Source: an optimization exercise on an open RTL-to-GDS flow (aim: small area). Production flows keep margins and buffers that such runs may drop. Function was checked by simulation only, so behaviour that the tests miss may differ from the original. Not every run is shown, and edits may drop behaviour that the tests do not exercise.

### Worst path highlighted, run 1

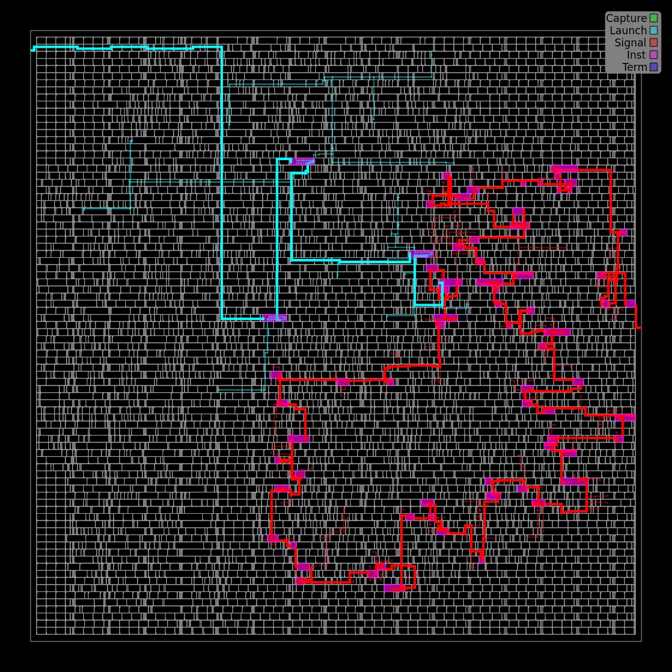
### Logic cells by family, run 1

(2 px per um)
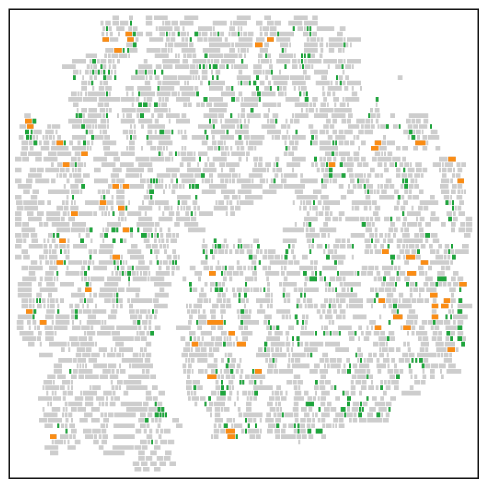
### Placement by cell class, run 1

(2 px per um)
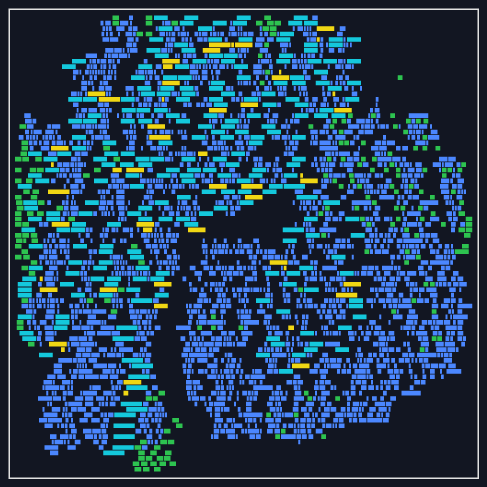
### Met3 routing, run 1

(2 px per um)
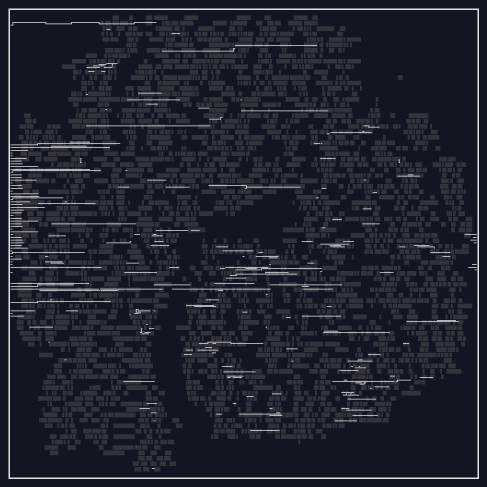
### flow/config.mk
export PLATFORM = sky130hd
export DESIGN_NAME = Panorama
export DESIGN_NICKNAME = Panorama
export VERILOG_FILES = /design/flow/design.v
export SDC_FILE = /design/flow/constraint.sdc
export NUM_CORES = 4
export LEC_CHECK = 0
export CAP_MARGIN = 20
export CORE_MARGIN = 2
export CORE_UTILIZATION = 40
export SLEW_MARGIN = 20
### flow/constraint.sdc
create_clock -name core_clock -period 25.0 [get_ports {CLOCK_50}]
set_input_delay 5.0000 -clock core_clock [delete_from_list [all_inputs] [get_ports {CLOCK_50}]]
set_output_delay 5.0000 -clock core_clock [all_outputs]
set_load 0.01 [all_outputs]
### flow/design.v
module hex_decoder(hex_digit, segments);
    input [3:0] hex_digit;
    output reg [6:0] segments;
    always @(*)
        case (hex_digit)
            4'h0: segments = 7'b100_0000;
            4'h1: segments = 7'b111_1001;
            4'h2: segments = 7'b010_0100;
            4'h3: segments = 7'b011_0000;
            4'h4: segments = 7'b001_1001;
            4'h5: segments = 7'b001_0010;
            4'h6: segments = 7'b000_0010;
            4'h7: segments = 7'b111_1000;
            4'h8: segments = 7'b000_0000;
            4'h9: segments = 7'b001_1000;
            4'hA: segments = 7'b000_1000;
            4'hB: segments = 7'b000_0011;
            4'hC: segments = 7'b100_0110;
            4'hD: segments = 7'b010_0001;
            4'hE: segments = 7'b000_0110;
            4'hF: segments = 7'b000_1110;   
            default: segments = 7'h7f;
        endcase
endmodule
module pulse_50000000(clock, reset, enable, pulse, q);
	input clock;
	input reset;
	input enable;
	output pulse;
	output reg [31:0] q;  
	always @(posedge clock)  
	begin
		if (reset == 1'b1)  
			q <= 32'd499;
		else if (q == 32'b00000000_00000000_00000000_00000000)
			q <= 32'd499;
		else if (enable == 1'b1)
			q <= q - 1'b1;  
	end
	assign pulse =  (q == 32'b00000000_00000000_00000000_00000000) ? 1 : 0;
endmodule
module pulse_2000mill(clock, reset, enable, pulse, q, sub);
	input clock;
	input reset;
	input enable;
	output pulse;
	input sub;
	output reg [30:0] q;  
	always @(posedge clock)  
	begin
		if (reset == 1'b1)  
			q <= 31'd20000;
		else if (q == 31'b0000000_00000000_00000000_00000000)  
			q <= 31'd20000;
		else if (enable == 1'b1)
			q <= q - 1'b1;  
		if (sub == 1'b1)
		begin
			if (q < 31'd1000)
				q <= 31'b0000000_00000000_00000000_00000000;
			else
				q <= q - 31'd1000;
		end
	end
	assign pulse =  (q == 31'b0000000_00000000_00000000_00000000) ? 1 : 0;
endmodule
module pulse_100mill(clock, reset, enable, pulse, q);
	input clock;
	input reset;
	input enable;
	output pulse;
	output reg [26:0] q;  
	always @(posedge clock)  
	begin
		if (reset == 1'b1)  
			q <= 27'd999;
		else if (q == 27'b000_00000000_00000000_00000000)  
			q <= 27'd999;
		else if (enable == 1'b1)
			q <= q - 1'b1;  
	end
	assign pulse =  (q == 27'b000_00000000_00000000_00000000) ? 1 : 0;
endmodule
module pulse_50mill(clock, reset, enable, pulse, q);
	input clock;
	input reset;
	input enable;
	output pulse;
	output reg [25:0] q;  
	always @(posedge clock)  
	begin
		if (reset == 1'b1)  
			q <= 26'd499;
		else if (q == 26'b00_00000000_00000000_00000000)  
			q <= 26'd499;
		else if (enable == 1'b1)
			q <= q - 1'b1;  
	end
	assign pulse =  (q == 26'b00_00000000_00000000_00000000) ? 1 : 0;
endmodule
module pulse_25mill(clock, reset, enable, pulse, q);
	input clock;
	input reset;
	input enable;
	output pulse;
	output reg [24:0] q;  
	always @(posedge clock)  
	begin
		if (reset == 1'b1)  
			q <= 25'd249;
		else if (q == 25'b0_00000000_00000000_00000000)  
			q <= 25'd249;
		else if (enable == 1'b1)
			q <= q - 1'b1;  
	end
	assign pulse =  (q == 25'b0_00000000_00000000_00000000) ? 1 : 0;
endmodule
module pulse_12mill500k(clock, reset, enable, pulse, q);
	input clock;
	input reset;
	input enable;
	output pulse;
	output reg [23:0] q;  
	always @(posedge clock)  
	begin
		if (reset == 1'b1)  
			q <= 24'd124;
		else if (q == 24'b00000000_00000000_00000000)  
			q <= 24'd124;
		else if (enable == 1'b1)
			q <= q - 1'b1;  
	end
	assign pulse =  (q == 24'b00000000_00000000_00000000) ? 1 : 0;
endmodule
module pulse_10mill(clock, reset, enable, pulse, q);
	input clock;
	input reset;
	input enable;
	output pulse;
	output reg [23:0] q;  
	always @(posedge clock)  
	begin
		if (reset == 1'b1)  
			q <= 24'd99;
		else if (q == 24'b00000000_00000000_00000000)  
			q <= 24'd99;
		else if (enable == 1'b1)
			q <= q - 1'b1;  
	end
	assign pulse =  (q == 24'b00000000_00000000_00000000) ? 1 : 0;
endmodule
module Panorama(SW, KEY, CLOCK_50, LEDR, HEX0, HEX1, HEX2, HEX3, HEX4, HEX5, HEX6, HEX7, LEDG);
    input [17:0] SW;
    input [3:0] KEY;
    input CLOCK_50;
    output [17:0] LEDR;
    output [6:0] HEX0, HEX1, HEX2, HEX3, HEX4, HEX5, HEX6, HEX7;
    output [7:0] LEDG;
    wire resetn;
    wire next;
    wire go;
    wire [7:0] data_result;
    assign next = ~KEY[1];
    assign resetn = KEY[0];
    assign go = ~KEY[3];
    wire [3:0] d3;
    wire [3:0] d2;
    wire [3:0] d1;
    wire [3:0] d0;
    wire [3:0] timer_tens;
    wire [3:0] timer_ones;
    wire [3:0] score_tens;
    wire [3:0] score_ones;
    part2 u0(
	.clk(CLOCK_50),
	.resetn(resetn),
	.next(next),
	.go(go),
	.check(go),
	.switches(SW[17:0]),
	.ledr(LEDR),
	.ledg(LEDG),
	.temp(),
	.temp2(),
	.hint(SW[17]),
	.timer_tens(timer_tens),
	.timer_ones(timer_ones),
	.score_tens(score_tens),
	.score_ones(score_ones),
	.d3(d3),
	.d2(d2),
	.d1(d1),
	.d0(d0)
    );
        hex_decoder H0(
        .hex_digit(d0), 
        .segments(HEX0)
        );
        hex_decoder H1(
        .hex_digit(d1), 
        .segments(HEX1)
        );
	hex_decoder H2(
	.hex_digit(d2), 
	.segments(HEX2)
	);
	hex_decoder H3(
	.hex_digit(d3), 
	.segments(HEX3)
	);
	hex_decoder H4(
	.hex_digit(timer_ones), 
	.segments(HEX4)
	);
	hex_decoder H5(
	.hex_digit(timer_tens), 
	.segments(HEX5)
	);
	hex_decoder H6(
	.hex_digit(score_ones), 
	.segments(HEX6)
	);
	hex_decoder H7(
	.hex_digit(score_tens), 
	.segments(HEX7)
	);
endmodule
module part2(
	input clk,
	input resetn,
	input next,
	input go,
	input check,
	input [17:0] switches,
	output [17:0] ledr,
	output [7:0] ledg,
	input hint,
	output [13:0] temp,
	output temp2,
	output [4:0] timer_tens,
	output [4:0] timer_ones,
	output [4:0] score_tens,
	output [4:0] score_ones,
	output [3:0] d3,
	output [3:0] d2,
	output [3:0] d1,
	output [3:0] d0
    );
	wire ld_dig3;
	wire ld_dig2;
	wire ld_dig1;
	wire ld_dig0;
	wire do_mult;
	wire chk_seq;
	wire chk_seq2;
	wire endtime;
	wire won;
	wire over;
	wire overwait;
	wire reset_digits;
	wire f_timer;
	wire f_duration;
	wire f_flash;
	wire f_check;
    control C0(
	.clk(clk),
	.resetn(resetn),
	.next(next),
	.go(go),
	.check(check),
	.endtime(endtime),
	.won(won),
	.over(over),
	.overwait(overwait),
	.f_timer(f_timer),
	.f_duration(f_duration),
	.f_flash(f_flash),
	.f_check(f_check),
	.reset_digits(reset_digits),
	.ld_dig3(ld_dig3),
	.ld_dig2(ld_dig2),
	.ld_dig1(ld_dig1),
	.ld_dig0(ld_dig0),
	.do_mult(do_mult),
	.chk_seq(chk_seq),
	.chk_seq2(chk_seq2)
    );
    datapath D0(
	.clk(clk),
	.resetn(resetn),
	.switches(switches),
	.ld_dig3(ld_dig3),
	.ld_dig2(ld_dig2),
	.ld_dig1(ld_dig1),
	.ld_dig0(ld_dig0),
	.do_mult(do_mult),
	.chk_seq(chk_seq),
	.chk_seq2(chk_seq2),
	.over(over),
	.overwait(overwait),
	.reset_digits(reset_digits),
	.f_timer(f_timer),
	.f_duration(f_duration),
	.f_flash(f_flash),
	.f_check(f_check),
	.temp(temp),
	.temp2(temp2),
	.ledr(ledr),
	.ledg(ledg),
	.hint(hint),
	.timer_tens(timer_tens),
	.timer_ones(timer_ones),
	.score_tens(score_tens),
	.score_ones(score_ones),
	.endtime(endtime),
	.won(won),
	.d3(d3),
	.d2(d2),
	.d1(d1),
	.d0(d0)
    );
 endmodule
module control(
	input clk,
	input resetn,
	input next,
	input go,
	input check,
	input endtime,
	input won,
	input f_timer,
	input f_duration,
	output reg f_flash,
	output reg f_check,
	output reg  ld_dig3,
	output reg  ld_dig2,
	output reg  ld_dig1,
	output reg  ld_dig0,
	output reg do_mult,
	output reg chk_seq,
	output reg chk_seq2,
	output reg over,
	output reg overwait,
	output reg reset_digits
    );
    reg [5:0] current_state, next_state;
    reg [5:0] current_state_flash, next_state_flash; 
    localparam  S_WAIT_DEC        = 5'd0,
                S_LOAD_DIGIT3   = 5'd1,
                S_LOAD_DIGIT2   = 5'd2,
                S_LOAD_DIGIT1   = 5'd3,
                S_LOAD_DIGIT0   = 5'd4,
		S_LOAD_DIGIT_WAIT   = 5'd5,
		S_WAIT_BIN_WAIT        = 5'd6,
		S_WAIT_BIN        = 5'd7,
		S_WAIT_BIN_CHECK = 5'd8,
		S_WAIT_BIN_CHECK_WAIT = 5'd9,
		S_GAMEOVER = 5'd10,
		S_GAMEOVER_WAIT = 5'd11,
		S_GAMEOVER_WAIT_WAIT = 5'd12,
		S_RESTART_WAIT = 5'd13;
    localparam  F_OFF        = 5'd0,
                F_ON   = 5'd1,
                F_CHECK   = 5'd2;
	wire gameover;
	assign gameover = (endtime || won);
    always@(*)
    begin: state_table 
            case (current_state)
		S_WAIT_DEC: next_state = next ? S_LOAD_DIGIT3 : (go ? S_WAIT_BIN_WAIT : S_WAIT_DEC);
                S_LOAD_DIGIT3: next_state = S_LOAD_DIGIT2;
                S_LOAD_DIGIT2: next_state = S_LOAD_DIGIT1;
                S_LOAD_DIGIT1: next_state = S_LOAD_DIGIT0;
                S_LOAD_DIGIT0: next_state = S_LOAD_DIGIT_WAIT;
                S_LOAD_DIGIT_WAIT: next_state = next ? S_LOAD_DIGIT_WAIT : S_WAIT_DEC;
                S_WAIT_BIN_WAIT: next_state = go ? S_WAIT_BIN_WAIT : S_WAIT_BIN;
		S_WAIT_BIN: next_state = gameover ? S_GAMEOVER : (check ? S_WAIT_BIN_CHECK : S_WAIT_BIN);
		S_WAIT_BIN_CHECK: next_state = gameover ? S_GAMEOVER : S_WAIT_BIN_CHECK_WAIT;
		S_WAIT_BIN_CHECK_WAIT: next_state = gameover ? S_GAMEOVER : (check ? S_WAIT_BIN_CHECK_WAIT : S_WAIT_BIN);
		S_GAMEOVER: next_state = S_GAMEOVER_WAIT;
		S_GAMEOVER_WAIT: next_state = go ? S_GAMEOVER_WAIT : S_GAMEOVER_WAIT_WAIT;
		S_GAMEOVER_WAIT_WAIT: next_state = go ? S_RESTART_WAIT : S_GAMEOVER_WAIT;
		S_RESTART_WAIT: next_state = go ? S_RESTART_WAIT : S_WAIT_DEC;
            default:     next_state = S_WAIT_DEC;
        endcase
	case (current_state_flash)
		F_OFF: next_state_flash = f_timer ? F_ON: F_OFF;
                F_ON: next_state_flash = f_duration ? F_CHECK : F_ON;
                F_CHECK: next_state_flash = F_OFF;
        default:     next_state_flash = F_OFF;
	endcase
    end
    always @(*)
    begin: enable_signals
        ld_dig3 = 1'b0;
        ld_dig2 = 1'b0;
        ld_dig1 = 1'b0;
        ld_dig0 = 1'b0;
	do_mult = 1'b0;
	chk_seq = 1'b0;
	chk_seq2 = 1'b0;
	over = 1'b0;
	overwait = 1'b0;
	reset_digits = 1'b0;
        case (current_state)
            S_LOAD_DIGIT3: begin
                ld_dig3 = 1'b1;
                end
            S_LOAD_DIGIT2: begin
                ld_dig2 = 1'b1;
                end
            S_LOAD_DIGIT1: begin
                ld_dig1 = 1'b1;
                end
            S_LOAD_DIGIT0: begin
                ld_dig0 = 1'b1;
                end
            S_WAIT_BIN_WAIT: begin
                do_mult = 1'b1;
                end
            S_WAIT_BIN: begin
                chk_seq = 1'b1;
                end
            S_WAIT_BIN_CHECK: begin
                chk_seq2 = 1'b1;
		chk_seq = 1'b1;
                end
            S_WAIT_BIN_CHECK_WAIT: begin
                chk_seq = 1'b1;
                end
            S_GAMEOVER: begin
                over = 1'b1;
                end
            S_GAMEOVER_WAIT: begin
                overwait = 1'b1;
                end
            S_GAMEOVER_WAIT_WAIT: begin
                overwait = 1'b1;
                end
            S_RESTART_WAIT: begin
                reset_digits = 1'b1;
                end
        endcase
	f_flash = 1'b0;
	f_check = 1'b0;
	case (current_state_flash)
            F_ON: begin
                f_flash = 1'b1;
                end
            F_CHECK: begin
                f_check = 1'b1;
                end
        endcase
    end
    always@(posedge clk)
    begin: state_FFs
        if(!resetn)
	begin
            current_state <= S_WAIT_DEC;
		current_state_flash <= F_OFF;
	end
        else
	begin
            current_state <= next_state;
		current_state_flash <= next_state_flash;
	end
    end  
endmodule	 
module datapath(
	input clk,
	input resetn,
	input [17:0] switches,
	input ld_dig3,
	input ld_dig2,
	input ld_dig1,
	input ld_dig0,
	input do_mult,
	input chk_seq,
	input chk_seq2,
	output [13:0] temp,
	output temp2,
	output [17:0] ledr,
	output [7:0] ledg,
	input hint,
	output [4:0] timer_tens,
	output [4:0] timer_ones,
	output [4:0] score_tens,
	output [4:0] score_ones,
	output f_timer,
	output f_duration,
	input f_flash,
	input f_check,
	output endtime,
	output won,
	input over,
	input overwait,
	input reset_digits,
	output reg [3:0] d3,
	output reg [3:0] d2,
	output reg [3:0] d1,
	output reg [3:0] d0
    );
        reg [13:0] answer;
	reg timeranout;
	reg t2000;
	reg t1000;
	reg t500;
	reg t250;
	wire [13:0] check;
	wire correct;
	wire [3:0] bin;
	assign temp = answer;
	reg result;
	reg [7:0] score;
	assign score_tens = score / 4'b1010;
	assign score_ones = score % 4'b1010;
    always@(posedge clk) begin
        if(!resetn || reset_digits) begin
            d3 <= 4'b0;
            d2 <= 4'b0; 
            d1 <= 4'b0; 
            d0 <= 4'b0;
	    timeranout <= 1'b0;
        end
	if (f_check)
	begin
		t2000 <= 1'b0;
		t1000 <= 1'b0;
		t500 <= 1'b0;
		t250 <= 1'b0;
		if (timer_tens <= 5'b00000)
			t250 <= 1'b1;
		else if (timer_tens <= 5'b00001)
			t500 <= 1'b1;
		else if (timer_tens <= 5'b00010)
			t1000 <= 1'b1;
		else if (timer_tens <= 5'b00011)
			t2000 <= 1'b1;
	end
	if (endtime)
		timeranout <= 1'b1;
	if (!resetn)
	begin
		score <= 8'b00000000;
		result <= 1'b0;
		t2000 <= 1'b1;
		t1000 <= 1'b0;
		t500 <= 1'b0;
		t250 <= 1'b0;
	end
        else begin
		if (do_mult)
			answer <= (d3 * 10'b11111_01000) + (d2 * 10'b00011_00100) + (d1 * 10'b00000_01010) + (d0 * 10'b00000_00001);
		if (bin != 4'b1111)
		begin
		    if(ld_dig3)
		        d3 <= d2;
		    if(ld_dig2)
		        d2 <= d1;
		    if(ld_dig1)
		        d1 <= d0;
		    if(ld_dig0)
			d0 <= bin;
		end
		if (over)
		begin
			result <= correct;
			if (correct && ~timeranout)
				score <= score + 1;
			else
				score <= 8'b00000000;
		end
        end
    end
	assign ledg = (result && overwait) ? 8'b11111111 : 8'b00000000;
	assign ledr[0] = (~result && overwait) || (hint && ~check[0] && chk_seq) || (~hint && f_flash && (chk_seq || chk_seq2));
	assign ledr[1] = (~result && overwait) || (hint && ~check[1] && chk_seq) || (~hint && f_flash && (chk_seq || chk_seq2));
	assign ledr[2] = (~result && overwait) || (hint && ~check[2] && chk_seq) || (~hint && f_flash && (chk_seq || chk_seq2));
	assign ledr[3] = (~result && overwait) || (hint && ~check[3] && chk_seq) || (~hint && f_flash && (chk_seq || chk_seq2));
	assign ledr[4] = (~result && overwait) || (hint && ~check[4] && chk_seq) || (~hint && f_flash && (chk_seq || chk_seq2));
	assign ledr[5] = (~result && overwait) || (hint && ~check[5] && chk_seq) || (~hint && f_flash && (chk_seq || chk_seq2));
	assign ledr[6] = (~result && overwait) || (hint && ~check[6] && chk_seq) || (~hint && f_flash && (chk_seq || chk_seq2));
	assign ledr[7] = (~result && overwait) || (hint && ~check[7] && chk_seq) || (~hint && f_flash && (chk_seq || chk_seq2));
	assign ledr[8] = (~result && overwait) || (hint && ~check[8] && chk_seq) || (~hint && f_flash && (chk_seq || chk_seq2));
	assign ledr[9] = (~result && overwait) || (hint && ~check[9] && chk_seq) || (~hint && f_flash && (chk_seq || chk_seq2));
	assign ledr[10] = (~result && overwait) || (hint && ~check[10] && chk_seq) || (~hint && f_flash && (chk_seq || chk_seq2));
	assign ledr[11] = (~result && overwait) || (hint && ~check[11] && chk_seq) || (~hint && f_flash && (chk_seq || chk_seq2));
	assign ledr[12] = (~result && overwait) || (hint && ~check[12] && chk_seq) || (~hint && f_flash && (chk_seq || chk_seq2));
	assign ledr[13] = (~result && overwait) || (hint && ~check[13] && chk_seq) || (~hint && f_flash && (chk_seq || chk_seq2));
	assign ledr[14] = (~result && overwait) || (f_flash && (chk_seq || chk_seq2));
	assign ledr[15] = (~result && overwait) || (f_flash && (chk_seq || chk_seq2));
	assign ledr[16] = (~result && overwait) || (f_flash && (chk_seq || chk_seq2));
	assign ledr[17] = (~result && overwait) || (f_flash && (chk_seq || chk_seq2));
	assign correct = (check == 14'b11111_11111_1111) && ~timeranout;
	assign check = ~(answer ^ switches[13:0]);
	assign temp2 = (correct && chk_seq);
	assign won = (correct && chk_seq2);
	sw_bin s(
		.switches(switches[9:0]),
		.bin(bin)
	);
	wire p1_wire;
	assign endtime = p1_wire;
	wire [30:0] q1;
	pulse_2000mill p1(
		.clock(clk),
		.reset(~(chk_seq || chk_seq2)),
		.enable(chk_seq || chk_seq2),
		.pulse(p1_wire),
		.sub(chk_seq2 && ~correct),
		.q(q1)
	);
	wire [5:0] timeleft = q1 / 26'd500;
	assign timer_tens = timeleft / 4'b1010;
	assign timer_ones = timeleft % 4'b1010;
	wire f2000;
	wire f1000;
	wire f500;
	wire f250;
	assign f_timer = (f2000 || f1000 || f500 || f250);
	pulse_100mill p100mill(
		.clock(clk),
		.reset(~((chk_seq || chk_seq2) && t2000)),
		.enable((chk_seq || chk_seq2) && t2000),
		.pulse(f2000),
		.q()
	);
	pulse_50mill p50mill(
		.clock(clk),
		.reset(~((chk_seq || chk_seq2) && t1000)),
		.enable((chk_seq || chk_seq2) && t1000),
		.pulse(f1000),
		.q()
	);
	pulse_25mill p25mill(
		.clock(clk),
		.reset(~((chk_seq || chk_seq2) && t500)),
		.enable((chk_seq || chk_seq2) && t500),
		.pulse(f500),
		.q()
	);
	pulse_12mill500k p12mill500k(
		.clock(clk),
		.reset(~((chk_seq || chk_seq2) && t250)),
		.enable((chk_seq || chk_seq2) && t250),
		.pulse(f250),
		.q()
	);
	pulse_10mill p10mill(
		.clock(clk),
		.reset(~((chk_seq || chk_seq2) && f_flash)),
		.enable((chk_seq || chk_seq2) && f_flash),
		.pulse(f_duration),
		.q()
	);
endmodule
module sw_bin(
	input [9:0] switches,
	output reg [3:0] bin
);
	always @(*)
    begin
        case (switches)
            10'b00000_00001: bin = 4'b0000;
            10'b00000_00010: bin = 4'b0001;
            10'b00000_00100: bin = 4'b0010;
            10'b00000_01000: bin = 4'b0011;
            10'b00000_10000: bin = 4'b0100;
            10'b00001_00000: bin = 4'b0101;
            10'b00010_00000: bin = 4'b0110;
            10'b00100_00000: bin = 4'b0111;
            10'b01000_00000: bin = 4'b1000;
            10'b10000_00000: bin = 4'b1001;
	    default: bin = 4'b1111;
        endcase
    end
endmodule
### flow/run.sh
#!/bin/bash
# synth_recipe.tcl (not shown) runs the flow's synth.tcl, then flattens the netlist and writes it again
# the make line also repeats each setting of config.mk as NAME=value (left out here)
make -C /OpenROAD-flow-scripts/flow DESIGN_CONFIG=/design/flow/config.mk WORK_HOME=/design/flow/orfs CLKGATE_MAP_FILE= SYNTH_SCRIPT=/design/flow/synth_recipe.tcl finish
==> reports/qor.log, run 1 <==
INFO  status         status=no timing/DRC/antenna violations
INFO  floorplanning  die_area=54620um^2
INFO  sta            timing.final.setup_violations=0
INFO  worst_setup_path worst_setup_ep_type=output port
INFO  sta            final-max-slew-violation-count=0
INFO  hold_path      hold_path.class=reg -> reg
INFO  routing        final_antenna_net_count=0
INFO  sta            fin_skew=0.02104ns
INFO  worst_setup_path worst_r2r_path_depth=69
INFO  clocking       tritoncts=done
INFO  worst_setup_path endpoint_of_the_worst_slack_reg_to_reg_timing_path=u0.D0.t1000
INFO  worst_setup_path critPathRequiredTime=20.00ns
INFO  floorplanning  core_region_area=52340um^2
INFO  placement      numPortBuffers=100
INFO  synthesis      postSynthRegisterBits=245
INFO  clocking       path_clk_slew=0.06ns
INFO  clocking       cts-root-to-sink-buffers=3
INFO  synthesis      synthesis.area=21110um^2
INFO  synthesis      synth_top_cell_area_share=21.63%
INFO  synthesis      synth.avg_cell_area=7.828um^2
INFO  floorplanning  chipHeight=233.7um
INFO  global_route   antenna_violations_before_repair=3
INFO  worst_setup_path worstPathMaxFanout=15
INFO  synthesis      yosys-top-cells-area=sky130_fd_sc_hd__dfxtp_1, sky130_fd_sc_hd__ha_1, sky130_fd_sc_hd__xnor2_1
INFO  layout         post_route_cells_drive_above_1_share=11.37%
INFO  flow_run       drv_cap=0
INFO  clocking       clock-root-buffer=sky130_fd_sc_hd__clkbuf_16
INFO  worst_setup_path critical-path-slowest-cell=sky130_fd_sc_hd__a211oi_1
INFO  layout         design.final.nets=2950
INFO  worst_setup_path critical-path-top-cell-by-count=sky130_fd_sc_hd__buf_4
INFO  placement      gpl.final_weighted_congestion=0.8685
INFO  synthesis      yosys_warnings=14
INFO  clocking       clkLatencyLatePin=0.57ns
INFO  synthesis      yosys.cell_types.count=145
INFO  worst_setup_path critical-path-max-stage-delay=0.61ns
INFO  global_route   grt_max_degree=46
INFO  routing        first_iter_violations=1374
INFO  synthesis      synth_nets=2843
INFO  worst_setup_path crit_type=reg -> out
INFO  sta            setup_total_negative_slack=0ns
INFO  routing        drtPass1Iterations=5
INFO  worst_setup_path crit_path_start=u0.D0.p1.q[4]
INFO  layout         antennaDiodeCount=0
INFO  global_route   total_global_route_track_usage=19.07%
INFO  hold_path      hold_path.startpoint=u0.D0.p25mill.q[0]
INFO  sta            final_hold_viols=0
INFO  worst_setup_path kind_of_start_point_of_the_critical_path=flop
About 'Worst path highlighted':
Period minus WS final: 24.02 ns
final core area utilization: 46.68%
minimum setup slack in the final design: 0.9768 ns

About 'Logic cells by family':
colour	family	cells	most used
orange	multiplexers	54	mux2i_1
green	NAND gates	388	nand2_1
fraction of area in multi-input gates: 62.03%
non-filler instance count after layout: 3512

About 'Placement by cell class':
colour	class	cells	share of their area
blue	all other logic	2329	67%
green	other buffers and delay cells	200	7.5%
cyan	flip-flops	245	22%
yellow	clock drivers and dummy loads	50	4.2%
number of standard-cell rows in the floorplan: 84
finished layout cell area: 24430 um^2

About 'Met3 routing':
wire length on this layer	2430 um
longest straight run	61.6 um
main direction	horizontal
nets with wire on the layer	198
share of all routed wire	4.5%
wirelength, routed: 53.87 mm
met3 usage in global routing: 2.917%

run 1: cells in the mapped netlist, drive strengths merged (23+ instances only):
cell and instances:
nor2 314, nand2 252, dfxtp 228, o21ai 154, inv 148, xnor2 141
a21oi 135, ha 107, nor3 90, clkbuf 82, xor2 72, nand3 71
nor4 56, a31oi 41, mux2i 41, buf 40, and2 37, o22ai 35
o31ai 35, or3 32, and3 31, nand2b 31, a211oi 28, o211ai 28
nor2b 24, or2 23
run 1: metal layers:
layer,global-route usage [%],share of wire (%),vias up
met3,2.917,4.5,71
li1,-,-,10030
met2,32.89,47,400
met1,24.75,46,9329
met4,4.925,1.9,6
met5,0,0.069,-
run 1: flip-flops by register name, summed over array words and instances, names as in the netlist, 7 cells and up:
register,cells
u0.D0.p12mill500k.q,24
HEX0,7
u0.D0.p10mill.q,24
u0.D0.p100mill.q,27
HEX3,7
HEX2,7
u0.D0.p50mill.q,26
u0.D0.answer,14
u0.D0.score,8
u0.D0.p25mill.q,25
HEX1,7
u0.D0.p1.q,31
run 1: kinds of logic (layout without fill, tap and decap cells):
group	after synthesis	after routing	synth area share (%)
multiplexers	54	54	2.709
flip-flops	245	245	24.05
XOR/XNOR	213	213	8.875
AND/OR/NAND/NOR	1050	1050	25.03
AO/OA/AOI/OAI	729	729	25.56
adder cells (fa/ha/maj)	130	130	8.252
buffers and inverters	275	403	5.531
run 1: through the flow:
stage	setup WS [ns]	util, %	hold WS, ns	area, um^2
finish	0.9768	46.68	0.3964	24430
global route	-0.07310	46.68	0.4301	24430
CTS	0.1994	45.95	0.3984	24050
detailed placement	0.4792	44.02	0.3836	23040
global placement	0.7987	44.02	0.3779	23040
floorplan	3.260	-	0.3671	21110
run 1: area by class of cell:
type	count	area, um^2
Fill cell	5083	27910
Clock buffer	34	745.7
Inverter	153	581.8
Sequential cell	245	5080
Multi-Input combinational cell	2176	15150
Clock inverter	16	250.2
Timing Repair Buffer	200	1759
Tap cell	688	860.8
run 1: timing repair:
item / 4_1_cts / 5_1_grt
setup buffers: 0 / 15
cloned: 0 / 0
pin swaps: 0 / 10
endpoints found under the setup margin: 8 / 14
resized for setup: 2 / 53
--- run 2 (changed files replaced; the others as in run 1) ---
removed: flow/run.sh
==> flow/design.v <==
module hex_full(h, s);
    input [3:0] h;
    output [6:0] s;
    assign s[0] = (~h[3] & ~h[2] & ~h[1] & h[0]) | (~h[3] & h[2] & ~h[1] & ~h[0]) | (h[3] & ~h[2] & h[1] & h[0]) | (h[3] & h[2] & ~h[1] & h[0]);
    assign s[1] = (~h[3] & h[2] & ~h[1] & h[0]) | (h[3] & h[2] & ~h[0]) | (h[3] & h[1] & h[0]) | (h[2] & h[1] & ~h[0]);
    assign s[2] = (~h[3] & ~h[2] & h[1] & ~h[0]) | (h[3] & h[2] & h[1]) | (h[3] & h[2] & ~h[0]);
    assign s[3] = (~h[3] & h[2] & ~h[1] & ~h[0]) | (h[3] & ~h[2] & h[1] & ~h[0]) | (~h[2] & ~h[1] & h[0]) | (h[2] & h[1] & h[0]);
    assign s[4] = (~h[3] & h[2] & ~h[1]) | (~h[3] & h[0]) | (~h[2] & ~h[1] & h[0]);
    assign s[5] = (~h[3] & ~h[2] & h[1]) | (~h[3] & ~h[2] & h[0]) | (~h[3] & h[1] & h[0]) | (h[3] & h[2] & ~h[1] & h[0]);
    assign s[6] = (~h[3] & ~h[2] & ~h[1]) | (~h[3] & h[2] & h[1] & h[0]) | (h[3] & h[2] & ~h[1] & ~h[0]);
endmodule
module hex_dec(h, s);
    input [3:0] h;
    output [6:0] s;
    assign s[0] = (~h[3] & ~h[2] & ~h[1] & h[0]) | (h[2] & ~h[1] & ~h[0]);
    assign s[1] = (h[2] & ~h[1] & h[0]) | (h[2] & h[1] & ~h[0]);
    assign s[2] = (~h[2] & h[1] & ~h[0]);
    assign s[3] = (~h[2] & ~h[1] & h[0]) | (h[2] & ~h[1] & ~h[0]) | (h[2] & h[1] & h[0]);
    assign s[4] = (h[2] & ~h[1]) | (h[0]);
    assign s[5] = (~h[3] & ~h[2] & h[0]) | (~h[2] & h[1]) | (h[1] & h[0]);
    assign s[6] = (~h[3] & ~h[2] & ~h[1]) | (h[2] & h[1] & h[0]);
endmodule
module hex_tens(h, s);
    input [2:0] h;
    output [6:0] s;
    assign s[0] = (h[2]) | (~h[1] & h[0]);
    assign s[1] = 1'b0;
    assign s[2] = (h[1] & ~h[0]);
    assign s[3] = (h[2]) | (~h[1] & h[0]);
    assign s[4] = (h[2]) | (h[0]);
    assign s[5] = (h[1]) | (h[0]);
    assign s[6] = (~h[2] & ~h[1]);
endmodule
module Panorama(SW, KEY, CLOCK_50, LEDR, HEX0, HEX1, HEX2, HEX3, HEX4, HEX5, HEX6, HEX7, LEDG);
    input [17:0] SW;
    input [3:0] KEY;
    input CLOCK_50;
    output [17:0] LEDR;
    output [6:0] HEX0, HEX1, HEX2, HEX3, HEX4, HEX5, HEX6, HEX7;
    output [7:0] LEDG;
    wire clk = CLOCK_50;
    wire resetn = KEY[0];
    wire next = ~KEY[1];
    wire go = ~KEY[3];
    wire hint = SW[17];
    localparam S_WAIT_DEC = 4'd0, S_LD3 = 4'd1, S_LD2 = 4'd2, S_LD1 = 4'd3,
               S_LD0 = 4'd4, S_LDW = 4'd5, S_BWW = 4'd6, S_WB = 4'd7,
               S_WBC = 4'd8, S_WBCW = 4'd9, S_GO = 4'd10, S_GOW = 4'd11,
               S_GOWW = 4'd12, S_RW = 4'd13;
    localparam F_OFF = 2'd0, F_ON = 2'd1, F_CHECK = 2'd2;
    reg [3:0] st;
    reg [1:0] fst;
    reg [3:0] d3, d2, d1, d0;
    reg [2:0] tt;
    reg [3:0] to;
    reg [8:0] rr;
    reg [2:0] ftn;
    reg [9:0] uc;
    reg ft;
    reg timeranout;
    reg result;
    reg [4:0] sct;
    reg [3:0] sco;
    wire chk = (st == S_WB) || (st == S_WBC) || (st == S_WBCW);
    wire chk2 = (st == S_WBC);
    wire over = (st == S_GO);
    wire overwait = (st == S_GOW) || (st == S_GOWW);
    wire reset_digits = (st == S_RW);
    wire [10:0] p3;
    assign p3[0] = (d3[0]);
    assign p3[1] = (d3[1]);
    assign p3[2] = (~d3[2] & d3[0]) | (d3[2] & ~d3[0]);
    assign p3[3] = (~d3[3] & ~d3[2] & ~d3[1] & d3[0]) | (d3[3] & ~d3[0]) | (d3[2] & d3[1]) | (d3[1] & ~d3[0]);
    assign p3[4] = (~d3[3] & ~d3[2] & d3[0]) | (~d3[2] & d3[1]) | (d3[2] & ~d3[1]);
    assign p3[5] = (d3[3]) | (d3[2]) | (d3[1]) | (d3[0]);
    assign p3[6] = (d3[3]) | (d3[2]) | (d3[1]) | (d3[0]);
    assign p3[7] = (d3[3] & ~d3[0]) | (d3[2] & ~d3[0]) | (d3[1] & ~d3[0]);
    assign p3[8] = (d3[3] & ~d3[0]) | (d3[2] & ~d3[1] & ~d3[0]) | (d3[1] & d3[0]);
    assign p3[9] = (d3[3] & ~d3[0]) | (d3[2] & d3[1]) | (d3[2] & d3[0]);
    assign p3[10] = (d3[3] & d3[0]);
    wire [7:0] p2;
    assign p2[0] = (d2[0]);
    assign p2[1] = (d2[1]);
    assign p2[2] = (d2[2]);
    assign p2[3] = (~d2[3] & d2[0]) | (d2[3] & ~d2[0]);
    assign p2[4] = (~d2[3] & ~d2[1] & d2[0]) | (d2[1] & ~d2[0]);
    assign p2[5] = (d2[3] & d2[0]) | (~d2[2] & d2[1] & ~d2[0]) | (d2[2] & ~d2[1]) | (d2[2] & d2[0]);
    assign p2[6] = (d2[3]) | (~d2[2] & d2[1] & d2[0]) | (d2[2] & ~d2[1]);
    assign p2[7] = (d2[3]) | (d2[2] & d2[1]);
    wire [5:0] p1;
    assign p1[0] = (d1[0]);
    assign p1[1] = (d1[1]);
    assign p1[2] = (~d1[2] & d1[0]) | (d1[2] & ~d1[0]);
    assign p1[3] = (d1[3]) | (~d1[2] & d1[1]) | (d1[2] & ~d1[1] & d1[0]) | (d1[1] & ~d1[0]);
    assign p1[4] = (d1[2] & ~d1[1]) | (d1[2] & ~d1[0]);
    assign p1[5] = (d1[3]) | (d1[2] & d1[1] & d1[0]);
    wire [13:0] answer = {p3, 3'b000} + {p2, 2'b00} + {p1, 1'b0} + d0;
    wire [13:0] diff = answer ^ SW[13:0];
    wire correct = (diff == 14'd0) && ~timeranout;
    wire endtime = (tt == 3'd0) && (to == 4'd0) && (rr == 9'd0);
    wire gameover = endtime || (correct && chk2);
    wire sub = chk2 && ~correct;
    wire [3:0] bin;
    assign bin[0] = SW[1] | SW[3] | SW[5] | SW[7] | SW[9];
    assign bin[1] = SW[2] | SW[3] | SW[6] | SW[7];
    assign bin[2] = SW[4] | SW[5] | SW[6] | SW[7];
    assign bin[3] = SW[8] | SW[9];
    reg any_sw, many_sw;
    integer i;
    always @(*) begin
        any_sw = 1'b0;
        many_sw = 1'b0;
        for (i = 0; i < 10; i = i + 1) begin
            many_sw = many_sw | (any_sw & SW[i]);
            any_sw = any_sw | SW[i];
        end
    end
    wire bin_ok = any_sw & ~many_sw;
    reg [3:0] st_n;
    always @(*) begin
        case (st)
            S_WAIT_DEC: st_n = next ? S_LD3 : (go ? S_BWW : S_WAIT_DEC);
            S_LD3: st_n = S_LD2;
            S_LD2: st_n = S_LD1;
            S_LD1: st_n = S_LD0;
            S_LD0: st_n = S_LDW;
            S_LDW: st_n = next ? S_LDW : S_WAIT_DEC;
            S_BWW: st_n = go ? S_BWW : S_WB;
            S_WB: st_n = gameover ? S_GO : (go ? S_WBC : S_WB);
            S_WBC: st_n = gameover ? S_GO : S_WBCW;
            S_WBCW: st_n = gameover ? S_GO : (go ? S_WBCW : S_WB);
            S_GO: st_n = S_GOW;
            S_GOW: st_n = go ? S_GOW : S_GOWW;
            S_GOWW: st_n = go ? S_RW : S_GOW;
            S_RW: st_n = go ? S_RW : S_WAIT_DEC;
            default: st_n = S_WAIT_DEC;
        endcase
    end
    always @(posedge clk)
        st <= resetn ? st_n : S_WAIT_DEC;
    always @(posedge clk) begin
        if (!resetn || reset_digits) begin
            d3 <= 4'd0;
            d2 <= 4'd0;
            d1 <= 4'd0;
            d0 <= 4'd0;
        end else if (bin_ok) begin
            if (st == S_LD3) d3 <= d2;
            if (st == S_LD2) d2 <= d1;
            if (st == S_LD1) d1 <= d0;
            if (st == S_LD0) d0 <= bin;
        end
    end
    always @(posedge clk) begin
        if (!chk || endtime) begin
            tt <= 3'd4;
            to <= 4'd0;
            rr <= 9'd0;
        end else if (rr == 9'd0) begin
            rr <= 9'd499;
            if (to == 4'd0) begin
                to <= 4'd9;
                tt <= tt - 3'd1;
            end else
                to <= to - 4'd1;
        end else
            rr <= rr - 9'd1;
        if (sub) begin
            if (tt == 3'd0 && to[3:1] == 3'd0) begin
                tt <= 3'd0;
                to <= 4'd0;
                rr <= 9'd0;
            end else if (to[3:1] == 3'd0) begin
                rr <= rr;
                to <= to + 4'd8;
                tt <= tt - 3'd1;
            end else begin
                rr <= rr;
                to <= to - 4'd2;
            end
        end
    end
    always @(posedge clk) begin
        if (endtime)
            timeranout <= 1'b1;
        else if (!resetn || reset_digits)
            timeranout <= 1'b0;
    end
    always @(posedge clk) begin
        if (!resetn) begin
            result <= 1'b0;
            sct <= 5'd0;
            sco <= 4'd0;
        end else if (over) begin
            result <= correct;
            if (!correct || (sct == 5'd25 && sco == 4'd5)) begin
                sct <= 5'd0;
                sco <= 4'd0;
            end else if (sco == 4'd9) begin
                sco <= 4'd0;
                sct <= sct + 5'd1;
            end else
                sco <= sco + 4'd1;
        end
    end
    wire f_dur = (uc == 10'd99);
    reg [9:0] uc_last;
    always @(*) begin
        case (ftn[1:0])
            2'd0: uc_last = 10'd123;
            2'd1: uc_last = 10'd248;
            2'd2: uc_last = 10'd498;
            default: uc_last = 10'd998;
        endcase
    end
    wire en = chk && !ftn[2];
    wire [2:0] ftn_n = !resetn ? 3'd3 : ((fst == F_CHECK) ? tt : ftn);
    wire fchg = (ftn_n != ftn);
    always @(posedge clk) begin
        ftn <= ftn_n;
        ft <= en && (uc == uc_last);
        if (!en || fchg || ft)
            uc <= 10'd0;
        else
            uc <= uc + 10'd1;
    end
    always @(posedge clk) begin
        if (!resetn)
            fst <= F_OFF;
        else case (fst)
            F_OFF: fst <= ft ? F_ON : F_OFF;
            F_ON: fst <= f_dur ? F_CHECK : F_ON;
            default: fst <= F_OFF;
        endcase
    end
    wire lose = ~result && overwait;
    wire flash = (fst == F_ON) && chk;
    assign LEDG = {8{result && overwait}};
    assign LEDR[13:0] = {14{lose}} | ({14{hint && chk}} & diff) | {14{~hint && flash}};
    assign LEDR[17:14] = {4{lose || flash}};
    hex_dec H0(.h(d0), .s(HEX0));
    hex_dec H1(.h(d1), .s(HEX1));
    hex_dec H2(.h(d2), .s(HEX2));
    hex_dec H3(.h(d3), .s(HEX3));
    hex_dec H4(.h(to), .s(HEX4));
    hex_tens H5(.h(tt), .s(HEX5));
    hex_dec H6(.h(sco), .s(HEX6));
    hex_full H7(.h(sct[3:0]), .s(HEX7));
endmodule
==> flow/flow/run.sh <==
#!/bin/bash
# Standard ORFS layout, but the port buffers are the smallest buffer cell instead of the one
# buffer_ports picks by default; the output of the whole run goes to flow.log.
set -euo pipefail
export BUFFER_PORTS_ARGS="-buffer_cell sky130_fd_sc_hd__buf_1"
bash standard.sh finish > flow.log 2>&1
==> flow/standard.sh <==
#!/bin/bash
# synth_recipe.tcl (not shown) runs the flow's synth.tcl, then flattens the netlist and writes it again
# the make line also repeats each setting of config.mk as NAME=value (left out here)
make -C /OpenROAD-flow-scripts/flow DESIGN_CONFIG=/design/flow/config.mk WORK_HOME=/design/flow/orfs CLKGATE_MAP_FILE= SYNTH_SCRIPT=/design/flow/synth_recipe.tcl "${@:-finish}"
### Met3 routing, run 2

(4 px per um)
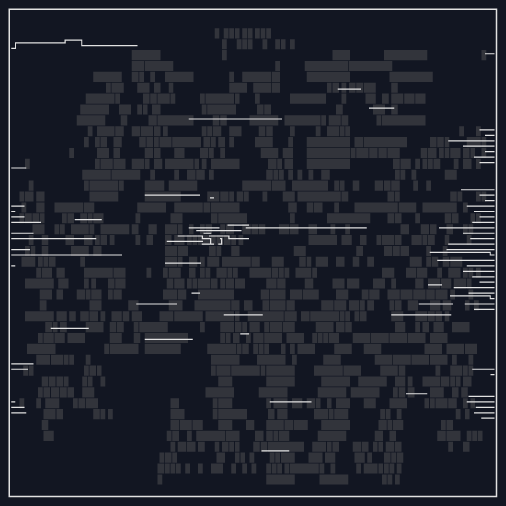
wire length on this layer	617 um
main direction	horizontal
share of all routed wire	4.6%
vias post-DR: 5188
wirelength, routed: 13.42 mm
met3 usage in global routing: 3.195%

### Placement by cell class, run 2

(4 px per um)
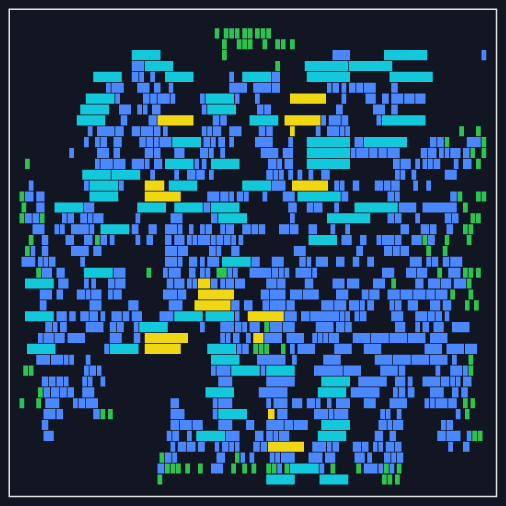
colour	class	cells	share of their area
cyan	flip-flops	63	24%
yellow	clock drivers and dummy loads	16	5.4%
blue	all other logic	602	65%
green	other buffers and delay cells	100	6.4%
core area: 13350 um^2
fraction of area in registers: 22.77%
number of standard-cell rows in the floorplan: 42
final core area utilization: 45.78%

==> run 2 against run 1 <==
Still clean. Count of clock-buffer cells in the layout shrank 22. Synthesized area fell by 74%. First-iteration DRC count shrank 76%. Global-route usage down 0.65 points. Highest routed layer is now met4.
==> reports/qor.log, run 2 <==
INFO  layout         multiInputGateArea=3651um^2
INFO  clocking       cts-root-to-sink-buffers=2
INFO  placement      numPortBuffers=99
INFO  layout         antennaDiodeCount=0
INFO  layout         layout_top_registers=uc x10, rr x9, sct x5
INFO  routing        final_antenna_net_count=0
INFO  sta            final-max-slew-violation-count=0
INFO  synthesis      postSynthRegisterBits=63
INFO  layout         postLayoutCellArea=6111um^2
INFO  synthesis      yosys-top-cells-area=sky130_fd_sc_hd__dfxtp_1, sky130_fd_sc_hd__ha_1, sky130_fd_sc_hd__edfxtp_1
INFO  status         status=no timing/DRC/antenna violations
INFO  worst_setup_path worstPathMaxFanout=4
INFO  layout         largest_register_ff_count=10
INFO  synthesis      yosys_warnings=1
INFO  worst_setup_path critPathRequiredTime=20.00ns
INFO  clocking       path_clk_slew=0.05ns
INFO  clocking       clock-root-buffer=sky130_fd_sc_hd__clkbuf_16
INFO  floorplanning  die_area=14750um^2
INFO  sta            final_hold_viols=0
INFO  layout         register_area=1391um^2
INFO  routing        drtPass1Iterations=5
INFO  synthesis      netlist_top_cells_count=sky130_fd_sc_hd__nor2_1, sky130_fd_sc_hd__nand2_1, sky130_fd_sc_hd__dfxtp_1
INFO  sta            setup_total_negative_slack=0ns
INFO  layout         max_flop_register=uc
INFO  synthesis      synth.avg_cell_area=7.630um^2
INFO  clocking       cts_resized=0
INFO  clocking       tritoncts=done
INFO  sta            finalCriticalPeriod=11.18ns
INFO  placement      gpl.final_weighted_congestion=0.8866
INFO  placement      detailed_place.area=5792um^2
INFO  synthesis      synthesis.area=5517um^2
INFO  hold_path      hold_path.class=reg -> reg
INFO  floorplanning  chipHeight=121.4um
INFO  worst_setup_path worst_setup_ep_type=output port
INFO  layout         fill_cells=1398
INFO  layout         design.final.nets=841
INFO  synthesis      synth_nets=788
INFO  sta            timing.final.setup_violations=0
INFO  synthesis      synth_top_cell_area_share=18.14%
INFO  sta            fin_skew=0.007381ns
INFO  synthesis      yosys.cell_types.count=68
INFO  global_route   total_global_route_track_usage=18.42%
run 2: cell type report:
| class | count | share of cell area (%) |
|---|---|---|
| clock inverter | 4 | 0.8395 |
| inverter | 40 | 2.457 |
| multi-input combinational | 562 | 59.75 |
| timing repair buffer | 100 | 6.204 |
| tap | 176 | 3.604 |
| sequential | 63 | 22.77 |
| clock buffer | 12 | 4.382 |
run 2: path summary, 6_finish.rpt:
| check | startpoint | endpoint | slack [ns] | cells after the start |
|---|---|---|---|---|
| min reg2reg | timeranout | timeranout | 0.45 | 2 |
| max reg2reg | d3[0] | to[1] | 19.80 | 15 |
| min | timeranout | timeranout | 0.45 | 2 |
| max | SW[9] | LEDR[9] | 13.82 | 6 |
run 2: cells by family (layout without fill, tap and decap cells):
logic type | Yosys count | after routing | share of synthesized area (%)
AND/OR/NAND/NOR | 285 | 285 | 25.06
AO/OA/AOI/OAI | 164 | 164 | 18.62
buffers and inverters | 98 | 156 | 8.596
flip-flops | 63 | 63 | 25.22
XOR/XNOR | 46 | 46 | 7.575
adder cells (fa/ha/maj) | 44 | 44 | 10.86
multiplexers | 22 | 22 | 3.992
other | 1 | 1 | 0.06798
run 2: per-stage QoR:
| stage | cells | hold WS (ns) | setup slack (ns) |
|---|---|---|---|
| after detailed placement | 941 | 0.4404 | 13.83 |
| after CTS | 957 | 0.4501 | 13.83 |
| after global placement | 941 | 0.4406 | 13.85 |
| final | 957 | 0.4488 | 13.82 |
| after floorplan | 723 | 0.4238 | 14.14 |
| after global routing | 957 | 0.4891 | 13.72 |
run 2: critical path, stage by stage:
cell and delay, ns:
sky130_fd_sc_hd__buf_1 0.21, sky130_fd_sc_hd__xnor2_1 0.13, sky130_fd_sc_hd__or3_1 0.34, sky130_fd_sc_hd__and2_1 0.17, sky130_fd_sc_hd__o21ai_0 0.16, sky130_fd_sc_hd__buf_1 0.18
run 2: per-layer routing:
metal	global-route usage, %	vias to the layer above	wire length [um]
met1	24.48	2454	6255
li1	-	2617	-
met3	3.195	11	616
met5	0	-	0
met4	5.388	0	162
met2	30.62	106	6386
==> inputs of run 3 (changes only) <==
--- a/flow/config.mk
+++ b/flow/config.mk
@@ -8,4 +8,5 @@
 export CAP_MARGIN = 20
 export CORE_MARGIN = 2
 export CORE_UTILIZATION = 40
+export CTS_BUF_LIST = sky130_fd_sc_hd__clkbuf_2 sky130_fd_sc_hd__clkbuf_4
 export SLEW_MARGIN = 20
### Met3 routing, run 3

(4 px per um)
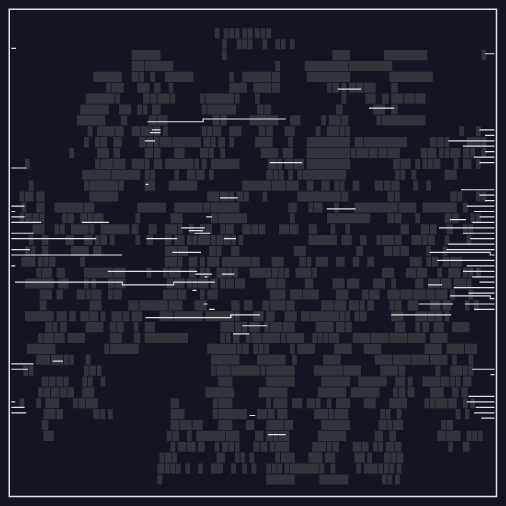
nets with wire on the layer	80
share of all routed wire	4.5%
main direction	horizontal
wire length on this layer	605 um
longest straight run	27.4 um
met3 usage in global routing: 3.336%
wirelength, routed: 13.38 mm
vias post-DR: 5223

### Logic cells by family, run 3

(4 px per um)
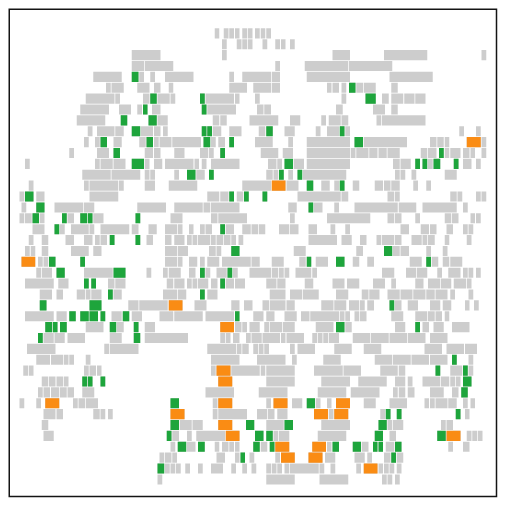
colour	family	cells	most used
green	NAND gates	117	nand2_1
orange	multiplexers	22	mux2i_1
non-filler instance count after layout: 958
most frequent standard cell in the layout excluding fill and tap cells: sky130_fd_sc_hd__buf_1
fraction of area in multi-input gates: 61.32%

==> run 3 against run 2 <==
Setup slack got worse by 0.0068 ns. Critical path type unchanged. Highest routed layer unchanged. Synthesized cell count unchanged. Design area decreased by 2.6%. Synthesized area unchanged. Count of clock-buffer cells in the layout decreased by 2. Register-to-register slack about the same.
==> reports/qor.log, run 3 <==
INFO  status         status=no timing/DRC/antenna violations
INFO  sta            fin_skew=0.01869ns
INFO  synthesis      synth.avg_cell_area=7.630um^2
INFO  worst_setup_path worst_setup_ep_type=output port
INFO  worst_setup_path critical-path-top-cell-by-count=sky130_fd_sc_hd__buf_1
INFO  layout         largest_register_ff_count=10
INFO  layout         design.final.nets=841
INFO  worst_setup_path worst_r2r_path_depth=15
INFO  layout         layout_top_registers=uc x10, rr x9, sct x5
INFO  worst_setup_path critPathRequiredTime=20.00ns
INFO  placement      detailedPlace.worstSlack=13.83ns
INFO  floorplanning  die_area=14750um^2
INFO  sta            setup_total_negative_slack=0ns
INFO  worst_setup_path crit_path_start=SW[9]
INFO  layout         fill_cells=1415
INFO  clocking       cts-root-to-sink-buffers=2
INFO  worst_setup_path critical-path-max-stage-delay=0.34ns
INFO  synthesis      synth_nets=788
INFO  worst_setup_path cell_by_cell_trace_of_the_critical_path=buf_1 -> xnor2_1 -> or3_1 -> and2_1 -> o21ai_0 -> buf_1
INFO  synthesis      postSynthRegisterBits=63
INFO  worst_setup_path worstSetupPathDepth=6
INFO  floorplanning  chipHeight=121.4um
INFO  worst_setup_path crit_type=in -> out
INFO  routing        drtPass1Iterations=5
INFO  routing        final_antenna_net_count=0
INFO  synthesis      synthesis.area=5517um^2
INFO  worst_setup_path critPathBufInv=2
[run 3: how the worst min path moves through the flow]
| stage | from | end | slack (ns) | cells past startpoint |
|---|---|---|---|---|
| floorplan | timeranout | timeranout | 0.42 | 2 |
| global placement | timeranout | timeranout | 0.44 | 2 |
| detailed placement | timeranout | timeranout | 0.44 | 2 |
| CTS | timeranout | timeranout | 0.46 | 2 |
| global route | timeranout | timeranout | 0.50 | 2 |
| finish | timeranout | timeranout | 0.46 | 2 |
[run 3: worst register-to-register path, delay by kind of cell (launching register included)]
family                   cells  cell delay (ns)
adder cells (fa/ha/maj)      4             1.46
AO/OA/AOI/OAI                1             0.25
XOR/XNOR                     2             0.32
flip-flops                   1             0.72
AND/OR/NAND/NOR              5             2.01
buffers and inverters        3             0.21
[run 3: final cells by class]
class / count / area [um^2] / area share [%]
multi-input combinational: 562 / 3651 / 61.32
clock buffer: 10 / 75.07 / 1.261
antenna: 1 / 2.502 / 0.04203
sequential: 63 / 1391 / 23.37
tap: 176 / 220.2 / 3.698
inverter: 40 / 150.1 / 2.522
timing repair buffer: 100 / 379.1 / 6.367
clock inverter: 6 / 85.08 / 1.429
[run 3: per-layer routing]
metal	up-vias	wire length, um	track usage, %
li1	2621	-	-
met1	2470	6272	24.48
met2	118	6334	30.23
met3	14	605	3.336
met4	0	165	5.316
met5	-	0	0
[run 3: cell families (layout without fill, tap and decap cells)]
kind of cell             after synthesis  in the layout  synth area share (%)
XOR/XNOR                              46             46                 7.575
adder cells (fa/ha/maj)               44             44                 10.86
AO/OA/AOI/OAI                        164            164                 18.62
multiplexers                          22             22                 3.992
flip-flops                            63             63                 25.22
AND/OR/NAND/NOR                      285            285                 25.06
buffers and inverters                 98            156                 8.596
other                                  1              2               0.06798
==> inputs of run 4 (changes only) <==
==> flow/run.sh (new file) <==
#!/bin/bash
# synth_recipe.tcl (not shown) runs the flow's synth.tcl, then flattens the netlist and writes it again
# the make line also repeats each setting of config.mk as NAME=value (left out here)
make -C /OpenROAD-flow-scripts/flow DESIGN_CONFIG=/design/flow/config.mk WORK_HOME=/design/flow/orfs CLKGATE_MAP_FILE= SYNTH_SCRIPT=/design/flow/synth_recipe.tcl finish
--- a/flow/config.mk
+++ b/flow/config.mk
@@ -8,5 +8,4 @@
 export CAP_MARGIN = 20
 export CORE_MARGIN = 2
 export CORE_UTILIZATION = 40
-export CTS_BUF_LIST = sky130_fd_sc_hd__clkbuf_2 sky130_fd_sc_hd__clkbuf_4
 export SLEW_MARGIN = 20
removed: flow/flow/run.sh
removed: flow/standard.sh
### Met3 routing, run 4

(4 px per um)
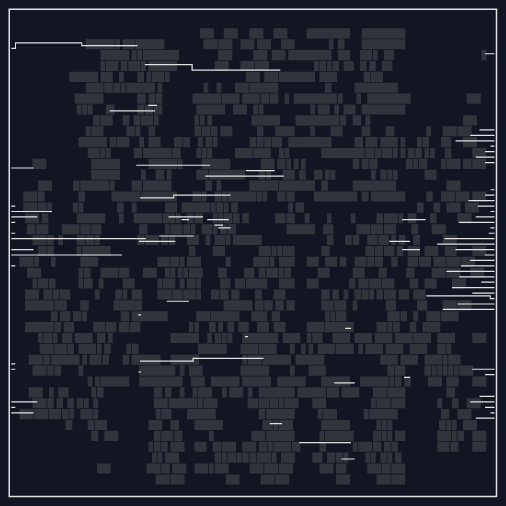
wire length on this layer	578 um
longest straight run	33.4 um
nets with wire on the layer	71
vias post-DR: 5144
met3 usage in global routing: 3.994%
wirelength, routed: 13.56 mm

### Logic cells by family, run 4

(4 px per um)
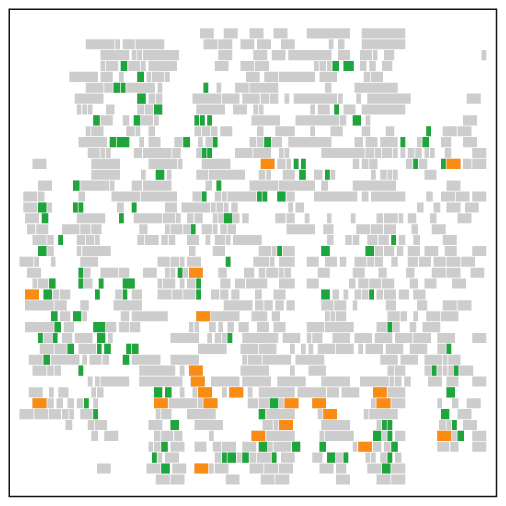
colour	family	cells	most used	where
orange	multiplexers	22	mux2i_1	bottom centre
green	NAND gates	117	nand2_1	spread over the die
most frequent standard cell in the layout excluding fill and tap cells: sky130_fd_sc_hd__clkdlybuf4s50_1
fraction of area in multi-input gates: 54.59%
non-filler instance count after layout: 955

==> run 4 against run 3 <==
Synthesized cell count unchanged. Design area up 13%. Count of clock-buffer cells in the layout up 2. Critical path depth unchanged. Wire length up 1.4%. Highest routed layer unchanged. Global-route usage up 0.38 points. Still clean on timing, DRC and antenna. Critical path type unchanged. Clock skew down 0.011 ns. Setup slack worse by 0.74 ns. Synthesized area unchanged.
==> reports/qor.log, run 4 <==
INFO  layout         design.final.nets=840
INFO  layout         final_core_util=50.22%
INFO  layout         post_route_cells_drive_above_1_share=3.979%
INFO  worst_setup_path worst_setup_ep_type=output port
INFO  placement      detailedPlace.worstSlack=13.09ns
INFO  floorplanning  die_area=14750um^2
INFO  status         status=no timing/DRC/antenna violations
INFO  sta            setup_total_negative_slack=0ns
INFO  worst_setup_path critical-path-max-stage-delay=0.57ns
INFO  floorplanning  num_rows=42
INFO  synthesis      yosys.cell_types.count=68
INFO  layout         layout_top_registers=uc x10, rr x9, sct x5
INFO  synthesis      netlist_top_cells_count=sky130_fd_sc_hd__nor2_1, sky130_fd_sc_hd__nand2_1, sky130_fd_sc_hd__dfxtp_1
INFO  placement      numPortBuffers=99
INFO  worst_setup_path kind_of_start_point_of_the_critical_path=primary input
INFO  worst_setup_path worst_r2r_path_depth=15
INFO  layout         multiInputGateArea=3660um^2
INFO  layout         max_flop_register=uc
INFO  layout         antennaDiodeCount=0
INFO  synthesis      post-synth-top-count-cell=sky130_fd_sc_hd__nor2_1
INFO  synthesis      synth_nets=788
INFO  synthesis      synth.avg_cell_area=7.630um^2
INFO  worst_setup_path worstSetupPathDepth=6
INFO  synthesis      yosys-top-cells-area=sky130_fd_sc_hd__dfxtp_1, sky130_fd_sc_hd__ha_1, sky130_fd_sc_hd__edfxtp_1
INFO  global_route   antenna_violations_before_repair=0
INFO  worst_setup_path worstPathMaxFanout=4
INFO  global_route   total_global_route_track_usage=18.71%
INFO  routing        final_antenna_net_count=0
INFO  synthesis      yosys_warnings=1
INFO  routing        drtPass1Iterations=5
INFO  placement      gpl.final_weighted_congestion=0.8500
INFO  hold_path      hold_path.class=reg -> reg
INFO  worst_setup_path crit_type=in -> out
INFO  sta            fin_skew=0.007599ns
INFO  global_route   grt_max_degree=20
INFO  sta            timing.final.setup_violations=0
INFO  sta            final-max-slew-violation-count=0
INFO  clocking       clkLatencyLatePin=0.33ns
INFO  worst_setup_path critPathBufInv=2
INFO  synthesis      postSynthRegisterBits=63
INFO  worst_setup_path critPathRequiredTime=20.00ns
INFO  layout         register_area=1391um^2
INFO  sta            post-route-worst-setup-slack=13.07ns
INFO  clocking       path_clk_slew=0.05ns
INFO  worst_setup_path critical-path-slowest-cell=sky130_fd_sc_hd__clkdlybuf4s50_1
INFO  sta            final_hold_viols=0
INFO  worst_setup_path cell_class_contributing_the_biggest_share_of_worst_path_delay=buffers and inverters
INFO  synthesis      synth_top_cell_area_share=18.14%
INFO  routing        first_iter_violations=368
==> run 4: cell counts after synthesis <==
No cell type changed its count.
==> run 4: routing by layer <==
layer,GRT usage [%],routed length (um)
met5,0,0
met4,5.029,206
met3,3.994,577
met2,31.11,6290
met1,24.57,6487
==> run 4: layout make-up <==
| class | count | area share (%) |
|---|---|---|
| Multi-Input combinational cell | 562 | 54.59 |
| Sequential cell | 63 | 20.75 |
| Timing Repair Buffer | 99 | 14.78 |
| Clock buffer | 12 | 3.677 |
| Tap cell | 176 | 3.285 |
| Inverter | 40 | 2.240 |
| Clock inverter | 3 | 0.6719 |
==> run 4: path summary, 6_finish.rpt <==
check             startpoint          to  slack, ns
setup / recovery       SW[9]     LEDR[9]      13.07
hold / removal    timeranout  timeranout       0.45
setup reg to reg       d3[0]       to[1]      19.77
hold reg to reg   timeranout  timeranout       0.45
==> run 4: cell families after synthesis <==
family / after synthesis / share of synthesized area [%]
other: 1 / 0.06798
multiplexers: 22 / 3.992
AND/OR/NAND/NOR: 285 / 25.06
AO/OA/AOI/OAI: 164 / 18.62
flip-flops: 63 / 25.22
buffers and inverters: 98 / 8.596
XOR/XNOR: 46 / 7.575
adder cells (fa/ha/maj): 44 / 10.86
==> run 4: worst min-delay path, stage by stage (launching register included) <==
cell and delay [ns]:
sky130_fd_sc_hd__dfxtp_1 0.30, sky130_fd_sc_hd__inv_1 0.05, sky130_fd_sc_hd__o22ai_1 0.05
==> run 4: through the flow <==
stage | cell area (um^2) | cells
2_1_floorplan | 5517 | 723
3_3_place_gp | 6404 | 940
3_5_place_dp | 6407 | 940
4_1_cts | 6699 | 955
5_1_grt | 6704 | 955
6_report | 6704 | 955
==> inputs of run 5 (changes only) <==
--- a/flow/design.v
+++ b/flow/design.v
@@ -94,7 +94,57 @@
     assign p1[3] = (d1[3]) | (~d1[2] & d1[1]) | (d1[2] & ~d1[1] & d1[0]) | (d1[1] & ~d1[0]);
     assign p1[4] = (d1[2] & ~d1[1]) | (d1[2] & ~d1[0]);
     assign p1[5] = (d1[3]) | (d1[2] & d1[1] & d1[0]);
-    wire [13:0] answer = {p3, 3'b000} + {p2, 2'b00} + {p1, 1'b0} + d0;
+    wire ax1 = d0[2] ^ p1[1] ^ p2[0];
+    wire ax2 = (d0[2] & p1[1]) | (d0[2] & p2[0]) | (p1[1] & p2[0]);
+    wire ax3 = d0[3] ^ p1[2] ^ p2[1];
+    wire ax4 = (d0[3] & p1[2]) | (d0[3] & p2[1]) | (p1[2] & p2[1]);
+    wire ax5 = p1[3] ^ p2[2] ^ p3[1];
+    wire ax6 = (p1[3] & p2[2]) | (p1[3] & p3[1]) | (p2[2] & p3[1]);
+    wire ax7 = p1[4] ^ p2[3] ^ p3[2];
+    wire ax8 = (p1[4] & p2[3]) | (p1[4] & p3[2]) | (p2[3] & p3[2]);
+    wire ax9 = p1[5] ^ p2[4] ^ p3[3];
+    wire ax10 = (p1[5] & p2[4]) | (p1[5] & p3[3]) | (p2[4] & p3[3]);
+    wire ax11 = ax2 ^ ax3 ^ p3[0];
+    wire ax12 = (ax2 & ax3) | (ax2 & p3[0]) | (ax3 & p3[0]);
+    wire ax13 = ax10 ^ p2[5] ^ p3[4];
+    wire ax14 = (ax10 & p2[5]) | (ax10 & p3[4]) | (p2[5] & p3[4]);
+    wire ax15 = ax12 ^ ax4 ^ ax5;
+    wire ax16 = (ax12 & ax4) | (ax12 & ax5) | (ax4 & ax5);
+    wire ax17 = ax14 ^ p2[6] ^ p3[5];
+    wire ax18 = (ax14 & p2[6]) | (ax14 & p3[5]) | (p2[6] & p3[5]);
+    wire ax19 = ax16 ^ ax6 ^ ax7;
+    wire ax20 = (ax16 & ax6) | (ax16 & ax7) | (ax6 & ax7);
+    wire ax21 = ax18 ^ p2[7] ^ p3[6];
+    wire ax22 = (ax18 & p2[7]) | (ax18 & p3[6]) | (p2[7] & p3[6]);
+    wire ax23 = ax20 ^ ax8 ^ ax9;
+    wire ax24 = (ax20 & ax8) | (ax20 & ax9) | (ax8 & ax9);
+    wire ax25 = d0[1] ^ p1[0];
+    wire ax26 = d0[1] & p1[0];
+    wire ax27 = ax1 ^ ax26;
+    wire ax28 = ax1 & ax26;
+    wire ax29 = ax11 ^ ax28;
+    wire ax30 = ax11 & ax28;
+    wire ax31 = ax15 ^ ax30;
+    wire ax32 = ax15 & ax30;
+    wire ax33 = ax19 ^ ax32;
+    wire ax34 = ax19 & ax32;
+    wire ax35 = ax23 ^ ax34;
+    wire ax36 = ax23 & ax34;
+    wire ax37 = ax24 ^ ax13 ^ ax36;
+    wire ax38 = (ax24 & ax13) | (ax24 & ax36) | (ax13 & ax36);
+    wire ax39 = ax17 ^ ax38;
+    wire ax40 = ax17 & ax38;
+    wire ax41 = ax21 ^ ax40;
+    wire ax42 = ax21 & ax40;
+    wire ax43 = ax22 ^ p3[7] ^ ax42;
+    wire ax44 = (ax22 & p3[7]) | (ax22 & ax42) | (p3[7] & ax42);
+    wire ax45 = p3[8] ^ ax44;
+    wire ax46 = p3[8] & ax44;
+    wire ax47 = p3[9] ^ ax46;
+    wire ax48 = p3[9] & ax46;
+    wire ax49 = p3[10] ^ ax48;
+    wire ax50 = p3[10] & ax48;
+    wire [13:0] answer = {ax49, ax47, ax45, ax43, ax41, ax39, ax37, ax35, ax33, ax31, ax29, ax27, ax25, d0[0]};
     wire [13:0] diff = answer ^ SW[13:0];
     wire correct = (diff == 14'd0) && ~timeranout;
     wire endtime = (tt == 3'd0) && (to == 4'd0) && (rr == 9'd0);
@@ -151,20 +201,22 @@
             if (st == S_LD0) d0 <= bin;
         end
     end
+    localparam [8:0] RR_499 = 9'd388;
+    wire [8:0] rr_step = {rr[7:0], ~(rr[8] ^ rr[4])};
     always @(posedge clk) begin
         if (!chk || endtime) begin
             tt <= 3'd4;
             to <= 4'd0;
             rr <= 9'd0;
         end else if (rr == 9'd0) begin
-            rr <= 9'd499;
+            rr <= RR_499;
             if (to == 4'd0) begin
                 to <= 4'd9;
                 tt <= tt - 3'd1;
             end else
                 to <= to - 4'd1;
         end else
-            rr <= rr - 9'd1;
+            rr <= rr_step;
         if (sub) begin
             if (tt == 3'd0 && to[3:1] == 3'd0) begin
                 tt <= 3'd0;
@@ -203,26 +255,29 @@
                 sco <= sco + 4'd1;
         end
     end
-    wire f_dur = (uc == 10'd99);
+    localparam [9:0] UC_99 = 10'd761, UC_123 = 10'd687, UC_248 = 10'd343,
+                     UC_498 = 10'd598, UC_998 = 10'd345;
+    wire f_dur = (uc == UC_99);
     reg [9:0] uc_last;
     always @(*) begin
         case (ftn[1:0])
-            2'd0: uc_last = 10'd123;
-            2'd1: uc_last = 10'd248;
-            2'd2: uc_last = 10'd498;
-            default: uc_last = 10'd998;
+            2'd0: uc_last = UC_123;
+            2'd1: uc_last = UC_248;
+            2'd2: uc_last = UC_498;
+            default: uc_last = UC_998;
         endcase
     end
     wire en = chk && !ftn[2];
     wire [2:0] ftn_n = !resetn ? 3'd3 : ((fst == F_CHECK) ? tt : ftn);
     wire fchg = (ftn_n != ftn);
+    wire [9:0] uc_step = {uc[8:0], ~(uc[9] ^ uc[6])};
     always @(posedge clk) begin
         ftn <= ftn_n;
         ft <= en && (uc == uc_last);
         if (!en || fchg || ft)
             uc <= 10'd0;
         else
-            uc <= uc + 10'd1;
+            uc <= uc_step;
     end
     always @(posedge clk) begin
         if (!resetn)
==> flow/flow/run.sh (new file) <==
#!/bin/bash
# Standard ORFS layout, but the port buffers are the smallest buffer cell instead of the one
# buffer_ports picks by default; the output of the whole run goes to flow.log.
set -euo pipefail
export BUFFER_PORTS_ARGS="-buffer_cell sky130_fd_sc_hd__buf_1"
bash standard.sh finish > flow.log 2>&1
==> flow/standard.sh (new file) <==
#!/bin/bash
# synth_recipe.tcl (not shown) runs the flow's synth.tcl, then flattens the netlist and writes it again
# the make line also repeats each setting of config.mk as NAME=value (left out here)
make -C /OpenROAD-flow-scripts/flow DESIGN_CONFIG=/design/flow/config.mk WORK_HOME=/design/flow/orfs CLKGATE_MAP_FILE= SYNTH_SCRIPT=/design/flow/synth_recipe.tcl "${@:-finish}"
--- a/flow/config.mk
+++ b/flow/config.mk
@@ -7,5 +7,6 @@
 export LEC_CHECK = 0
 export CAP_MARGIN = 20
 export CORE_MARGIN = 2
-export CORE_UTILIZATION = 40
+export CORE_UTILIZATION = 80
+export CTS_BUF_LIST = sky130_fd_sc_hd__clkbuf_2 sky130_fd_sc_hd__clkbuf_4 sky130_fd_sc_hd__clkbuf_8
 export SLEW_MARGIN = 20
removed: flow/run.sh
### Placement by cell class, run 5

(6 px per um)
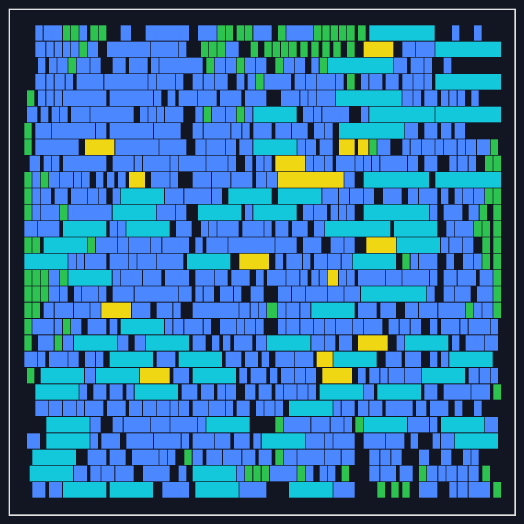
colour	class	cells	share of their area
blue	all other logic	538	64%
yellow	clock drivers and dummy loads	15	3.4%
cyan	flip-flops	63	26%
green	other buffers and delay cells	100	6.9%
core area: 6277 um^2
final core area utilization: 88.20%

### Floorplan with the power grid, run 5

(6 px per um) Pins as bars on the die edge.
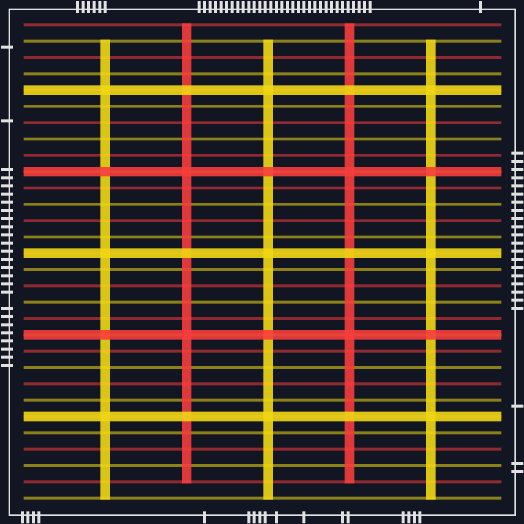
colour	net
red	VDD
yellow	VSS
met4 straps	5
met1 rails	30
Die Wd: 84.07 um
floorplan die height: 84.07 um

==> run 5 against run 4 <==
Still clean on timing, DRC and antenna. Global-route usage grew 20 points. Count of clock-buffer cells in the layout fell by 1. Synthesized area is 7.0% lower. Synthesized cell count is 9.5% lower. Non-clock buffer count grew 1. First-iteration DRC count grew 58%. Clock skew up 0.0074 ns. Utilization rose by 38 points. Highest routed layer unchanged.
==> reports/qor.log, run 5 <==
INFO  status         status=no timing/DRC/antenna violations
INFO  floorplanning  num_rows=29
INFO  placement      numPortBuffers=99
INFO  synthesis      yosys-top-cells-area=sky130_fd_sc_hd__dfxtp_1, sky130_fd_sc_hd__edfxtp_1, sky130_fd_sc_hd__ha_1
INFO  sta            final_hold_viols=0
INFO  sta            fin_skew=0.01502ns
INFO  clocking       clkLatencyLatePin=0.36ns
INFO  synthesis      yosys_warnings=1
INFO  layout         layout_top_registers=uc x10, rr x9, sct x5
INFO  worst_setup_path kind_of_start_point_of_the_critical_path=flop
INFO  synthesis      synthesis.area=5129um^2
INFO  sta            post-route-worst-setup-slack=13.66ns
INFO  global_route   grt_max_degree=25
INFO  sta            setup_total_negative_slack=0ns
INFO  layout         largest_register_ff_count=10
INFO  routing        vias=5114
INFO  worst_setup_path critical-path-slowest-cell=sky130_fd_sc_hd__dfxtp_1
INFO  placement      detailedPlace.worstSlack=13.93ns
INFO  routing        final_antenna_net_count=0
INFO  layout         max_flop_register=uc
INFO  clocking       cts_resized=0
INFO  synthesis      synth.avg_cell_area=7.842um^2
INFO  synthesis      synth_nets=719
INFO  hold_path      hold_path.startpoint=ftn[2]
INFO  clocking       postCtsSetupRepairBufs=0
INFO  worst_setup_path cell_class_contributing_the_biggest_share_of_worst_path_delay=adder cells
INFO  global_route   total_global_route_track_usage=38.51%
INFO  synthesis      synth_top_family_by_area=simple AND/OR/NAND/NOR gates
INFO  synthesis      yosys.cell_types.count=66
INFO  routing        drtPass1Iterations=5
INFO  worst_setup_path worst-r2r-setup-slack=17.65ns
INFO  synthesis      synthXorXnorAreaFrac=5.806%
INFO  sta            timing.final.setup_violations=0
INFO  global_route   antenna_violations_before_repair=0
INFO  worst_setup_path critical-path-top-cell-by-count=sky130_fd_sc_hd__inv_1
INFO  layout         antennaDiodeCount=0
INFO  synthesis      post_synth_and_or_nand_nor_area_fraction=24.03%
INFO  hold_path      min_delay_path_depth=2
## run 5: cells by family after synthesis
group,after synthesis
buffers and inverters,99
flip-flops,63
adder cells (fa/ha/maj),44
other,1
AND/OR/NAND/NOR,248
multiplexers,19
AO/OA/AOI/OAI,146
XOR/XNOR,34
## run 5: worst reg2reg max path: cells and delay by family (launching register included)
family,cells,cell delay (ns)
fa+ha+maj,13,4.01
buf+inv,8,0.68
xor+xnor,1,0.21
simple gates,3,0.95
flops,1,0.59
compound gates,2,0.72
## run 5: how the worst max path moves through the flow
stage	from	to	slack, ns	cells after the start
global placement	SW[6]	LEDR[6]	14.01	5
floorplan	SW[13]	LEDR[13]	14.32	4
global route	d1[0]	LEDR[13]	13.32	26
finish	d1[0]	LEDR[13]	13.66	26
CTS	d1[0]	LEDR[13]	13.69	26
detailed placement	SW[6]	LEDR[6]	13.93	5
## run 5: per-stage QoR
stage	instances	cell area, um^2
floorplan	654	5129
global placement	777	5339
detailed placement	777	5339
CTS	792	5525
global route	793	5537
finish	793	5537
## run 5: cell type report
class | count | area (um^2)
timing repair buffer | 100 | 376.6
tap | 77 | 96.34
multi-input combinational | 492 | 3313
clock buffer | 11 | 138.9
clock inverter | 4 | 47.55
fill | 347 | 740.7
inverter | 46 | 172.7
sequential | 63 | 1391
## run 5: routing by layer
| layer | up-vias | track usage, % | wire length [um] |
|---|---|---|---|
| met5 | - | 0 | 0 |
| met1 | 2333 | 48.25 | 5257 |
| met4 | 0 | 17.45 | 525 |
| met2 | 337 | 63.06 | 6510 |
| li1 | 2374 | - | - |
| met3 | 70 | 9.001 | 1123 |
==> inputs of run 6 (changes only) <==
--- a/flow/config.mk
+++ b/flow/config.mk
@@ -7,6 +7,6 @@
 export LEC_CHECK = 0
 export CAP_MARGIN = 20
 export CORE_MARGIN = 2
-export CORE_UTILIZATION = 80
+export CORE_UTILIZATION = 60
 export CTS_BUF_LIST = sky130_fd_sc_hd__clkbuf_2 sky130_fd_sc_hd__clkbuf_4 sky130_fd_sc_hd__clkbuf_8
 export SLEW_MARGIN = 20
### Logic cells by family, run 6

(6 px per um)
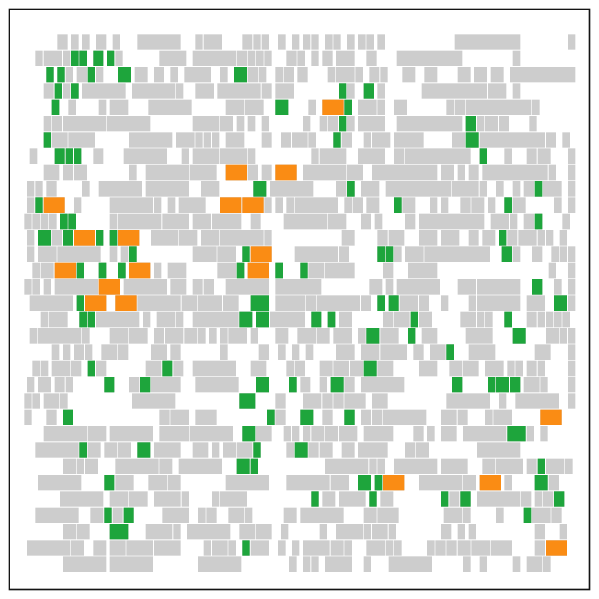
colour	family	cells	most used
green	NAND gates	108	nand2_1
orange	multiplexers	19	mux2i_1
non-filler instance count after layout: 821
fraction of area in multi-input gates: 59.59%
most frequent standard cell in the layout excluding fill and tap cells: sky130_fd_sc_hd__buf_1

### Worst path highlighted, run 6

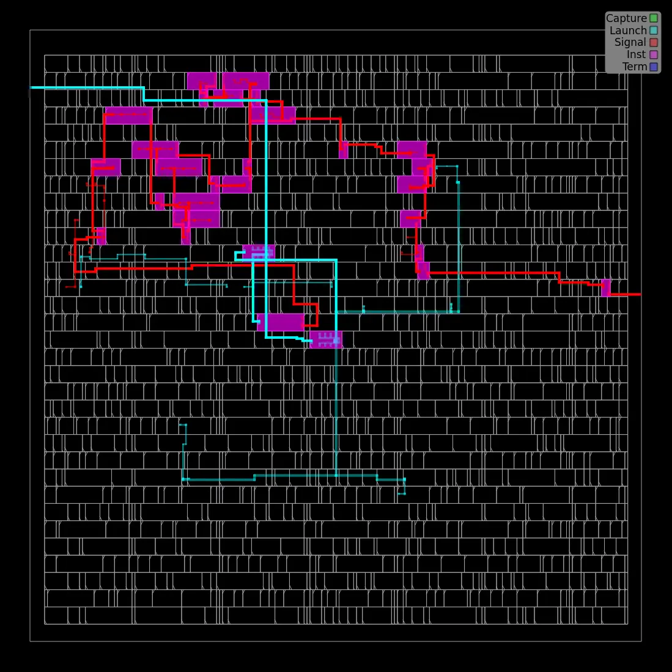
final total negative setup slack: 0 ns
Period minus WS final: 11.21 ns
minimum setup slack in the final design: 13.79 ns
final core area utilization: 67.45%

==> run 6 against run 5 <==
Still clean on timing, DRC and antenna. Design area up 0.61%. Die area grew 32%. Via count down 7.2%. Synthesized cell count did not move. Cell count increased by 3.5%. Critical path depth unchanged. Synthesized area is the same. Critical endpoint unchanged. Largest cell class unchanged. Highest routed layer unchanged.
==> reports/qor.log, run 6 <==
INFO  synthesis      yosys-top-cells-area=sky130_fd_sc_hd__dfxtp_1, sky130_fd_sc_hd__edfxtp_1, sky130_fd_sc_hd__ha_1
INFO  routing        vias=4748
INFO  routing        first_iter_violations=276
INFO  layout         layout_top_registers=uc x10, rr x9, sct x5
INFO  worst_setup_path worst-r2r-setup-slack=17.82ns
INFO  clocking       tritoncts=done
INFO  floorplanning  core_region_area=8258um^2
INFO  worst_setup_path crit_type=reg -> out
INFO  worst_setup_path critical-path-max-stage-delay=0.59ns
INFO  clocking       cts_resized=0
INFO  synthesis      synthXorXnorAreaFrac=5.806%
INFO  placement      numPortBuffers=99
INFO  synthesis      post-synth-top-count-cell=sky130_fd_sc_hd__nor2_1
INFO  layout         largest_register_ff_count=10
INFO  synthesis      synth.avg_cell_area=7.842um^2
INFO  hold_path      hold_path.class=reg -> reg
INFO  worst_setup_path crit-reg2reg-launch=d1[0]
INFO  clocking       clock-root-buffer=sky130_fd_sc_hd__clkbuf_8
INFO  floorplanning  chipHeight=96.46um
INFO  worst_setup_path worst_setup_ep_type=output port
INFO  sta            timing.final.setup_violations=0
INFO  routing        drtPass1Iterations=6
INFO  status         status=no timing/DRC/antenna violations
INFO  global_route   antenna_violations_before_repair=0
INFO  placement      gpl.final_weighted_congestion=0.8321
==> run 6: worst max-delay path by stage <==
| stage | slack [ns] | cells past startpoint | to |
|---|---|---|---|
| after floorplan | 14.32 | 4 | LEDR[13] |
| after global placement | 13.98 | 5 | LEDR[6] |
| after detailed placement | 13.99 | 5 | LEDR[6] |
| after CTS | 13.78 | 26 | LEDR[13] |
| after global routing | 13.45 | 26 | LEDR[13] |
| final | 13.79 | 26 | LEDR[13] |
==> run 6: metrics by stage <==
step	util (%)	instance area (um^2)	hold WS, ns	setup WS (ns)
2_1_floorplan	-	5129	0.4384	14.32
3_3_place_gp	65.08	5374	0.4484	13.98
3_5_place_dp	65.08	5374	0.4636	13.99
4_1_cts	67.30	5558	0.4779	13.78
5_1_grt	67.45	5570	0.5032	13.45
6_report	67.45	5570	0.4701	13.79
==> run 6: worst max-delay path, delay by kind of cell (launching register included) <==
| family | cells | cell delay [ns] |
|---|---|---|
| adders and majority gates | 13 | 3.79 |
| buffers and inverters | 10 | 0.84 |
| DFF | 1 | 0.59 |
| xor gates and xnor gates | 2 | 0.35 |
| AOI/OAI and AO/OA | 1 | 0.27 |
==> run 6: cells by family (layout without fill, tap and decap cells) <==
logic type      count (synthesis)  after routing
other cells                     1              1
flops                          63             63
mux                            19             19
buf+inv                        99            161
simple gates                  248            248
xor+xnor                       34             34
fa+ha+maj                      44             44
compound gates                146            146
==> run 6: final cells by class <==
type | instances | share of cell area [%]
clock buffer | 9 | 2.224
timing repair buffer | 99 | 6.671
clock inverter | 7 | 1.078
multi-input combinational | 492 | 59.59
sequential | 63 | 24.98
inverter | 46 | 3.100
tap | 105 | 2.358
==> run 6: layer usage <==
layer | track usage, % | vias to the layer above | wire length (um)
met5 | 0 | - | 0
met4 | 10.45 | 0 | 351
met3 | 5.198 | 29 | 653
met2 | 42.30 | 151 | 5534
met1 | 34.76 | 2189 | 5521
li1 | - | 2379 | -
==> inputs of run 7 (changes only) <==
--- a/flow/design.v
+++ b/flow/design.v
@@ -94,56 +94,55 @@
     assign p1[3] = (d1[3]) | (~d1[2] & d1[1]) | (d1[2] & ~d1[1] & d1[0]) | (d1[1] & ~d1[0]);
     assign p1[4] = (d1[2] & ~d1[1]) | (d1[2] & ~d1[0]);
     assign p1[5] = (d1[3]) | (d1[2] & d1[1] & d1[0]);
-    wire ax1 = d0[2] ^ p1[1] ^ p2[0];
-    wire ax2 = (d0[2] & p1[1]) | (d0[2] & p2[0]) | (p1[1] & p2[0]);
-    wire ax3 = d0[3] ^ p1[2] ^ p2[1];
-    wire ax4 = (d0[3] & p1[2]) | (d0[3] & p2[1]) | (p1[2] & p2[1]);
-    wire ax5 = p1[3] ^ p2[2] ^ p3[1];
-    wire ax6 = (p1[3] & p2[2]) | (p1[3] & p3[1]) | (p2[2] & p3[1]);
-    wire ax7 = p1[4] ^ p2[3] ^ p3[2];
-    wire ax8 = (p1[4] & p2[3]) | (p1[4] & p3[2]) | (p2[3] & p3[2]);
-    wire ax9 = p1[5] ^ p2[4] ^ p3[3];
-    wire ax10 = (p1[5] & p2[4]) | (p1[5] & p3[3]) | (p2[4] & p3[3]);
-    wire ax11 = ax2 ^ ax3 ^ p3[0];
-    wire ax12 = (ax2 & ax3) | (ax2 & p3[0]) | (ax3 & p3[0]);
-    wire ax13 = ax10 ^ p2[5] ^ p3[4];
-    wire ax14 = (ax10 & p2[5]) | (ax10 & p3[4]) | (p2[5] & p3[4]);
-    wire ax15 = ax12 ^ ax4 ^ ax5;
-    wire ax16 = (ax12 & ax4) | (ax12 & ax5) | (ax4 & ax5);
-    wire ax17 = ax14 ^ p2[6] ^ p3[5];
-    wire ax18 = (ax14 & p2[6]) | (ax14 & p3[5]) | (p2[6] & p3[5]);
-    wire ax19 = ax16 ^ ax6 ^ ax7;
-    wire ax20 = (ax16 & ax6) | (ax16 & ax7) | (ax6 & ax7);
-    wire ax21 = ax18 ^ p2[7] ^ p3[6];
-    wire ax22 = (ax18 & p2[7]) | (ax18 & p3[6]) | (p2[7] & p3[6]);
-    wire ax23 = ax20 ^ ax8 ^ ax9;
-    wire ax24 = (ax20 & ax8) | (ax20 & ax9) | (ax8 & ax9);
+    wire ax1 = d0[3] ^ p1[2];
+    wire ax2 = d0[3] & p1[2];
+    wire ax3 = p1[3] ^ p2[2];
+    wire ax4 = p1[3] & p2[2];
+    wire ax5 = p1[4] ^ p2[3];
+    wire ax6 = p1[4] & p2[3];
+    wire ax7 = p1[5] ^ p2[4];
+    wire ax8 = p1[5] & p2[4];
+    wire ax9 = d0[2] ^ p1[1];
+    wire ax10 = d0[2] & p1[1];
+    wire ax11 = ax1 ^ p2[1] ^ p3[0];
+    wire ax12 = (ax1 & p2[1]) | (ax1 & p3[0]) | (p2[1] & p3[0]);
+    wire ax13 = ax2 ^ ax3 ^ p3[1];
+    wire ax14 = (ax2 & ax3) | (ax2 & p3[1]) | (ax3 & p3[1]);
+    wire ax15 = ax4 ^ ax5 ^ p3[2];
+    wire ax16 = (ax4 & ax5) | (ax4 & p3[2]) | (ax5 & p3[2]);
+    wire ax17 = ax6 ^ ax7 ^ p3[3];
+    wire ax18 = (ax6 & ax7) | (ax6 & p3[3]) | (ax7 & p3[3]);
+    wire ax19 = ax8 ^ p2[5] ^ p3[4];
+    wire ax20 = (ax8 & p2[5]) | (ax8 & p3[4]) | (p2[5] & p3[4]);
+    wire ax21 = p2[6] ^ p3[5];
+    wire ax22 = p2[6] & p3[5];
+    wire ax23 = p2[7] ^ p3[6];
+    wire ax24 = p2[7] & p3[6];
     wire ax25 = d0[1] ^ p1[0];
     wire ax26 = d0[1] & p1[0];
-    wire ax27 = ax1 ^ ax26;
-    wire ax28 = ax1 & ax26;
-    wire ax29 = ax11 ^ ax28;
-    wire ax30 = ax11 & ax28;
-    wire ax31 = ax15 ^ ax30;
-    wire ax32 = ax15 & ax30;
-    wire ax33 = ax19 ^ ax32;
-    wire ax34 = ax19 & ax32;
-    wire ax35 = ax23 ^ ax34;
-    wire ax36 = ax23 & ax34;
-    wire ax37 = ax24 ^ ax13 ^ ax36;
-    wire ax38 = (ax24 & ax13) | (ax24 & ax36) | (ax13 & ax36);
-    wire ax39 = ax17 ^ ax38;
-    wire ax40 = ax17 & ax38;
-    wire ax41 = ax21 ^ ax40;
-    wire ax42 = ax21 & ax40;
-    wire ax43 = ax22 ^ p3[7] ^ ax42;
-    wire ax44 = (ax22 & p3[7]) | (ax22 & ax42) | (p3[7] & ax42);
+    wire ax27 = ax9 ^ p2[0] ^ ax26;
+    wire ax28 = (ax9 & p2[0]) | (ax9 & ax26) | (p2[0] & ax26);
+    wire ax29 = ax10 ^ ax11 ^ ax28;
+    wire ax30 = (ax10 & ax11) | (ax10 & ax28) | (ax11 & ax28);
+    wire ax31 = ax12 ^ ax13 ^ ax30;
+    wire ax32 = (ax12 & ax13) | (ax12 & ax30) | (ax13 & ax30);
+    wire ax33 = ax14 ^ ax15 ^ ax32;
+    wire ax34 = (ax14 & ax15) | (ax14 & ax32) | (ax15 & ax32);
+    wire ax35 = ax16 ^ ax17 ^ ax34;
+    wire ax36 = (ax16 & ax17) | (ax16 & ax34) | (ax17 & ax34);
+    wire ax37 = ax18 ^ ax19 ^ ax36;
+    wire ax38 = (ax18 & ax19) | (ax18 & ax36) | (ax19 & ax36);
+    wire ax39 = ax20 ^ ax21 ^ ax38;
+    wire ax40 = (ax20 & ax21) | (ax20 & ax38) | (ax21 & ax38);
+    wire ax41 = ax22 ^ ax23 ^ ax40;
+    wire ax42 = (ax22 & ax23) | (ax22 & ax40) | (ax23 & ax40);
+    wire ax43 = ax24 ^ p3[7] ^ ax42;
+    wire ax44 = (ax24 & p3[7]) | (ax24 & ax42) | (p3[7] & ax42);
     wire ax45 = p3[8] ^ ax44;
     wire ax46 = p3[8] & ax44;
     wire ax47 = p3[9] ^ ax46;
     wire ax48 = p3[9] & ax46;
     wire ax49 = p3[10] ^ ax48;
-    wire ax50 = p3[10] & ax48;
     wire [13:0] answer = {ax49, ax47, ax45, ax43, ax41, ax39, ax37, ax35, ax33, ax31, ax29, ax27, ax25, d0[0]};
     wire [13:0] diff = answer ^ SW[13:0];
     wire correct = (diff == 14'd0) && ~timeranout;
==> flow/flow/run.sh (replaced) <==
#!/bin/bash
# The standard ORFS layout (standard.sh) with two changes:
#  - synthesis maps the logic with an area-oriented ABC script (flow/synth.tcl, flow/area.abc);
#  - port buffers are the smallest buffer cell instead of the one buffer_ports picks by default.
# The output of the whole run goes to flow.log (ORFS keeps each step's log under orfs/logs).
set -euo pipefail
export FLOW_WORK="$PWD"
export FLOW_ABC_SCRIPT="$PWD/flow/area.abc"
export BUFFER_PORTS_ARGS="-buffer_cell sky130_fd_sc_hd__buf_1"
bash standard.sh SYNTH_SCRIPT="$PWD/flow/synth.tcl" finish > flow.log 2>&1
==> flow/flow/area.abc (new file) <==
&get -n
&st
&deepsyn -T 30
&put
dch
amap
==> flow/flow/synth.tcl (new file) <==
# The standard synthesis (synth_recipe.tcl, sourced unchanged) with one difference: the
# combinational mapping runs ABC with flow/area.abc (area-oriented) in place of ORFS's speed
# script. Registers are mapped before ABC runs, so they are the standard synthesis's own.
proc abc {args} {
  set i [lsearch -exact $args -script]
  if {$i >= 0} { set args [lreplace $args [expr {$i + 1}] [expr {$i + 1}] $::env(FLOW_ABC_SCRIPT)] }
  yosys abc {*}$args
}
source $::env(FLOW_WORK)/synth_recipe.tcl
### Worst path highlighted, run 7

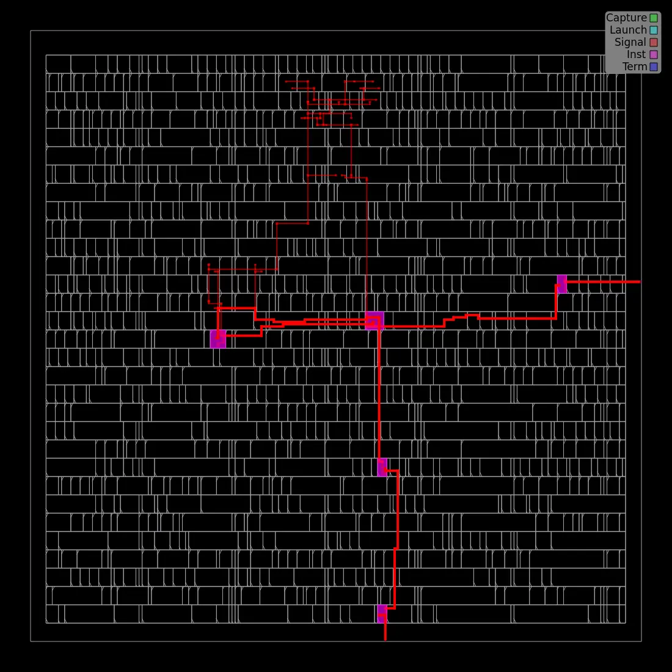
minimum setup slack in the final design: 13.61 ns
Period minus WS final: 11.39 ns

### Placement by cell class, run 7

(6 px per um)
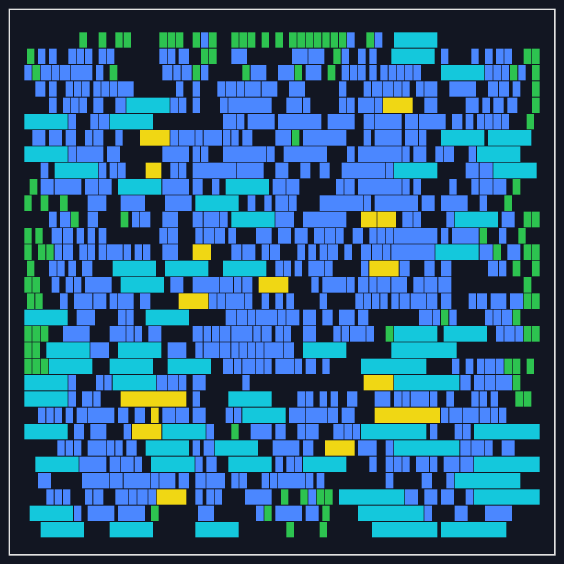
colour	class	cells	share of their area
green	other buffers and delay cells	99	7.4%
cyan	flip-flops	63	28%
yellow	clock drivers and dummy loads	16	4.4%
blue	all other logic	540	60%
number of standard-cell rows in the floorplan: 31
finished layout cell area: 5134 um^2

==> run 7 against run 6 <==
Still clean. Cell count is 0.49% lower. Global-route usage is 1.1 points higher. Setup slack worse by 0.18 ns. Sequential share of layout area is 2.1 points higher. Count of clock-buffer cells in the layout stayed put. Flip-flop and latch count stayed put. Hold slack worse by 0.031 ns. Synthesized cell count is 6.0% lower.
==> reports/qor.log, run 7 <==
INFO  floorplanning  floorplan.die.width=90.68um
INFO  global_route   antenna_violations_before_repair=0
INFO  worst_setup_path worstSetupPathDepth=5
INFO  synthesis      synth_top_cell_area_share=22.20%
INFO  placement      gpl.final_weighted_congestion=0.9161
INFO  routing        drtPass1Iterations=4
INFO  worst_setup_path critical-path-slowest-cell=sky130_fd_sc_hd__nand2b_1
INFO  floorplanning  chipHeight=90.68um
INFO  placement      numPortBuffers=99
INFO  sta            final-max-slew-violation-count=0
INFO  clocking       clkLatencyLatePin=0.35ns
INFO  layout         largest_register_ff_count=10
INFO  flow_run       drv_cap=0
INFO  layout         multiInputGateArea=2633um^2
INFO  global_route   total_global_route_track_usage=27.38%
INFO  worst_setup_path critical-path-top-cell-by-count=sky130_fd_sc_hd__buf_1
INFO  worst_setup_path crit-reg2reg-launch=d1[1]
INFO  synthesis      yosys_warnings=1
INFO  clocking       cts_resized=0
INFO  worst_setup_path critPathRequiredTime=20.00ns
INFO  synthesis      synthesis.area=4508um^2
INFO  worst_setup_path cell_by_cell_trace_of_the_critical_path=buf_1 -> nand2_1 -> nand2b_1 -> o21a_1 -> buf_1
INFO  layout         design.final.nets=778
INFO  worst_setup_path crit_path_start=SW[17]
INFO  worst_setup_path endpoint_of_the_worst_slack_reg_to_reg_timing_path=tt[2]
INFO  layout         final_core_util=70.78%
INFO  layout         layout_top_registers=uc x10, rr x9, sct x5
INFO  clocking       cts-root-to-sink-buffers=2
INFO  sta            timing.final.setup_violations=0
INFO  layout         layout_commonest_cell=sky130_fd_sc_hd__nor2_1
INFO  synthesis      yosys-top-cells-area=sky130_fd_sc_hd__dfxtp_1, sky130_fd_sc_hd__nor2_1, sky130_fd_sc_hd__clkinv_1
INFO  clocking       path_clk_slew=0.07ns
INFO  hold_path      hold_path.startpoint=uc[2]
INFO  synthesis      synth.avg_cell_area=7.330um^2
INFO  worst_setup_path cell_class_contributing_the_biggest_share_of_worst_path_delay=simple AND/OR/NAND/NOR gates
INFO  floorplanning  core_region_area=7253um^2
INFO  synthesis      netlist_top_cells_count=sky130_fd_sc_hd__nor2_1, sky130_fd_sc_hd__clkinv_1, sky130_fd_sc_hd__dfxtp_1
INFO  floorplanning  die_area=8223um^2
INFO  routing        final_antenna_net_count=0
INFO  worst_setup_path worst_r2r_path_depth=31
INFO  sta            setup_total_negative_slack=0ns
INFO  layout         fill_cells=606
INFO  clocking       postCtsSetupRepairBufs=0
INFO  sta            final_hold_viols=0
INFO  status         status=no timing/DRC/antenna violations
INFO  worst_setup_path worst_setup_ep_type=output port
INFO  routing        postRouteWirelength=11.07mm
INFO  layout         post_route_cells_drive_above_1_share=2.089%
INFO  synthesis      synth_nets=680
[run 7: cell types whose count changed in the layout (fill, tap and decap cells not counted), sizes merged, moves of 12 or more]
cell	change
and2	-14
clkinv	+105
inv	-49
mux2i	-19
nand2	-36
nand2b	-14
nand3	-12
nor2	+81
o21a	+12
or2	+12
xnor2	-18
xor2	-16
[run 7: worst min path at each step]
stage	end	cells after the start
floorplan	uc[3]	2
global placement	uc[2]	2
detailed placement	uc[3]	2
CTS	uc[3]	2
global route	uc[2]	2
finish	uc[3]	2
[run 7: layer usage]
layer  GRT usage (%)  wire [um]
met1           34.36       4991
met2           45.96       5162
met3           6.177        685
met4           10.26        233
met5               0          0
[run 7: final cells by class]
type | instances | share of cell area, %
Multi-Input combinational cell | 435 | 51.28
Sequential cell | 63 | 27.10
Inverter | 105 | 7.677
Timing Repair Buffer | 99 | 7.239
Clock buffer | 9 | 2.413
Tap cell | 99 | 2.413
Clock inverter | 7 | 1.877
[run 7: kinds of logic after synthesis]
| kind of cell | share of synthesized area (%) |
|---|---|
| AOI/OAI and AO/OA | 20.48 |
| adders and majority gates | 13.99 |
| buffers and inverters | 10.74 |
| DFF | 30.86 |
| other | 0.08318 |
| and+or+nand+nor | 23.84 |
[run 7: worst min-delay path, cell delays in order (launching register included)]
cell and delay (ns):
sky130_fd_sc_hd__dfxtp_1 0.31, sky130_fd_sc_hd__clkinv_1 0.05, sky130_fd_sc_hd__nor2_1 0.04
[run 7: metrics by stage]
stage	std cells	setup slack, ns
final	817	13.61
after global routing	817	13.27
after CTS	817	13.65
after detailed placement	801	13.65
after global placement	801	13.73
after floorplan	615	14.23
==> inputs of run 8 (changes only) <==
==> flow/flow/run.sh (replaced) <==
#!/bin/bash
# The standard ORFS layout (standard.sh) with these changes:
#  - synthesis: adders are not extracted into adder cells and ABC maps the logic with an
#    area-oriented script (flow/synth.tcl, flow/area.abc); registers are unchanged;
#  - port buffers are the smallest buffer cell instead of the one buffer_ports picks;
#  - clock tree synthesis adds no dummy loads and uses small clock buffers.
# The output of the whole run goes to flow.log (ORFS keeps each step's log under orfs/logs).
set -euo pipefail
export FLOW_WORK="$PWD"
export FLOW_ABC_SCRIPT="$PWD/flow/area.abc"
export BUFFER_PORTS_ARGS="-buffer_cell sky130_fd_sc_hd__buf_1"
export CTS_ARGS="-sink_clustering_enable -repair_clock_nets -dont_use_dummy_load -sink_clustering_size 64 -sink_clustering_max_diameter 500 -buf_list {sky130_fd_sc_hd__clkbuf_16}"
bash standard.sh SYNTH_SCRIPT="$PWD/flow/synth.tcl" finish > flow.log 2>&1
==> flow/flow/synth.tcl (replaced) <==
# The standard synthesis (the same steps as synth_recipe.tcl) with two differences in the
# combinational logic only:
#  - Yosys's extract_fa is skipped, so adders stay plain gates that ABC can optimise freely;
#  - ABC maps the logic with flow/area.abc (area-oriented) instead of ORFS's speed script.
# Registers are mapped by the standard steps before ABC runs, so they are the standard
# synthesis's own (same names, count and cell types).
proc synth {args} { yosys synth -nofsm -noshare {*}$args }
proc extract_fa {args} { puts "extract_fa skipped" }
proc abc {args} {
  set i [lsearch -exact $args -script]
  if {$i >= 0} { set args [lreplace $args [expr {$i + 1}] [expr {$i + 1}] $::env(FLOW_ABC_SCRIPT)] }
  yosys abc {*}$args
}
source $::env(SCRIPTS_DIR)/synth.tcl
# left out here: clear keep_hierarchy, flatten, clean up, hide names made inside functions, write 1_2_yosys.v
### Met3 routing, run 8

(6 px per um)
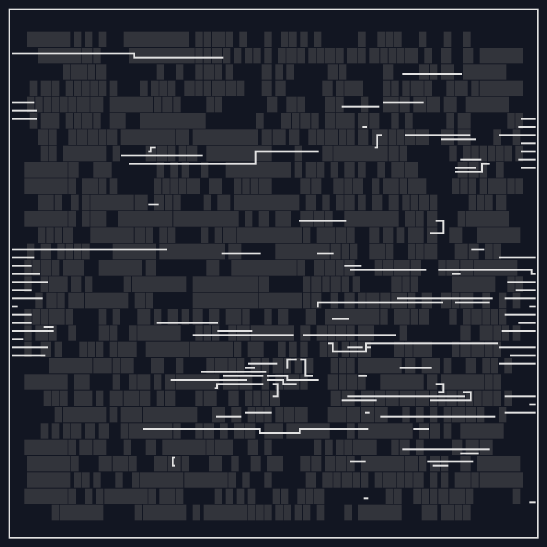
main direction	horizontal
wire length on this layer	699 um
longest straight run	25.5 um
share of all routed wire	6.2%
met3 usage in global routing: 5.372%
vias post-DR: 4746

### Placement by cell class, run 8

(6 px per um)
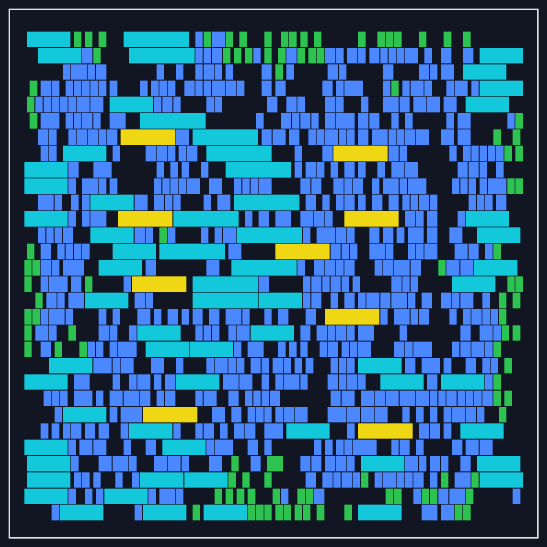
colour	class	cells	share of their area
blue	all other logic	576	58%
green	other buffers and delay cells	100	8.0%
cyan	flip-flops	63	29%
yellow	cells driving clock nets	9	4.8%
core area: 6794 um^2
number of standard-cell rows in the floorplan: 30

==> run 8 against run 7 <==
Still clean on timing, DRC and antenna. Register-to-register slack gained 1.3 ns. Count of clock-buffer cells in the layout is the same. Non-clock buffer count grew 1. Sequential share of layout area grew 1.6 points. Synthesized cell count grew 5.9%. Maximum frequency grew 1.7%. Flip-flop and latch count is the same. First-iteration DRC count shrank 5.3%. Critical endpoint is now LEDR[3]. Highest routed layer unchanged.
==> reports/qor.log, run 8 <==
INFO  global_route   antenna_violations_before_repair=0
INFO  sta            final_hold_viols=0
INFO  layout         layout_commonest_cell=sky130_fd_sc_hd__nor2_1
INFO  clocking       postCtsSetupRepairBufs=0
INFO  synthesis      yosys.cell_types.count=39
INFO  routing        first_iter_violations=180
INFO  worst_setup_path critPathRequiredTime=20.00ns
INFO  global_route   top_usage_layer=met2
INFO  worst_setup_path cell_by_cell_trace_of_the_critical_path=buf_1 -> nor3_1 -> a221oi_1 -> nor2_1 -> a21oi_1 -> o21ai_0 -> buf_1
INFO  clocking       clkLatencyLatePin=0.33ns
INFO  global_route   grt_max_degree=16
INFO  layout         layout_top_registers=uc x10, rr x9, sct x5
INFO  layout         instances_no_fill=844
INFO  synthesis      synth_top_cell_area_share=23.73%
INFO  worst_setup_path crit-reg2reg-launch=d1[0]
INFO  synthesis      post-synth-top-count-cell=sky130_fd_sc_hd__nor2_1
INFO  synthesis      yosys.area_share.adder=0%
INFO  worst_setup_path critical-path-slowest-cell=sky130_fd_sc_hd__a221oi_1
INFO  synthesis      synth.avg_cell_area=6.479um^2
INFO  global_route   total_global_route_track_usage=30.03%
INFO  synthesis      synthesis.area=4218um^2
INFO  placement      place_inst=835
INFO  hold_path      hold_path.class=reg -> reg
INFO  clocking       clock-root-buffer=sky130_fd_sc_hd__clkbuf_16
INFO  layout         post_route_cells_drive_above_1_share=1.337%
INFO  worst_setup_path worst-r2r-setup-slack=18.35ns
INFO  sta            setup_total_negative_slack=0ns
INFO  worst_setup_path worst_r2r_path_depth=30
INFO  worst_setup_path critical-path-top-cell-by-count=sky130_fd_sc_hd__buf_1
INFO  status         status=no timing/DRC/antenna violations
INFO  clocking       tritoncts=done
INFO  layout         largest_register_ff_count=10
INFO  routing        drtPass1Iterations=5
INFO  placement      detailedPlace.worstSlack=13.82ns
INFO  placement      numPortBuffers=99
INFO  worst_setup_path endpoint_of_the_worst_slack_reg_to_reg_timing_path=to[3]
INFO  synthesis      synthXorXnorAreaFrac=0.4153%
INFO  flow_run       drv_cap=0
## run 8: cell types whose count changed after synthesis, moves of 8 or more
cell / before / now
sky130_fd_sc_hd__o21a_1: 15 / 5
sky130_fd_sc_hd__nand2_1: 27 / 71
sky130_fd_sc_hd__nor3_1: 18 / 30
sky130_fd_sc_hd__clkinv_1: 105 / 92
sky130_fd_sc_hd__ha_1: 28 / 0
sky130_fd_sc_hd__o22ai_1: 19 / 31
sky130_fd_sc_hd__fa_1: 14 / 0
sky130_fd_sc_hd__o21ai_0: 39 / 72
sky130_fd_sc_hd__a21oi_1: 33 / 41
## run 8: logic make-up after synthesis
| group | count (synthesis) |
|---|---|
| simple gates | 286 |
| compound gates | 195 |
| buf+inv | 104 |
| flops | 63 |
| xor+xnor | 2 |
| other cells | 1 |
## run 8: final cells by class
class	count	area, um^2
multi-input combinational	484	2391
fill	608	1942
sequential	63	1391
timing repair buffer	100	379.1
inverter	92	345.3
clock buffer	9	225.2
tap	96	120.1
## run 8: how the worst max path moves through the flow
stage          slack, ns  startpoint  cells after the start      end
2_1_floorplan      14.11      SW[17]                      3  LEDR[0]
3_3_place_gp       13.83       SW[3]                      7  LEDR[3]
3_5_place_dp       13.82       SW[3]                      7  LEDR[3]
4_1_cts            13.82       SW[3]                      7  LEDR[3]
5_1_grt            13.70       SW[8]                      8  LEDR[8]
6_report           13.80       SW[3]                      7  LEDR[3]
## run 8: per-layer routing
layer	part of all wire, %	vias up
met3	6.2	18
met2	50	166
met4	1.7	0
met1	42	2113
met5	0	-
li1	-	2449
## run 8: worst max-delay path: cells and delay by family
family                 cells  cell delay [ns]
buffers and inverters      2             0.38
AO/OA/AOI/OAI              3             0.64
AND/OR/NAND/NOR            2             0.17
==> inputs of run 9 (changes only) <==
--- a/flow/flow/run.sh
+++ b/flow/flow/run.sh
@@ -9,5 +9,5 @@
 export FLOW_WORK="$PWD"
 export FLOW_ABC_SCRIPT="$PWD/flow/area.abc"
 export BUFFER_PORTS_ARGS="-buffer_cell sky130_fd_sc_hd__buf_1"
-export CTS_ARGS="-sink_clustering_enable -repair_clock_nets -dont_use_dummy_load -sink_clustering_size 64 -sink_clustering_max_diameter 500 -buf_list {sky130_fd_sc_hd__clkbuf_16}"
+export CTS_ARGS="-sink_clustering_enable -repair_clock_nets -dont_use_dummy_load -sink_clustering_size 32 -sink_clustering_max_diameter 300 -buf_list {sky130_fd_sc_hd__clkbuf_8}"
 bash standard.sh SYNTH_SCRIPT="$PWD/flow/synth.tcl" finish > flow.log 2>&1
### Logic cells by family, run 9

(6 px per um)
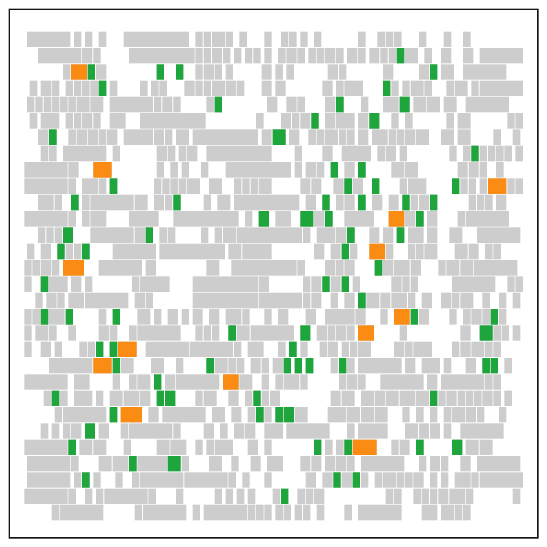
colour	family	cells	most used
orange	AND-OR and OR-AND gates	13	o21a_1
green	NAND gates	84	nand2_1
fraction of area in multi-input gates: 50.33%
most frequent standard cell in the layout excluding fill and tap cells: sky130_fd_sc_hd__nor2_1
non-filler instance count after layout: 844

### Floorplan with the power grid, run 9

(6 px per um) Pins as bars on the die edge.
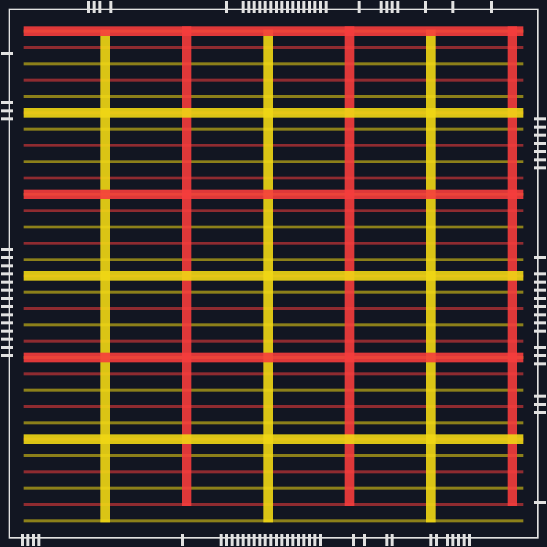
colour	net
yellow	VSS
red	VDD
met1 rails	31
signal pins	105
met4 straps	6
met5 straps	6
Die Wd: 87.85 um
floorplan die height: 87.85 um

==> run 9 against run 8 <==
Maximum frequency about the same. Via count grew 0.46%. Clock skew increased by 0.0049 ns. Cell count stayed put. Global-route usage down 0.42 points. Synthesized area stayed put. Critical path type unchanged.
==> reports/qor.log, run 9 <==
INFO  clocking       cts_resized=0
INFO  routing        drtPass1Iterations=5
INFO  synthesis      netlist_top_cells_count=sky130_fd_sc_hd__nor2_1, sky130_fd_sc_hd__clkinv_1, sky130_fd_sc_hd__o21ai_0
INFO  worst_setup_path cell_class_contributing_the_biggest_share_of_worst_path_delay=compound AO/OA/AOI/OAI gates
INFO  worst_setup_path worst_r2r_path_depth=30
INFO  routing        postRouteWirelength=11.23mm
INFO  worst_setup_path crit_type=in -> out
INFO  routing        vias=4768
INFO  synthesis      synthesis.area=4218um^2
INFO  routing        final_antenna_net_count=0
INFO  global_route   antenna_violations_before_repair=0
INFO  status         status=no timing/DRC/antenna violations
INFO  worst_setup_path critPathBufInv=2
INFO  floorplanning  core_region_area=6794um^2
INFO  layout         largest_register_ff_count=10
INFO  placement      numPortBuffers=99
INFO  synthesis      synth_compound_area_share=27.53%
INFO  placement      place_inst=835
INFO  layout         design.final.nets=773
INFO  sta            setup_total_negative_slack=0ns
INFO  floorplanning  num_rows=30
INFO  synthesis      post_synth_and_or_nand_nor_area_fraction=28.66%
INFO  worst_setup_path worst_setup_ep_type=output port
INFO  synthesis      synthXorXnorAreaFrac=0.4153%
INFO  worst_setup_path worstPathMaxFanout=6
INFO  layout         antennaDiodeCount=0
INFO  routing        first_iter_violations=171
-- run 9: final cells by class --
type                            instances  area, um^2  area share [%]
Timing Repair Buffer                  100       379.1           7.980
Clock buffer                            9       123.9           2.607
Inverter                               92       345.3           7.269
Sequential cell                        63        1391           29.29
Multi-Input combinational cell        484        2391           50.33
Tap cell                               96       120.1           2.528
-- run 9: path summary, 6_finish.rpt --
path,slack [ns],startpoint,end
worst max register to register,18.45,d1[0],to[3]
worst max-delay path,13.79,SW[3],LEDR[3]
worst min register to register,0.44,uc[7],uc[8]
worst min-delay path,0.44,uc[7],uc[8]
-- run 9: tightest hold or removal path: stages, from the launching register on --
cell	delay, ns
sky130_fd_sc_hd__dfxtp_1	0.31
sky130_fd_sc_hd__clkinv_1	0.05
sky130_fd_sc_hd__nor2_1	0.04
-- run 9: metal layers --
metal,GRT usage [%],up-vias,wire (um)
li1,-,2455,-
met1,35.53,2132,4839
met2,52.75,156,5520
met3,4.241,25,617
met4,12.45,0,252
met5,0,-,0
-- run 9: kinds of logic after synthesis --
kind of cell	Yosys count
AND/OR/NAND/NOR	286
AO/OA/AOI/OAI	195
buffers and inverters	104
flip-flops	63
XOR/XNOR	2
other	1
-- run 9: stage by stage --
step	instance area [um^2]	utilization [%]	hold slack [ns]	setup slack (ns)
finish	4751	69.93	0.4386	13.79
global route	4751	69.93	0.4586	13.70
CTS	4751	69.93	0.4427	13.82
detailed placement	4627	68.10	0.4319	13.82
global placement	4627	68.10	0.4293	13.83
floorplan	4218	-	0.4176	14.11
==> inputs of run 10 (changes only) <==
--- a/flow/flow/run.sh
+++ b/flow/flow/run.sh
@@ -9,5 +9,5 @@
 export FLOW_WORK="$PWD"
 export FLOW_ABC_SCRIPT="$PWD/flow/area.abc"
 export BUFFER_PORTS_ARGS="-buffer_cell sky130_fd_sc_hd__buf_1"
-export CTS_ARGS="-sink_clustering_enable -repair_clock_nets -dont_use_dummy_load -sink_clustering_size 32 -sink_clustering_max_diameter 300 -buf_list {sky130_fd_sc_hd__clkbuf_8}"
+export CTS_ARGS="-sink_clustering_enable -repair_clock_nets -dont_use_dummy_load -buf_list {sky130_fd_sc_hd__clkbuf_4}"
 bash standard.sh SYNTH_SCRIPT="$PWD/flow/synth.tcl" finish > flow.log 2>&1
### Worst path highlighted, run 10

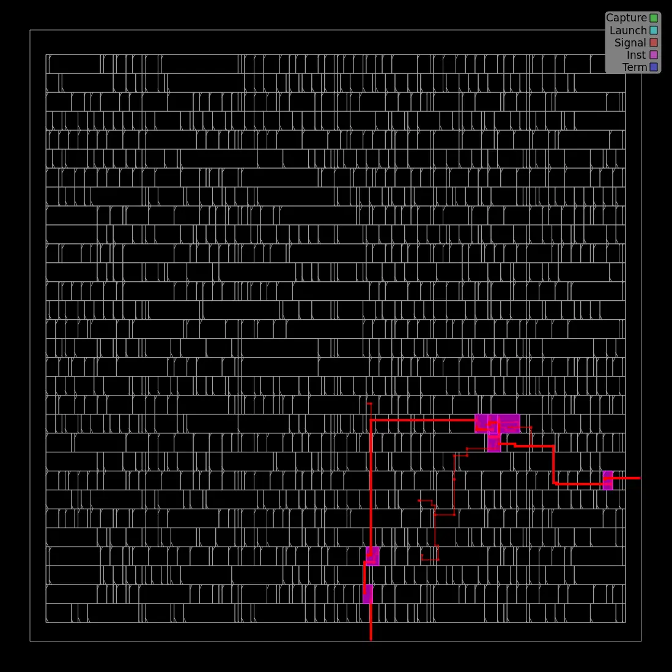
minimum setup slack in the final design: 13.79 ns
final core area utilization: 69.10%
Period minus WS final: 11.21 ns

### Met3 routing, run 10

(6 px per um)
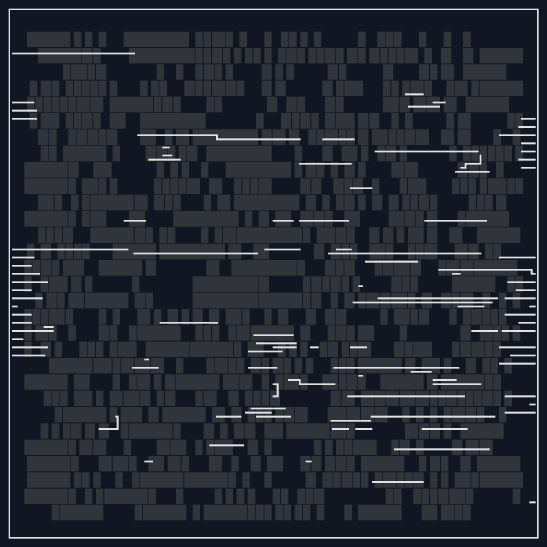
main direction	horizontal
longest straight run	25.3 um
wire length on this layer	632 um
vias post-DR: 4769
wirelength, routed: 11.15 mm

==> run 10 against run 9 <==
Cell count unchanged. Clock skew increased by 0.011 ns. Critical path depth unchanged. Sequential share of layout area increased by 0.35 points. Hold slack improved by 0.0059 ns. Maximum frequency about the same. Non-clock buffer count unchanged. Wire length decreased by 0.69%. Highest routed layer unchanged.
==> reports/qor.log, run 10 <==
INFO  status         status=no timing/DRC/antenna violations
INFO  sta            fin_skew=0.02957ns
INFO  layout         post_route_cells_drive_above_1_share=1.337%
INFO  clocking       cts_resized=0
INFO  floorplanning  core_region_area=6794um^2
INFO  synthesis      yosys.cell_types.count=39
INFO  worst_setup_path worst_r2r_path_depth=30
INFO  sta            timing.final.setup_violations=0
INFO  floorplanning  die_area=7717um^2
INFO  routing        first_iter_violations=167
INFO  clocking       postCtsSetupRepairBufs=0
INFO  routing        final_antenna_net_count=0
INFO  layout         design.final.nets=773
INFO  synthesis      synthesis.area=4218um^2
INFO  sta            final-max-slew-violation-count=0
INFO  layout         antennaDiodeCount=0
INFO  layout         multiInputGateArea=2391um^2
INFO  worst_setup_path endpoint_of_the_worst_slack_reg_to_reg_timing_path=to[3]
INFO  floorplanning  floorplan.die.width=87.85um
INFO  hold_path      hold_path.startpoint=uc[7]
INFO  layout         fill_cells=635
INFO  hold_path      hold_path.class=reg -> reg
INFO  layout         register_area=1391um^2
INFO  worst_setup_path crit_path_end=LEDR[3]
INFO  sta            final_hold_viols=0
INFO  worst_setup_path crit_path_start=SW[3]
INFO  worst_setup_path worst-r2r-setup-slack=18.43ns
INFO  worst_setup_path crit-reg2reg-launch=d1[0]
INFO  synthesis      yosys_warnings=1
INFO  global_route   total_global_route_track_usage=29.57%
INFO  clocking       tritoncts=done
INFO  placement      gpl.final_weighted_congestion=0.9424
INFO  floorplanning  num_rows=30
-- run 10: area by class of cell --
class / instances / share of cell area [%]
Inverter: 92 / 7.356
Clock buffer: 9 / 1.439
Timing Repair Buffer: 100 / 8.076
Sequential cell: 63 / 29.64
Multi-Input combinational cell: 484 / 50.93
Tap cell: 96 / 2.559
-- run 10: cells by family (layout without fill, tap and decap cells) --
| family | after synthesis | count (layout) | synth area share (%) |
|---|---|---|---|
| xor+xnor | 2 | 2 | 0.4154 |
| flops | 63 | 63 | 32.99 |
| compound gates | 195 | 195 | 27.53 |
| simple gates | 286 | 286 | 28.66 |
| buf+inv | 104 | 201 | 10.32 |
| other cells | 1 | 1 | 0.08891 |
-- run 10: stage by stage --
stage               worst slack [ns]  area (um^2)  utilization (%)  instances
finish                         13.79         4695            69.10        844
global placement               13.83         4627            68.10        835
global route                   13.69         4695            69.10        844
floorplan                      14.11         4218                -        651
CTS                            13.82         4695            69.10        844
detailed placement             13.82         4627            68.10        835
-- run 10: layer usage --
layer	vias to the layer above	part of all wire (%)	track usage (%)
met2	152	49	52.89
met4	0	2.3	11.89
met1	2136	43	35.47
met3	27	5.7	4.336
li1	2454	-	-
met5	-	0	0
-- run 10: worst min path at each step --
stage / to / cells past startpoint
after floorplan: uc[5] / 2
after detailed placement: uc[8] / 2
after CTS: uc[8] / 2
after global placement: uc[9] / 2
after global routing: uc[8] / 2
final: uc[8] / 2
-- run 10: critical path, stage by stage --
cell	delay (ns)
sky130_fd_sc_hd__buf_1	0.24
sky130_fd_sc_hd__nor3_1	0.10
sky130_fd_sc_hd__a221oi_1	0.27
sky130_fd_sc_hd__nor2_1	0.07
sky130_fd_sc_hd__a21oi_1	0.24
sky130_fd_sc_hd__o21ai_0	0.14
sky130_fd_sc_hd__buf_1	0.15

==> layout pictures side by side <==
Floorplan with the power grid.
picture 1
(4 px per um) Pins as bars on the die edge.
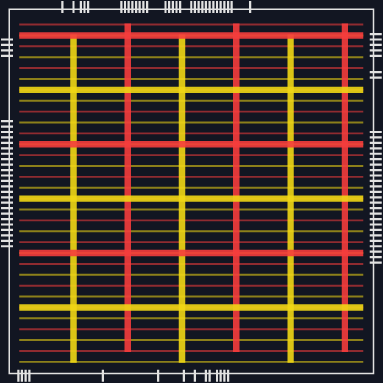
picture 2
(4 px per um) Pins as bars on the die edge.
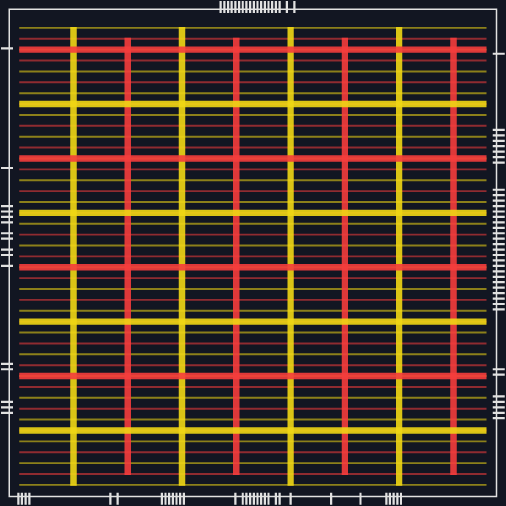
picture 3
(4 px per um) Pins as bars on the die edge.
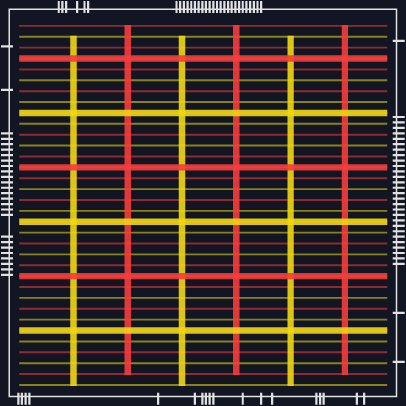
picture 4
(2 px per um) Pins as bars on the die edge.
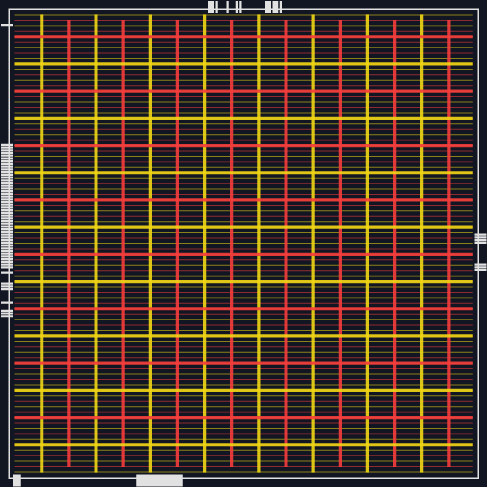
Picture 4 is run 1.
Picture 1 is run 7.
Picture 3 is run 6.
Picture 2 is run 3.
Of these, largest die: picture 4

Key to picture 1:
colour	net
red	VDD
yellow	VSS
rows	31
signal pins	105
met5 straps	6
met4 straps	6


## Gallery

Logic cells by family.
shot_01.png
(6 px per um)
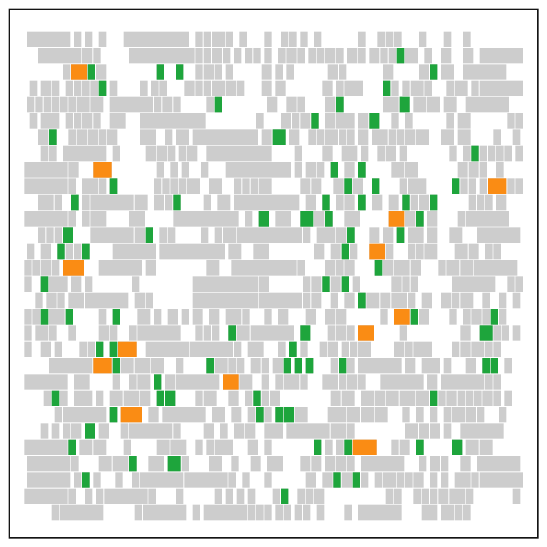
shot_02.png
(6 px per um)
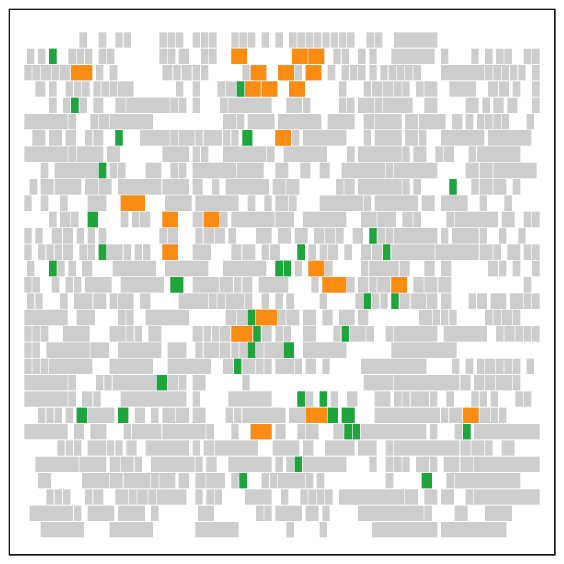
shot_03.png
(6 px per um)
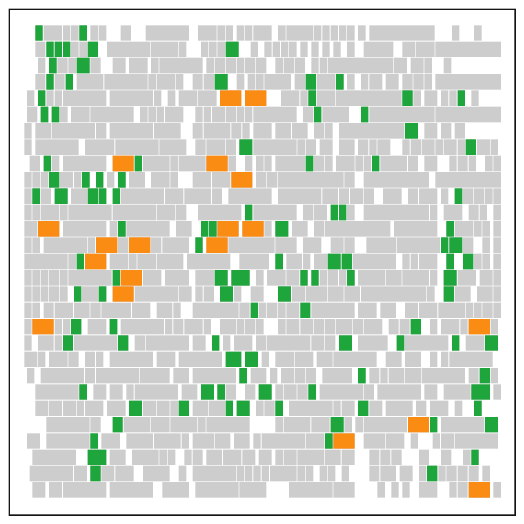
shot_04.png
(4 px per um)
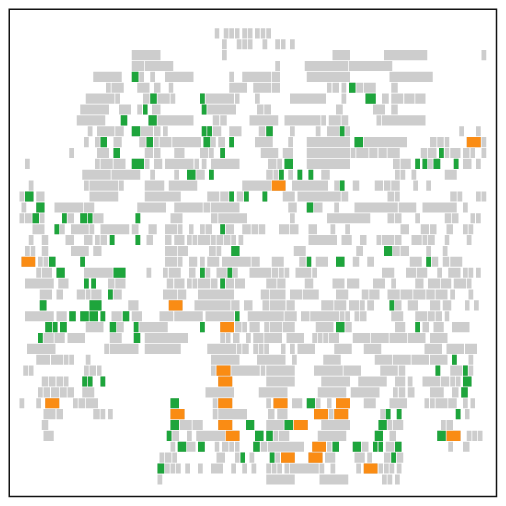
Of these, largest die: shot_04.png
shot_04.png: run 2
shot_03.png: run 5
shot_01.png: run 10
shot_02.png: run 7

==> re-timing with driven ports <==
The results above use ideal ports. As a check the final layouts listed here were re-extracted and re-timed, cells and wires unchanged. Step 1, drivers: a clkbuf_16 drives CLOCK_50 and a buf_2 each remaining input, both assumed. Step 2 also shifts input and output timing later by t, the mid clock arrival at the registers, as if the neighbouring blocks saw the same clock. Slacks: ideal ports / drivers / drivers and shift; pairs: ideal ports / drivers.
run	t, ns	setup WS [ns]	slew at the worst register clock pin (ns)
run 1	0.613	0.977 / 0.923 / 1.536	0.07 / 0.07
run 2	0.370	13.816 / 13.793 / 13.793	0.06 / 0.06
run 3	0.446	13.809 / 13.786 / 13.786	0.12 / 0.12
run 4	0.362	13.069 / 13.041 / 13.041	0.06 / 0.06
run 5	0.383	13.661 / 13.629 / 13.878	0.08 / 0.08
run 6	0.376	13.790 / 13.758 / 13.922	0.09 / 0.09
run 7	0.378	13.610 / 13.588 / 13.588	0.08 / 0.08
run 8	0.358	13.801 / 13.778 / 13.778	0.06 / 0.06
run 9	0.364	13.793 / 13.770 / 13.770	0.07 / 0.07
run 10	0.435	13.785 / 13.762 / 13.762	0.11 / 0.11
After both steps setup and hold are still met in every run listed. The setup slack of run 4, which loses most, moves by -0.028 ns with the drivers and by -0.028 ns with both steps.
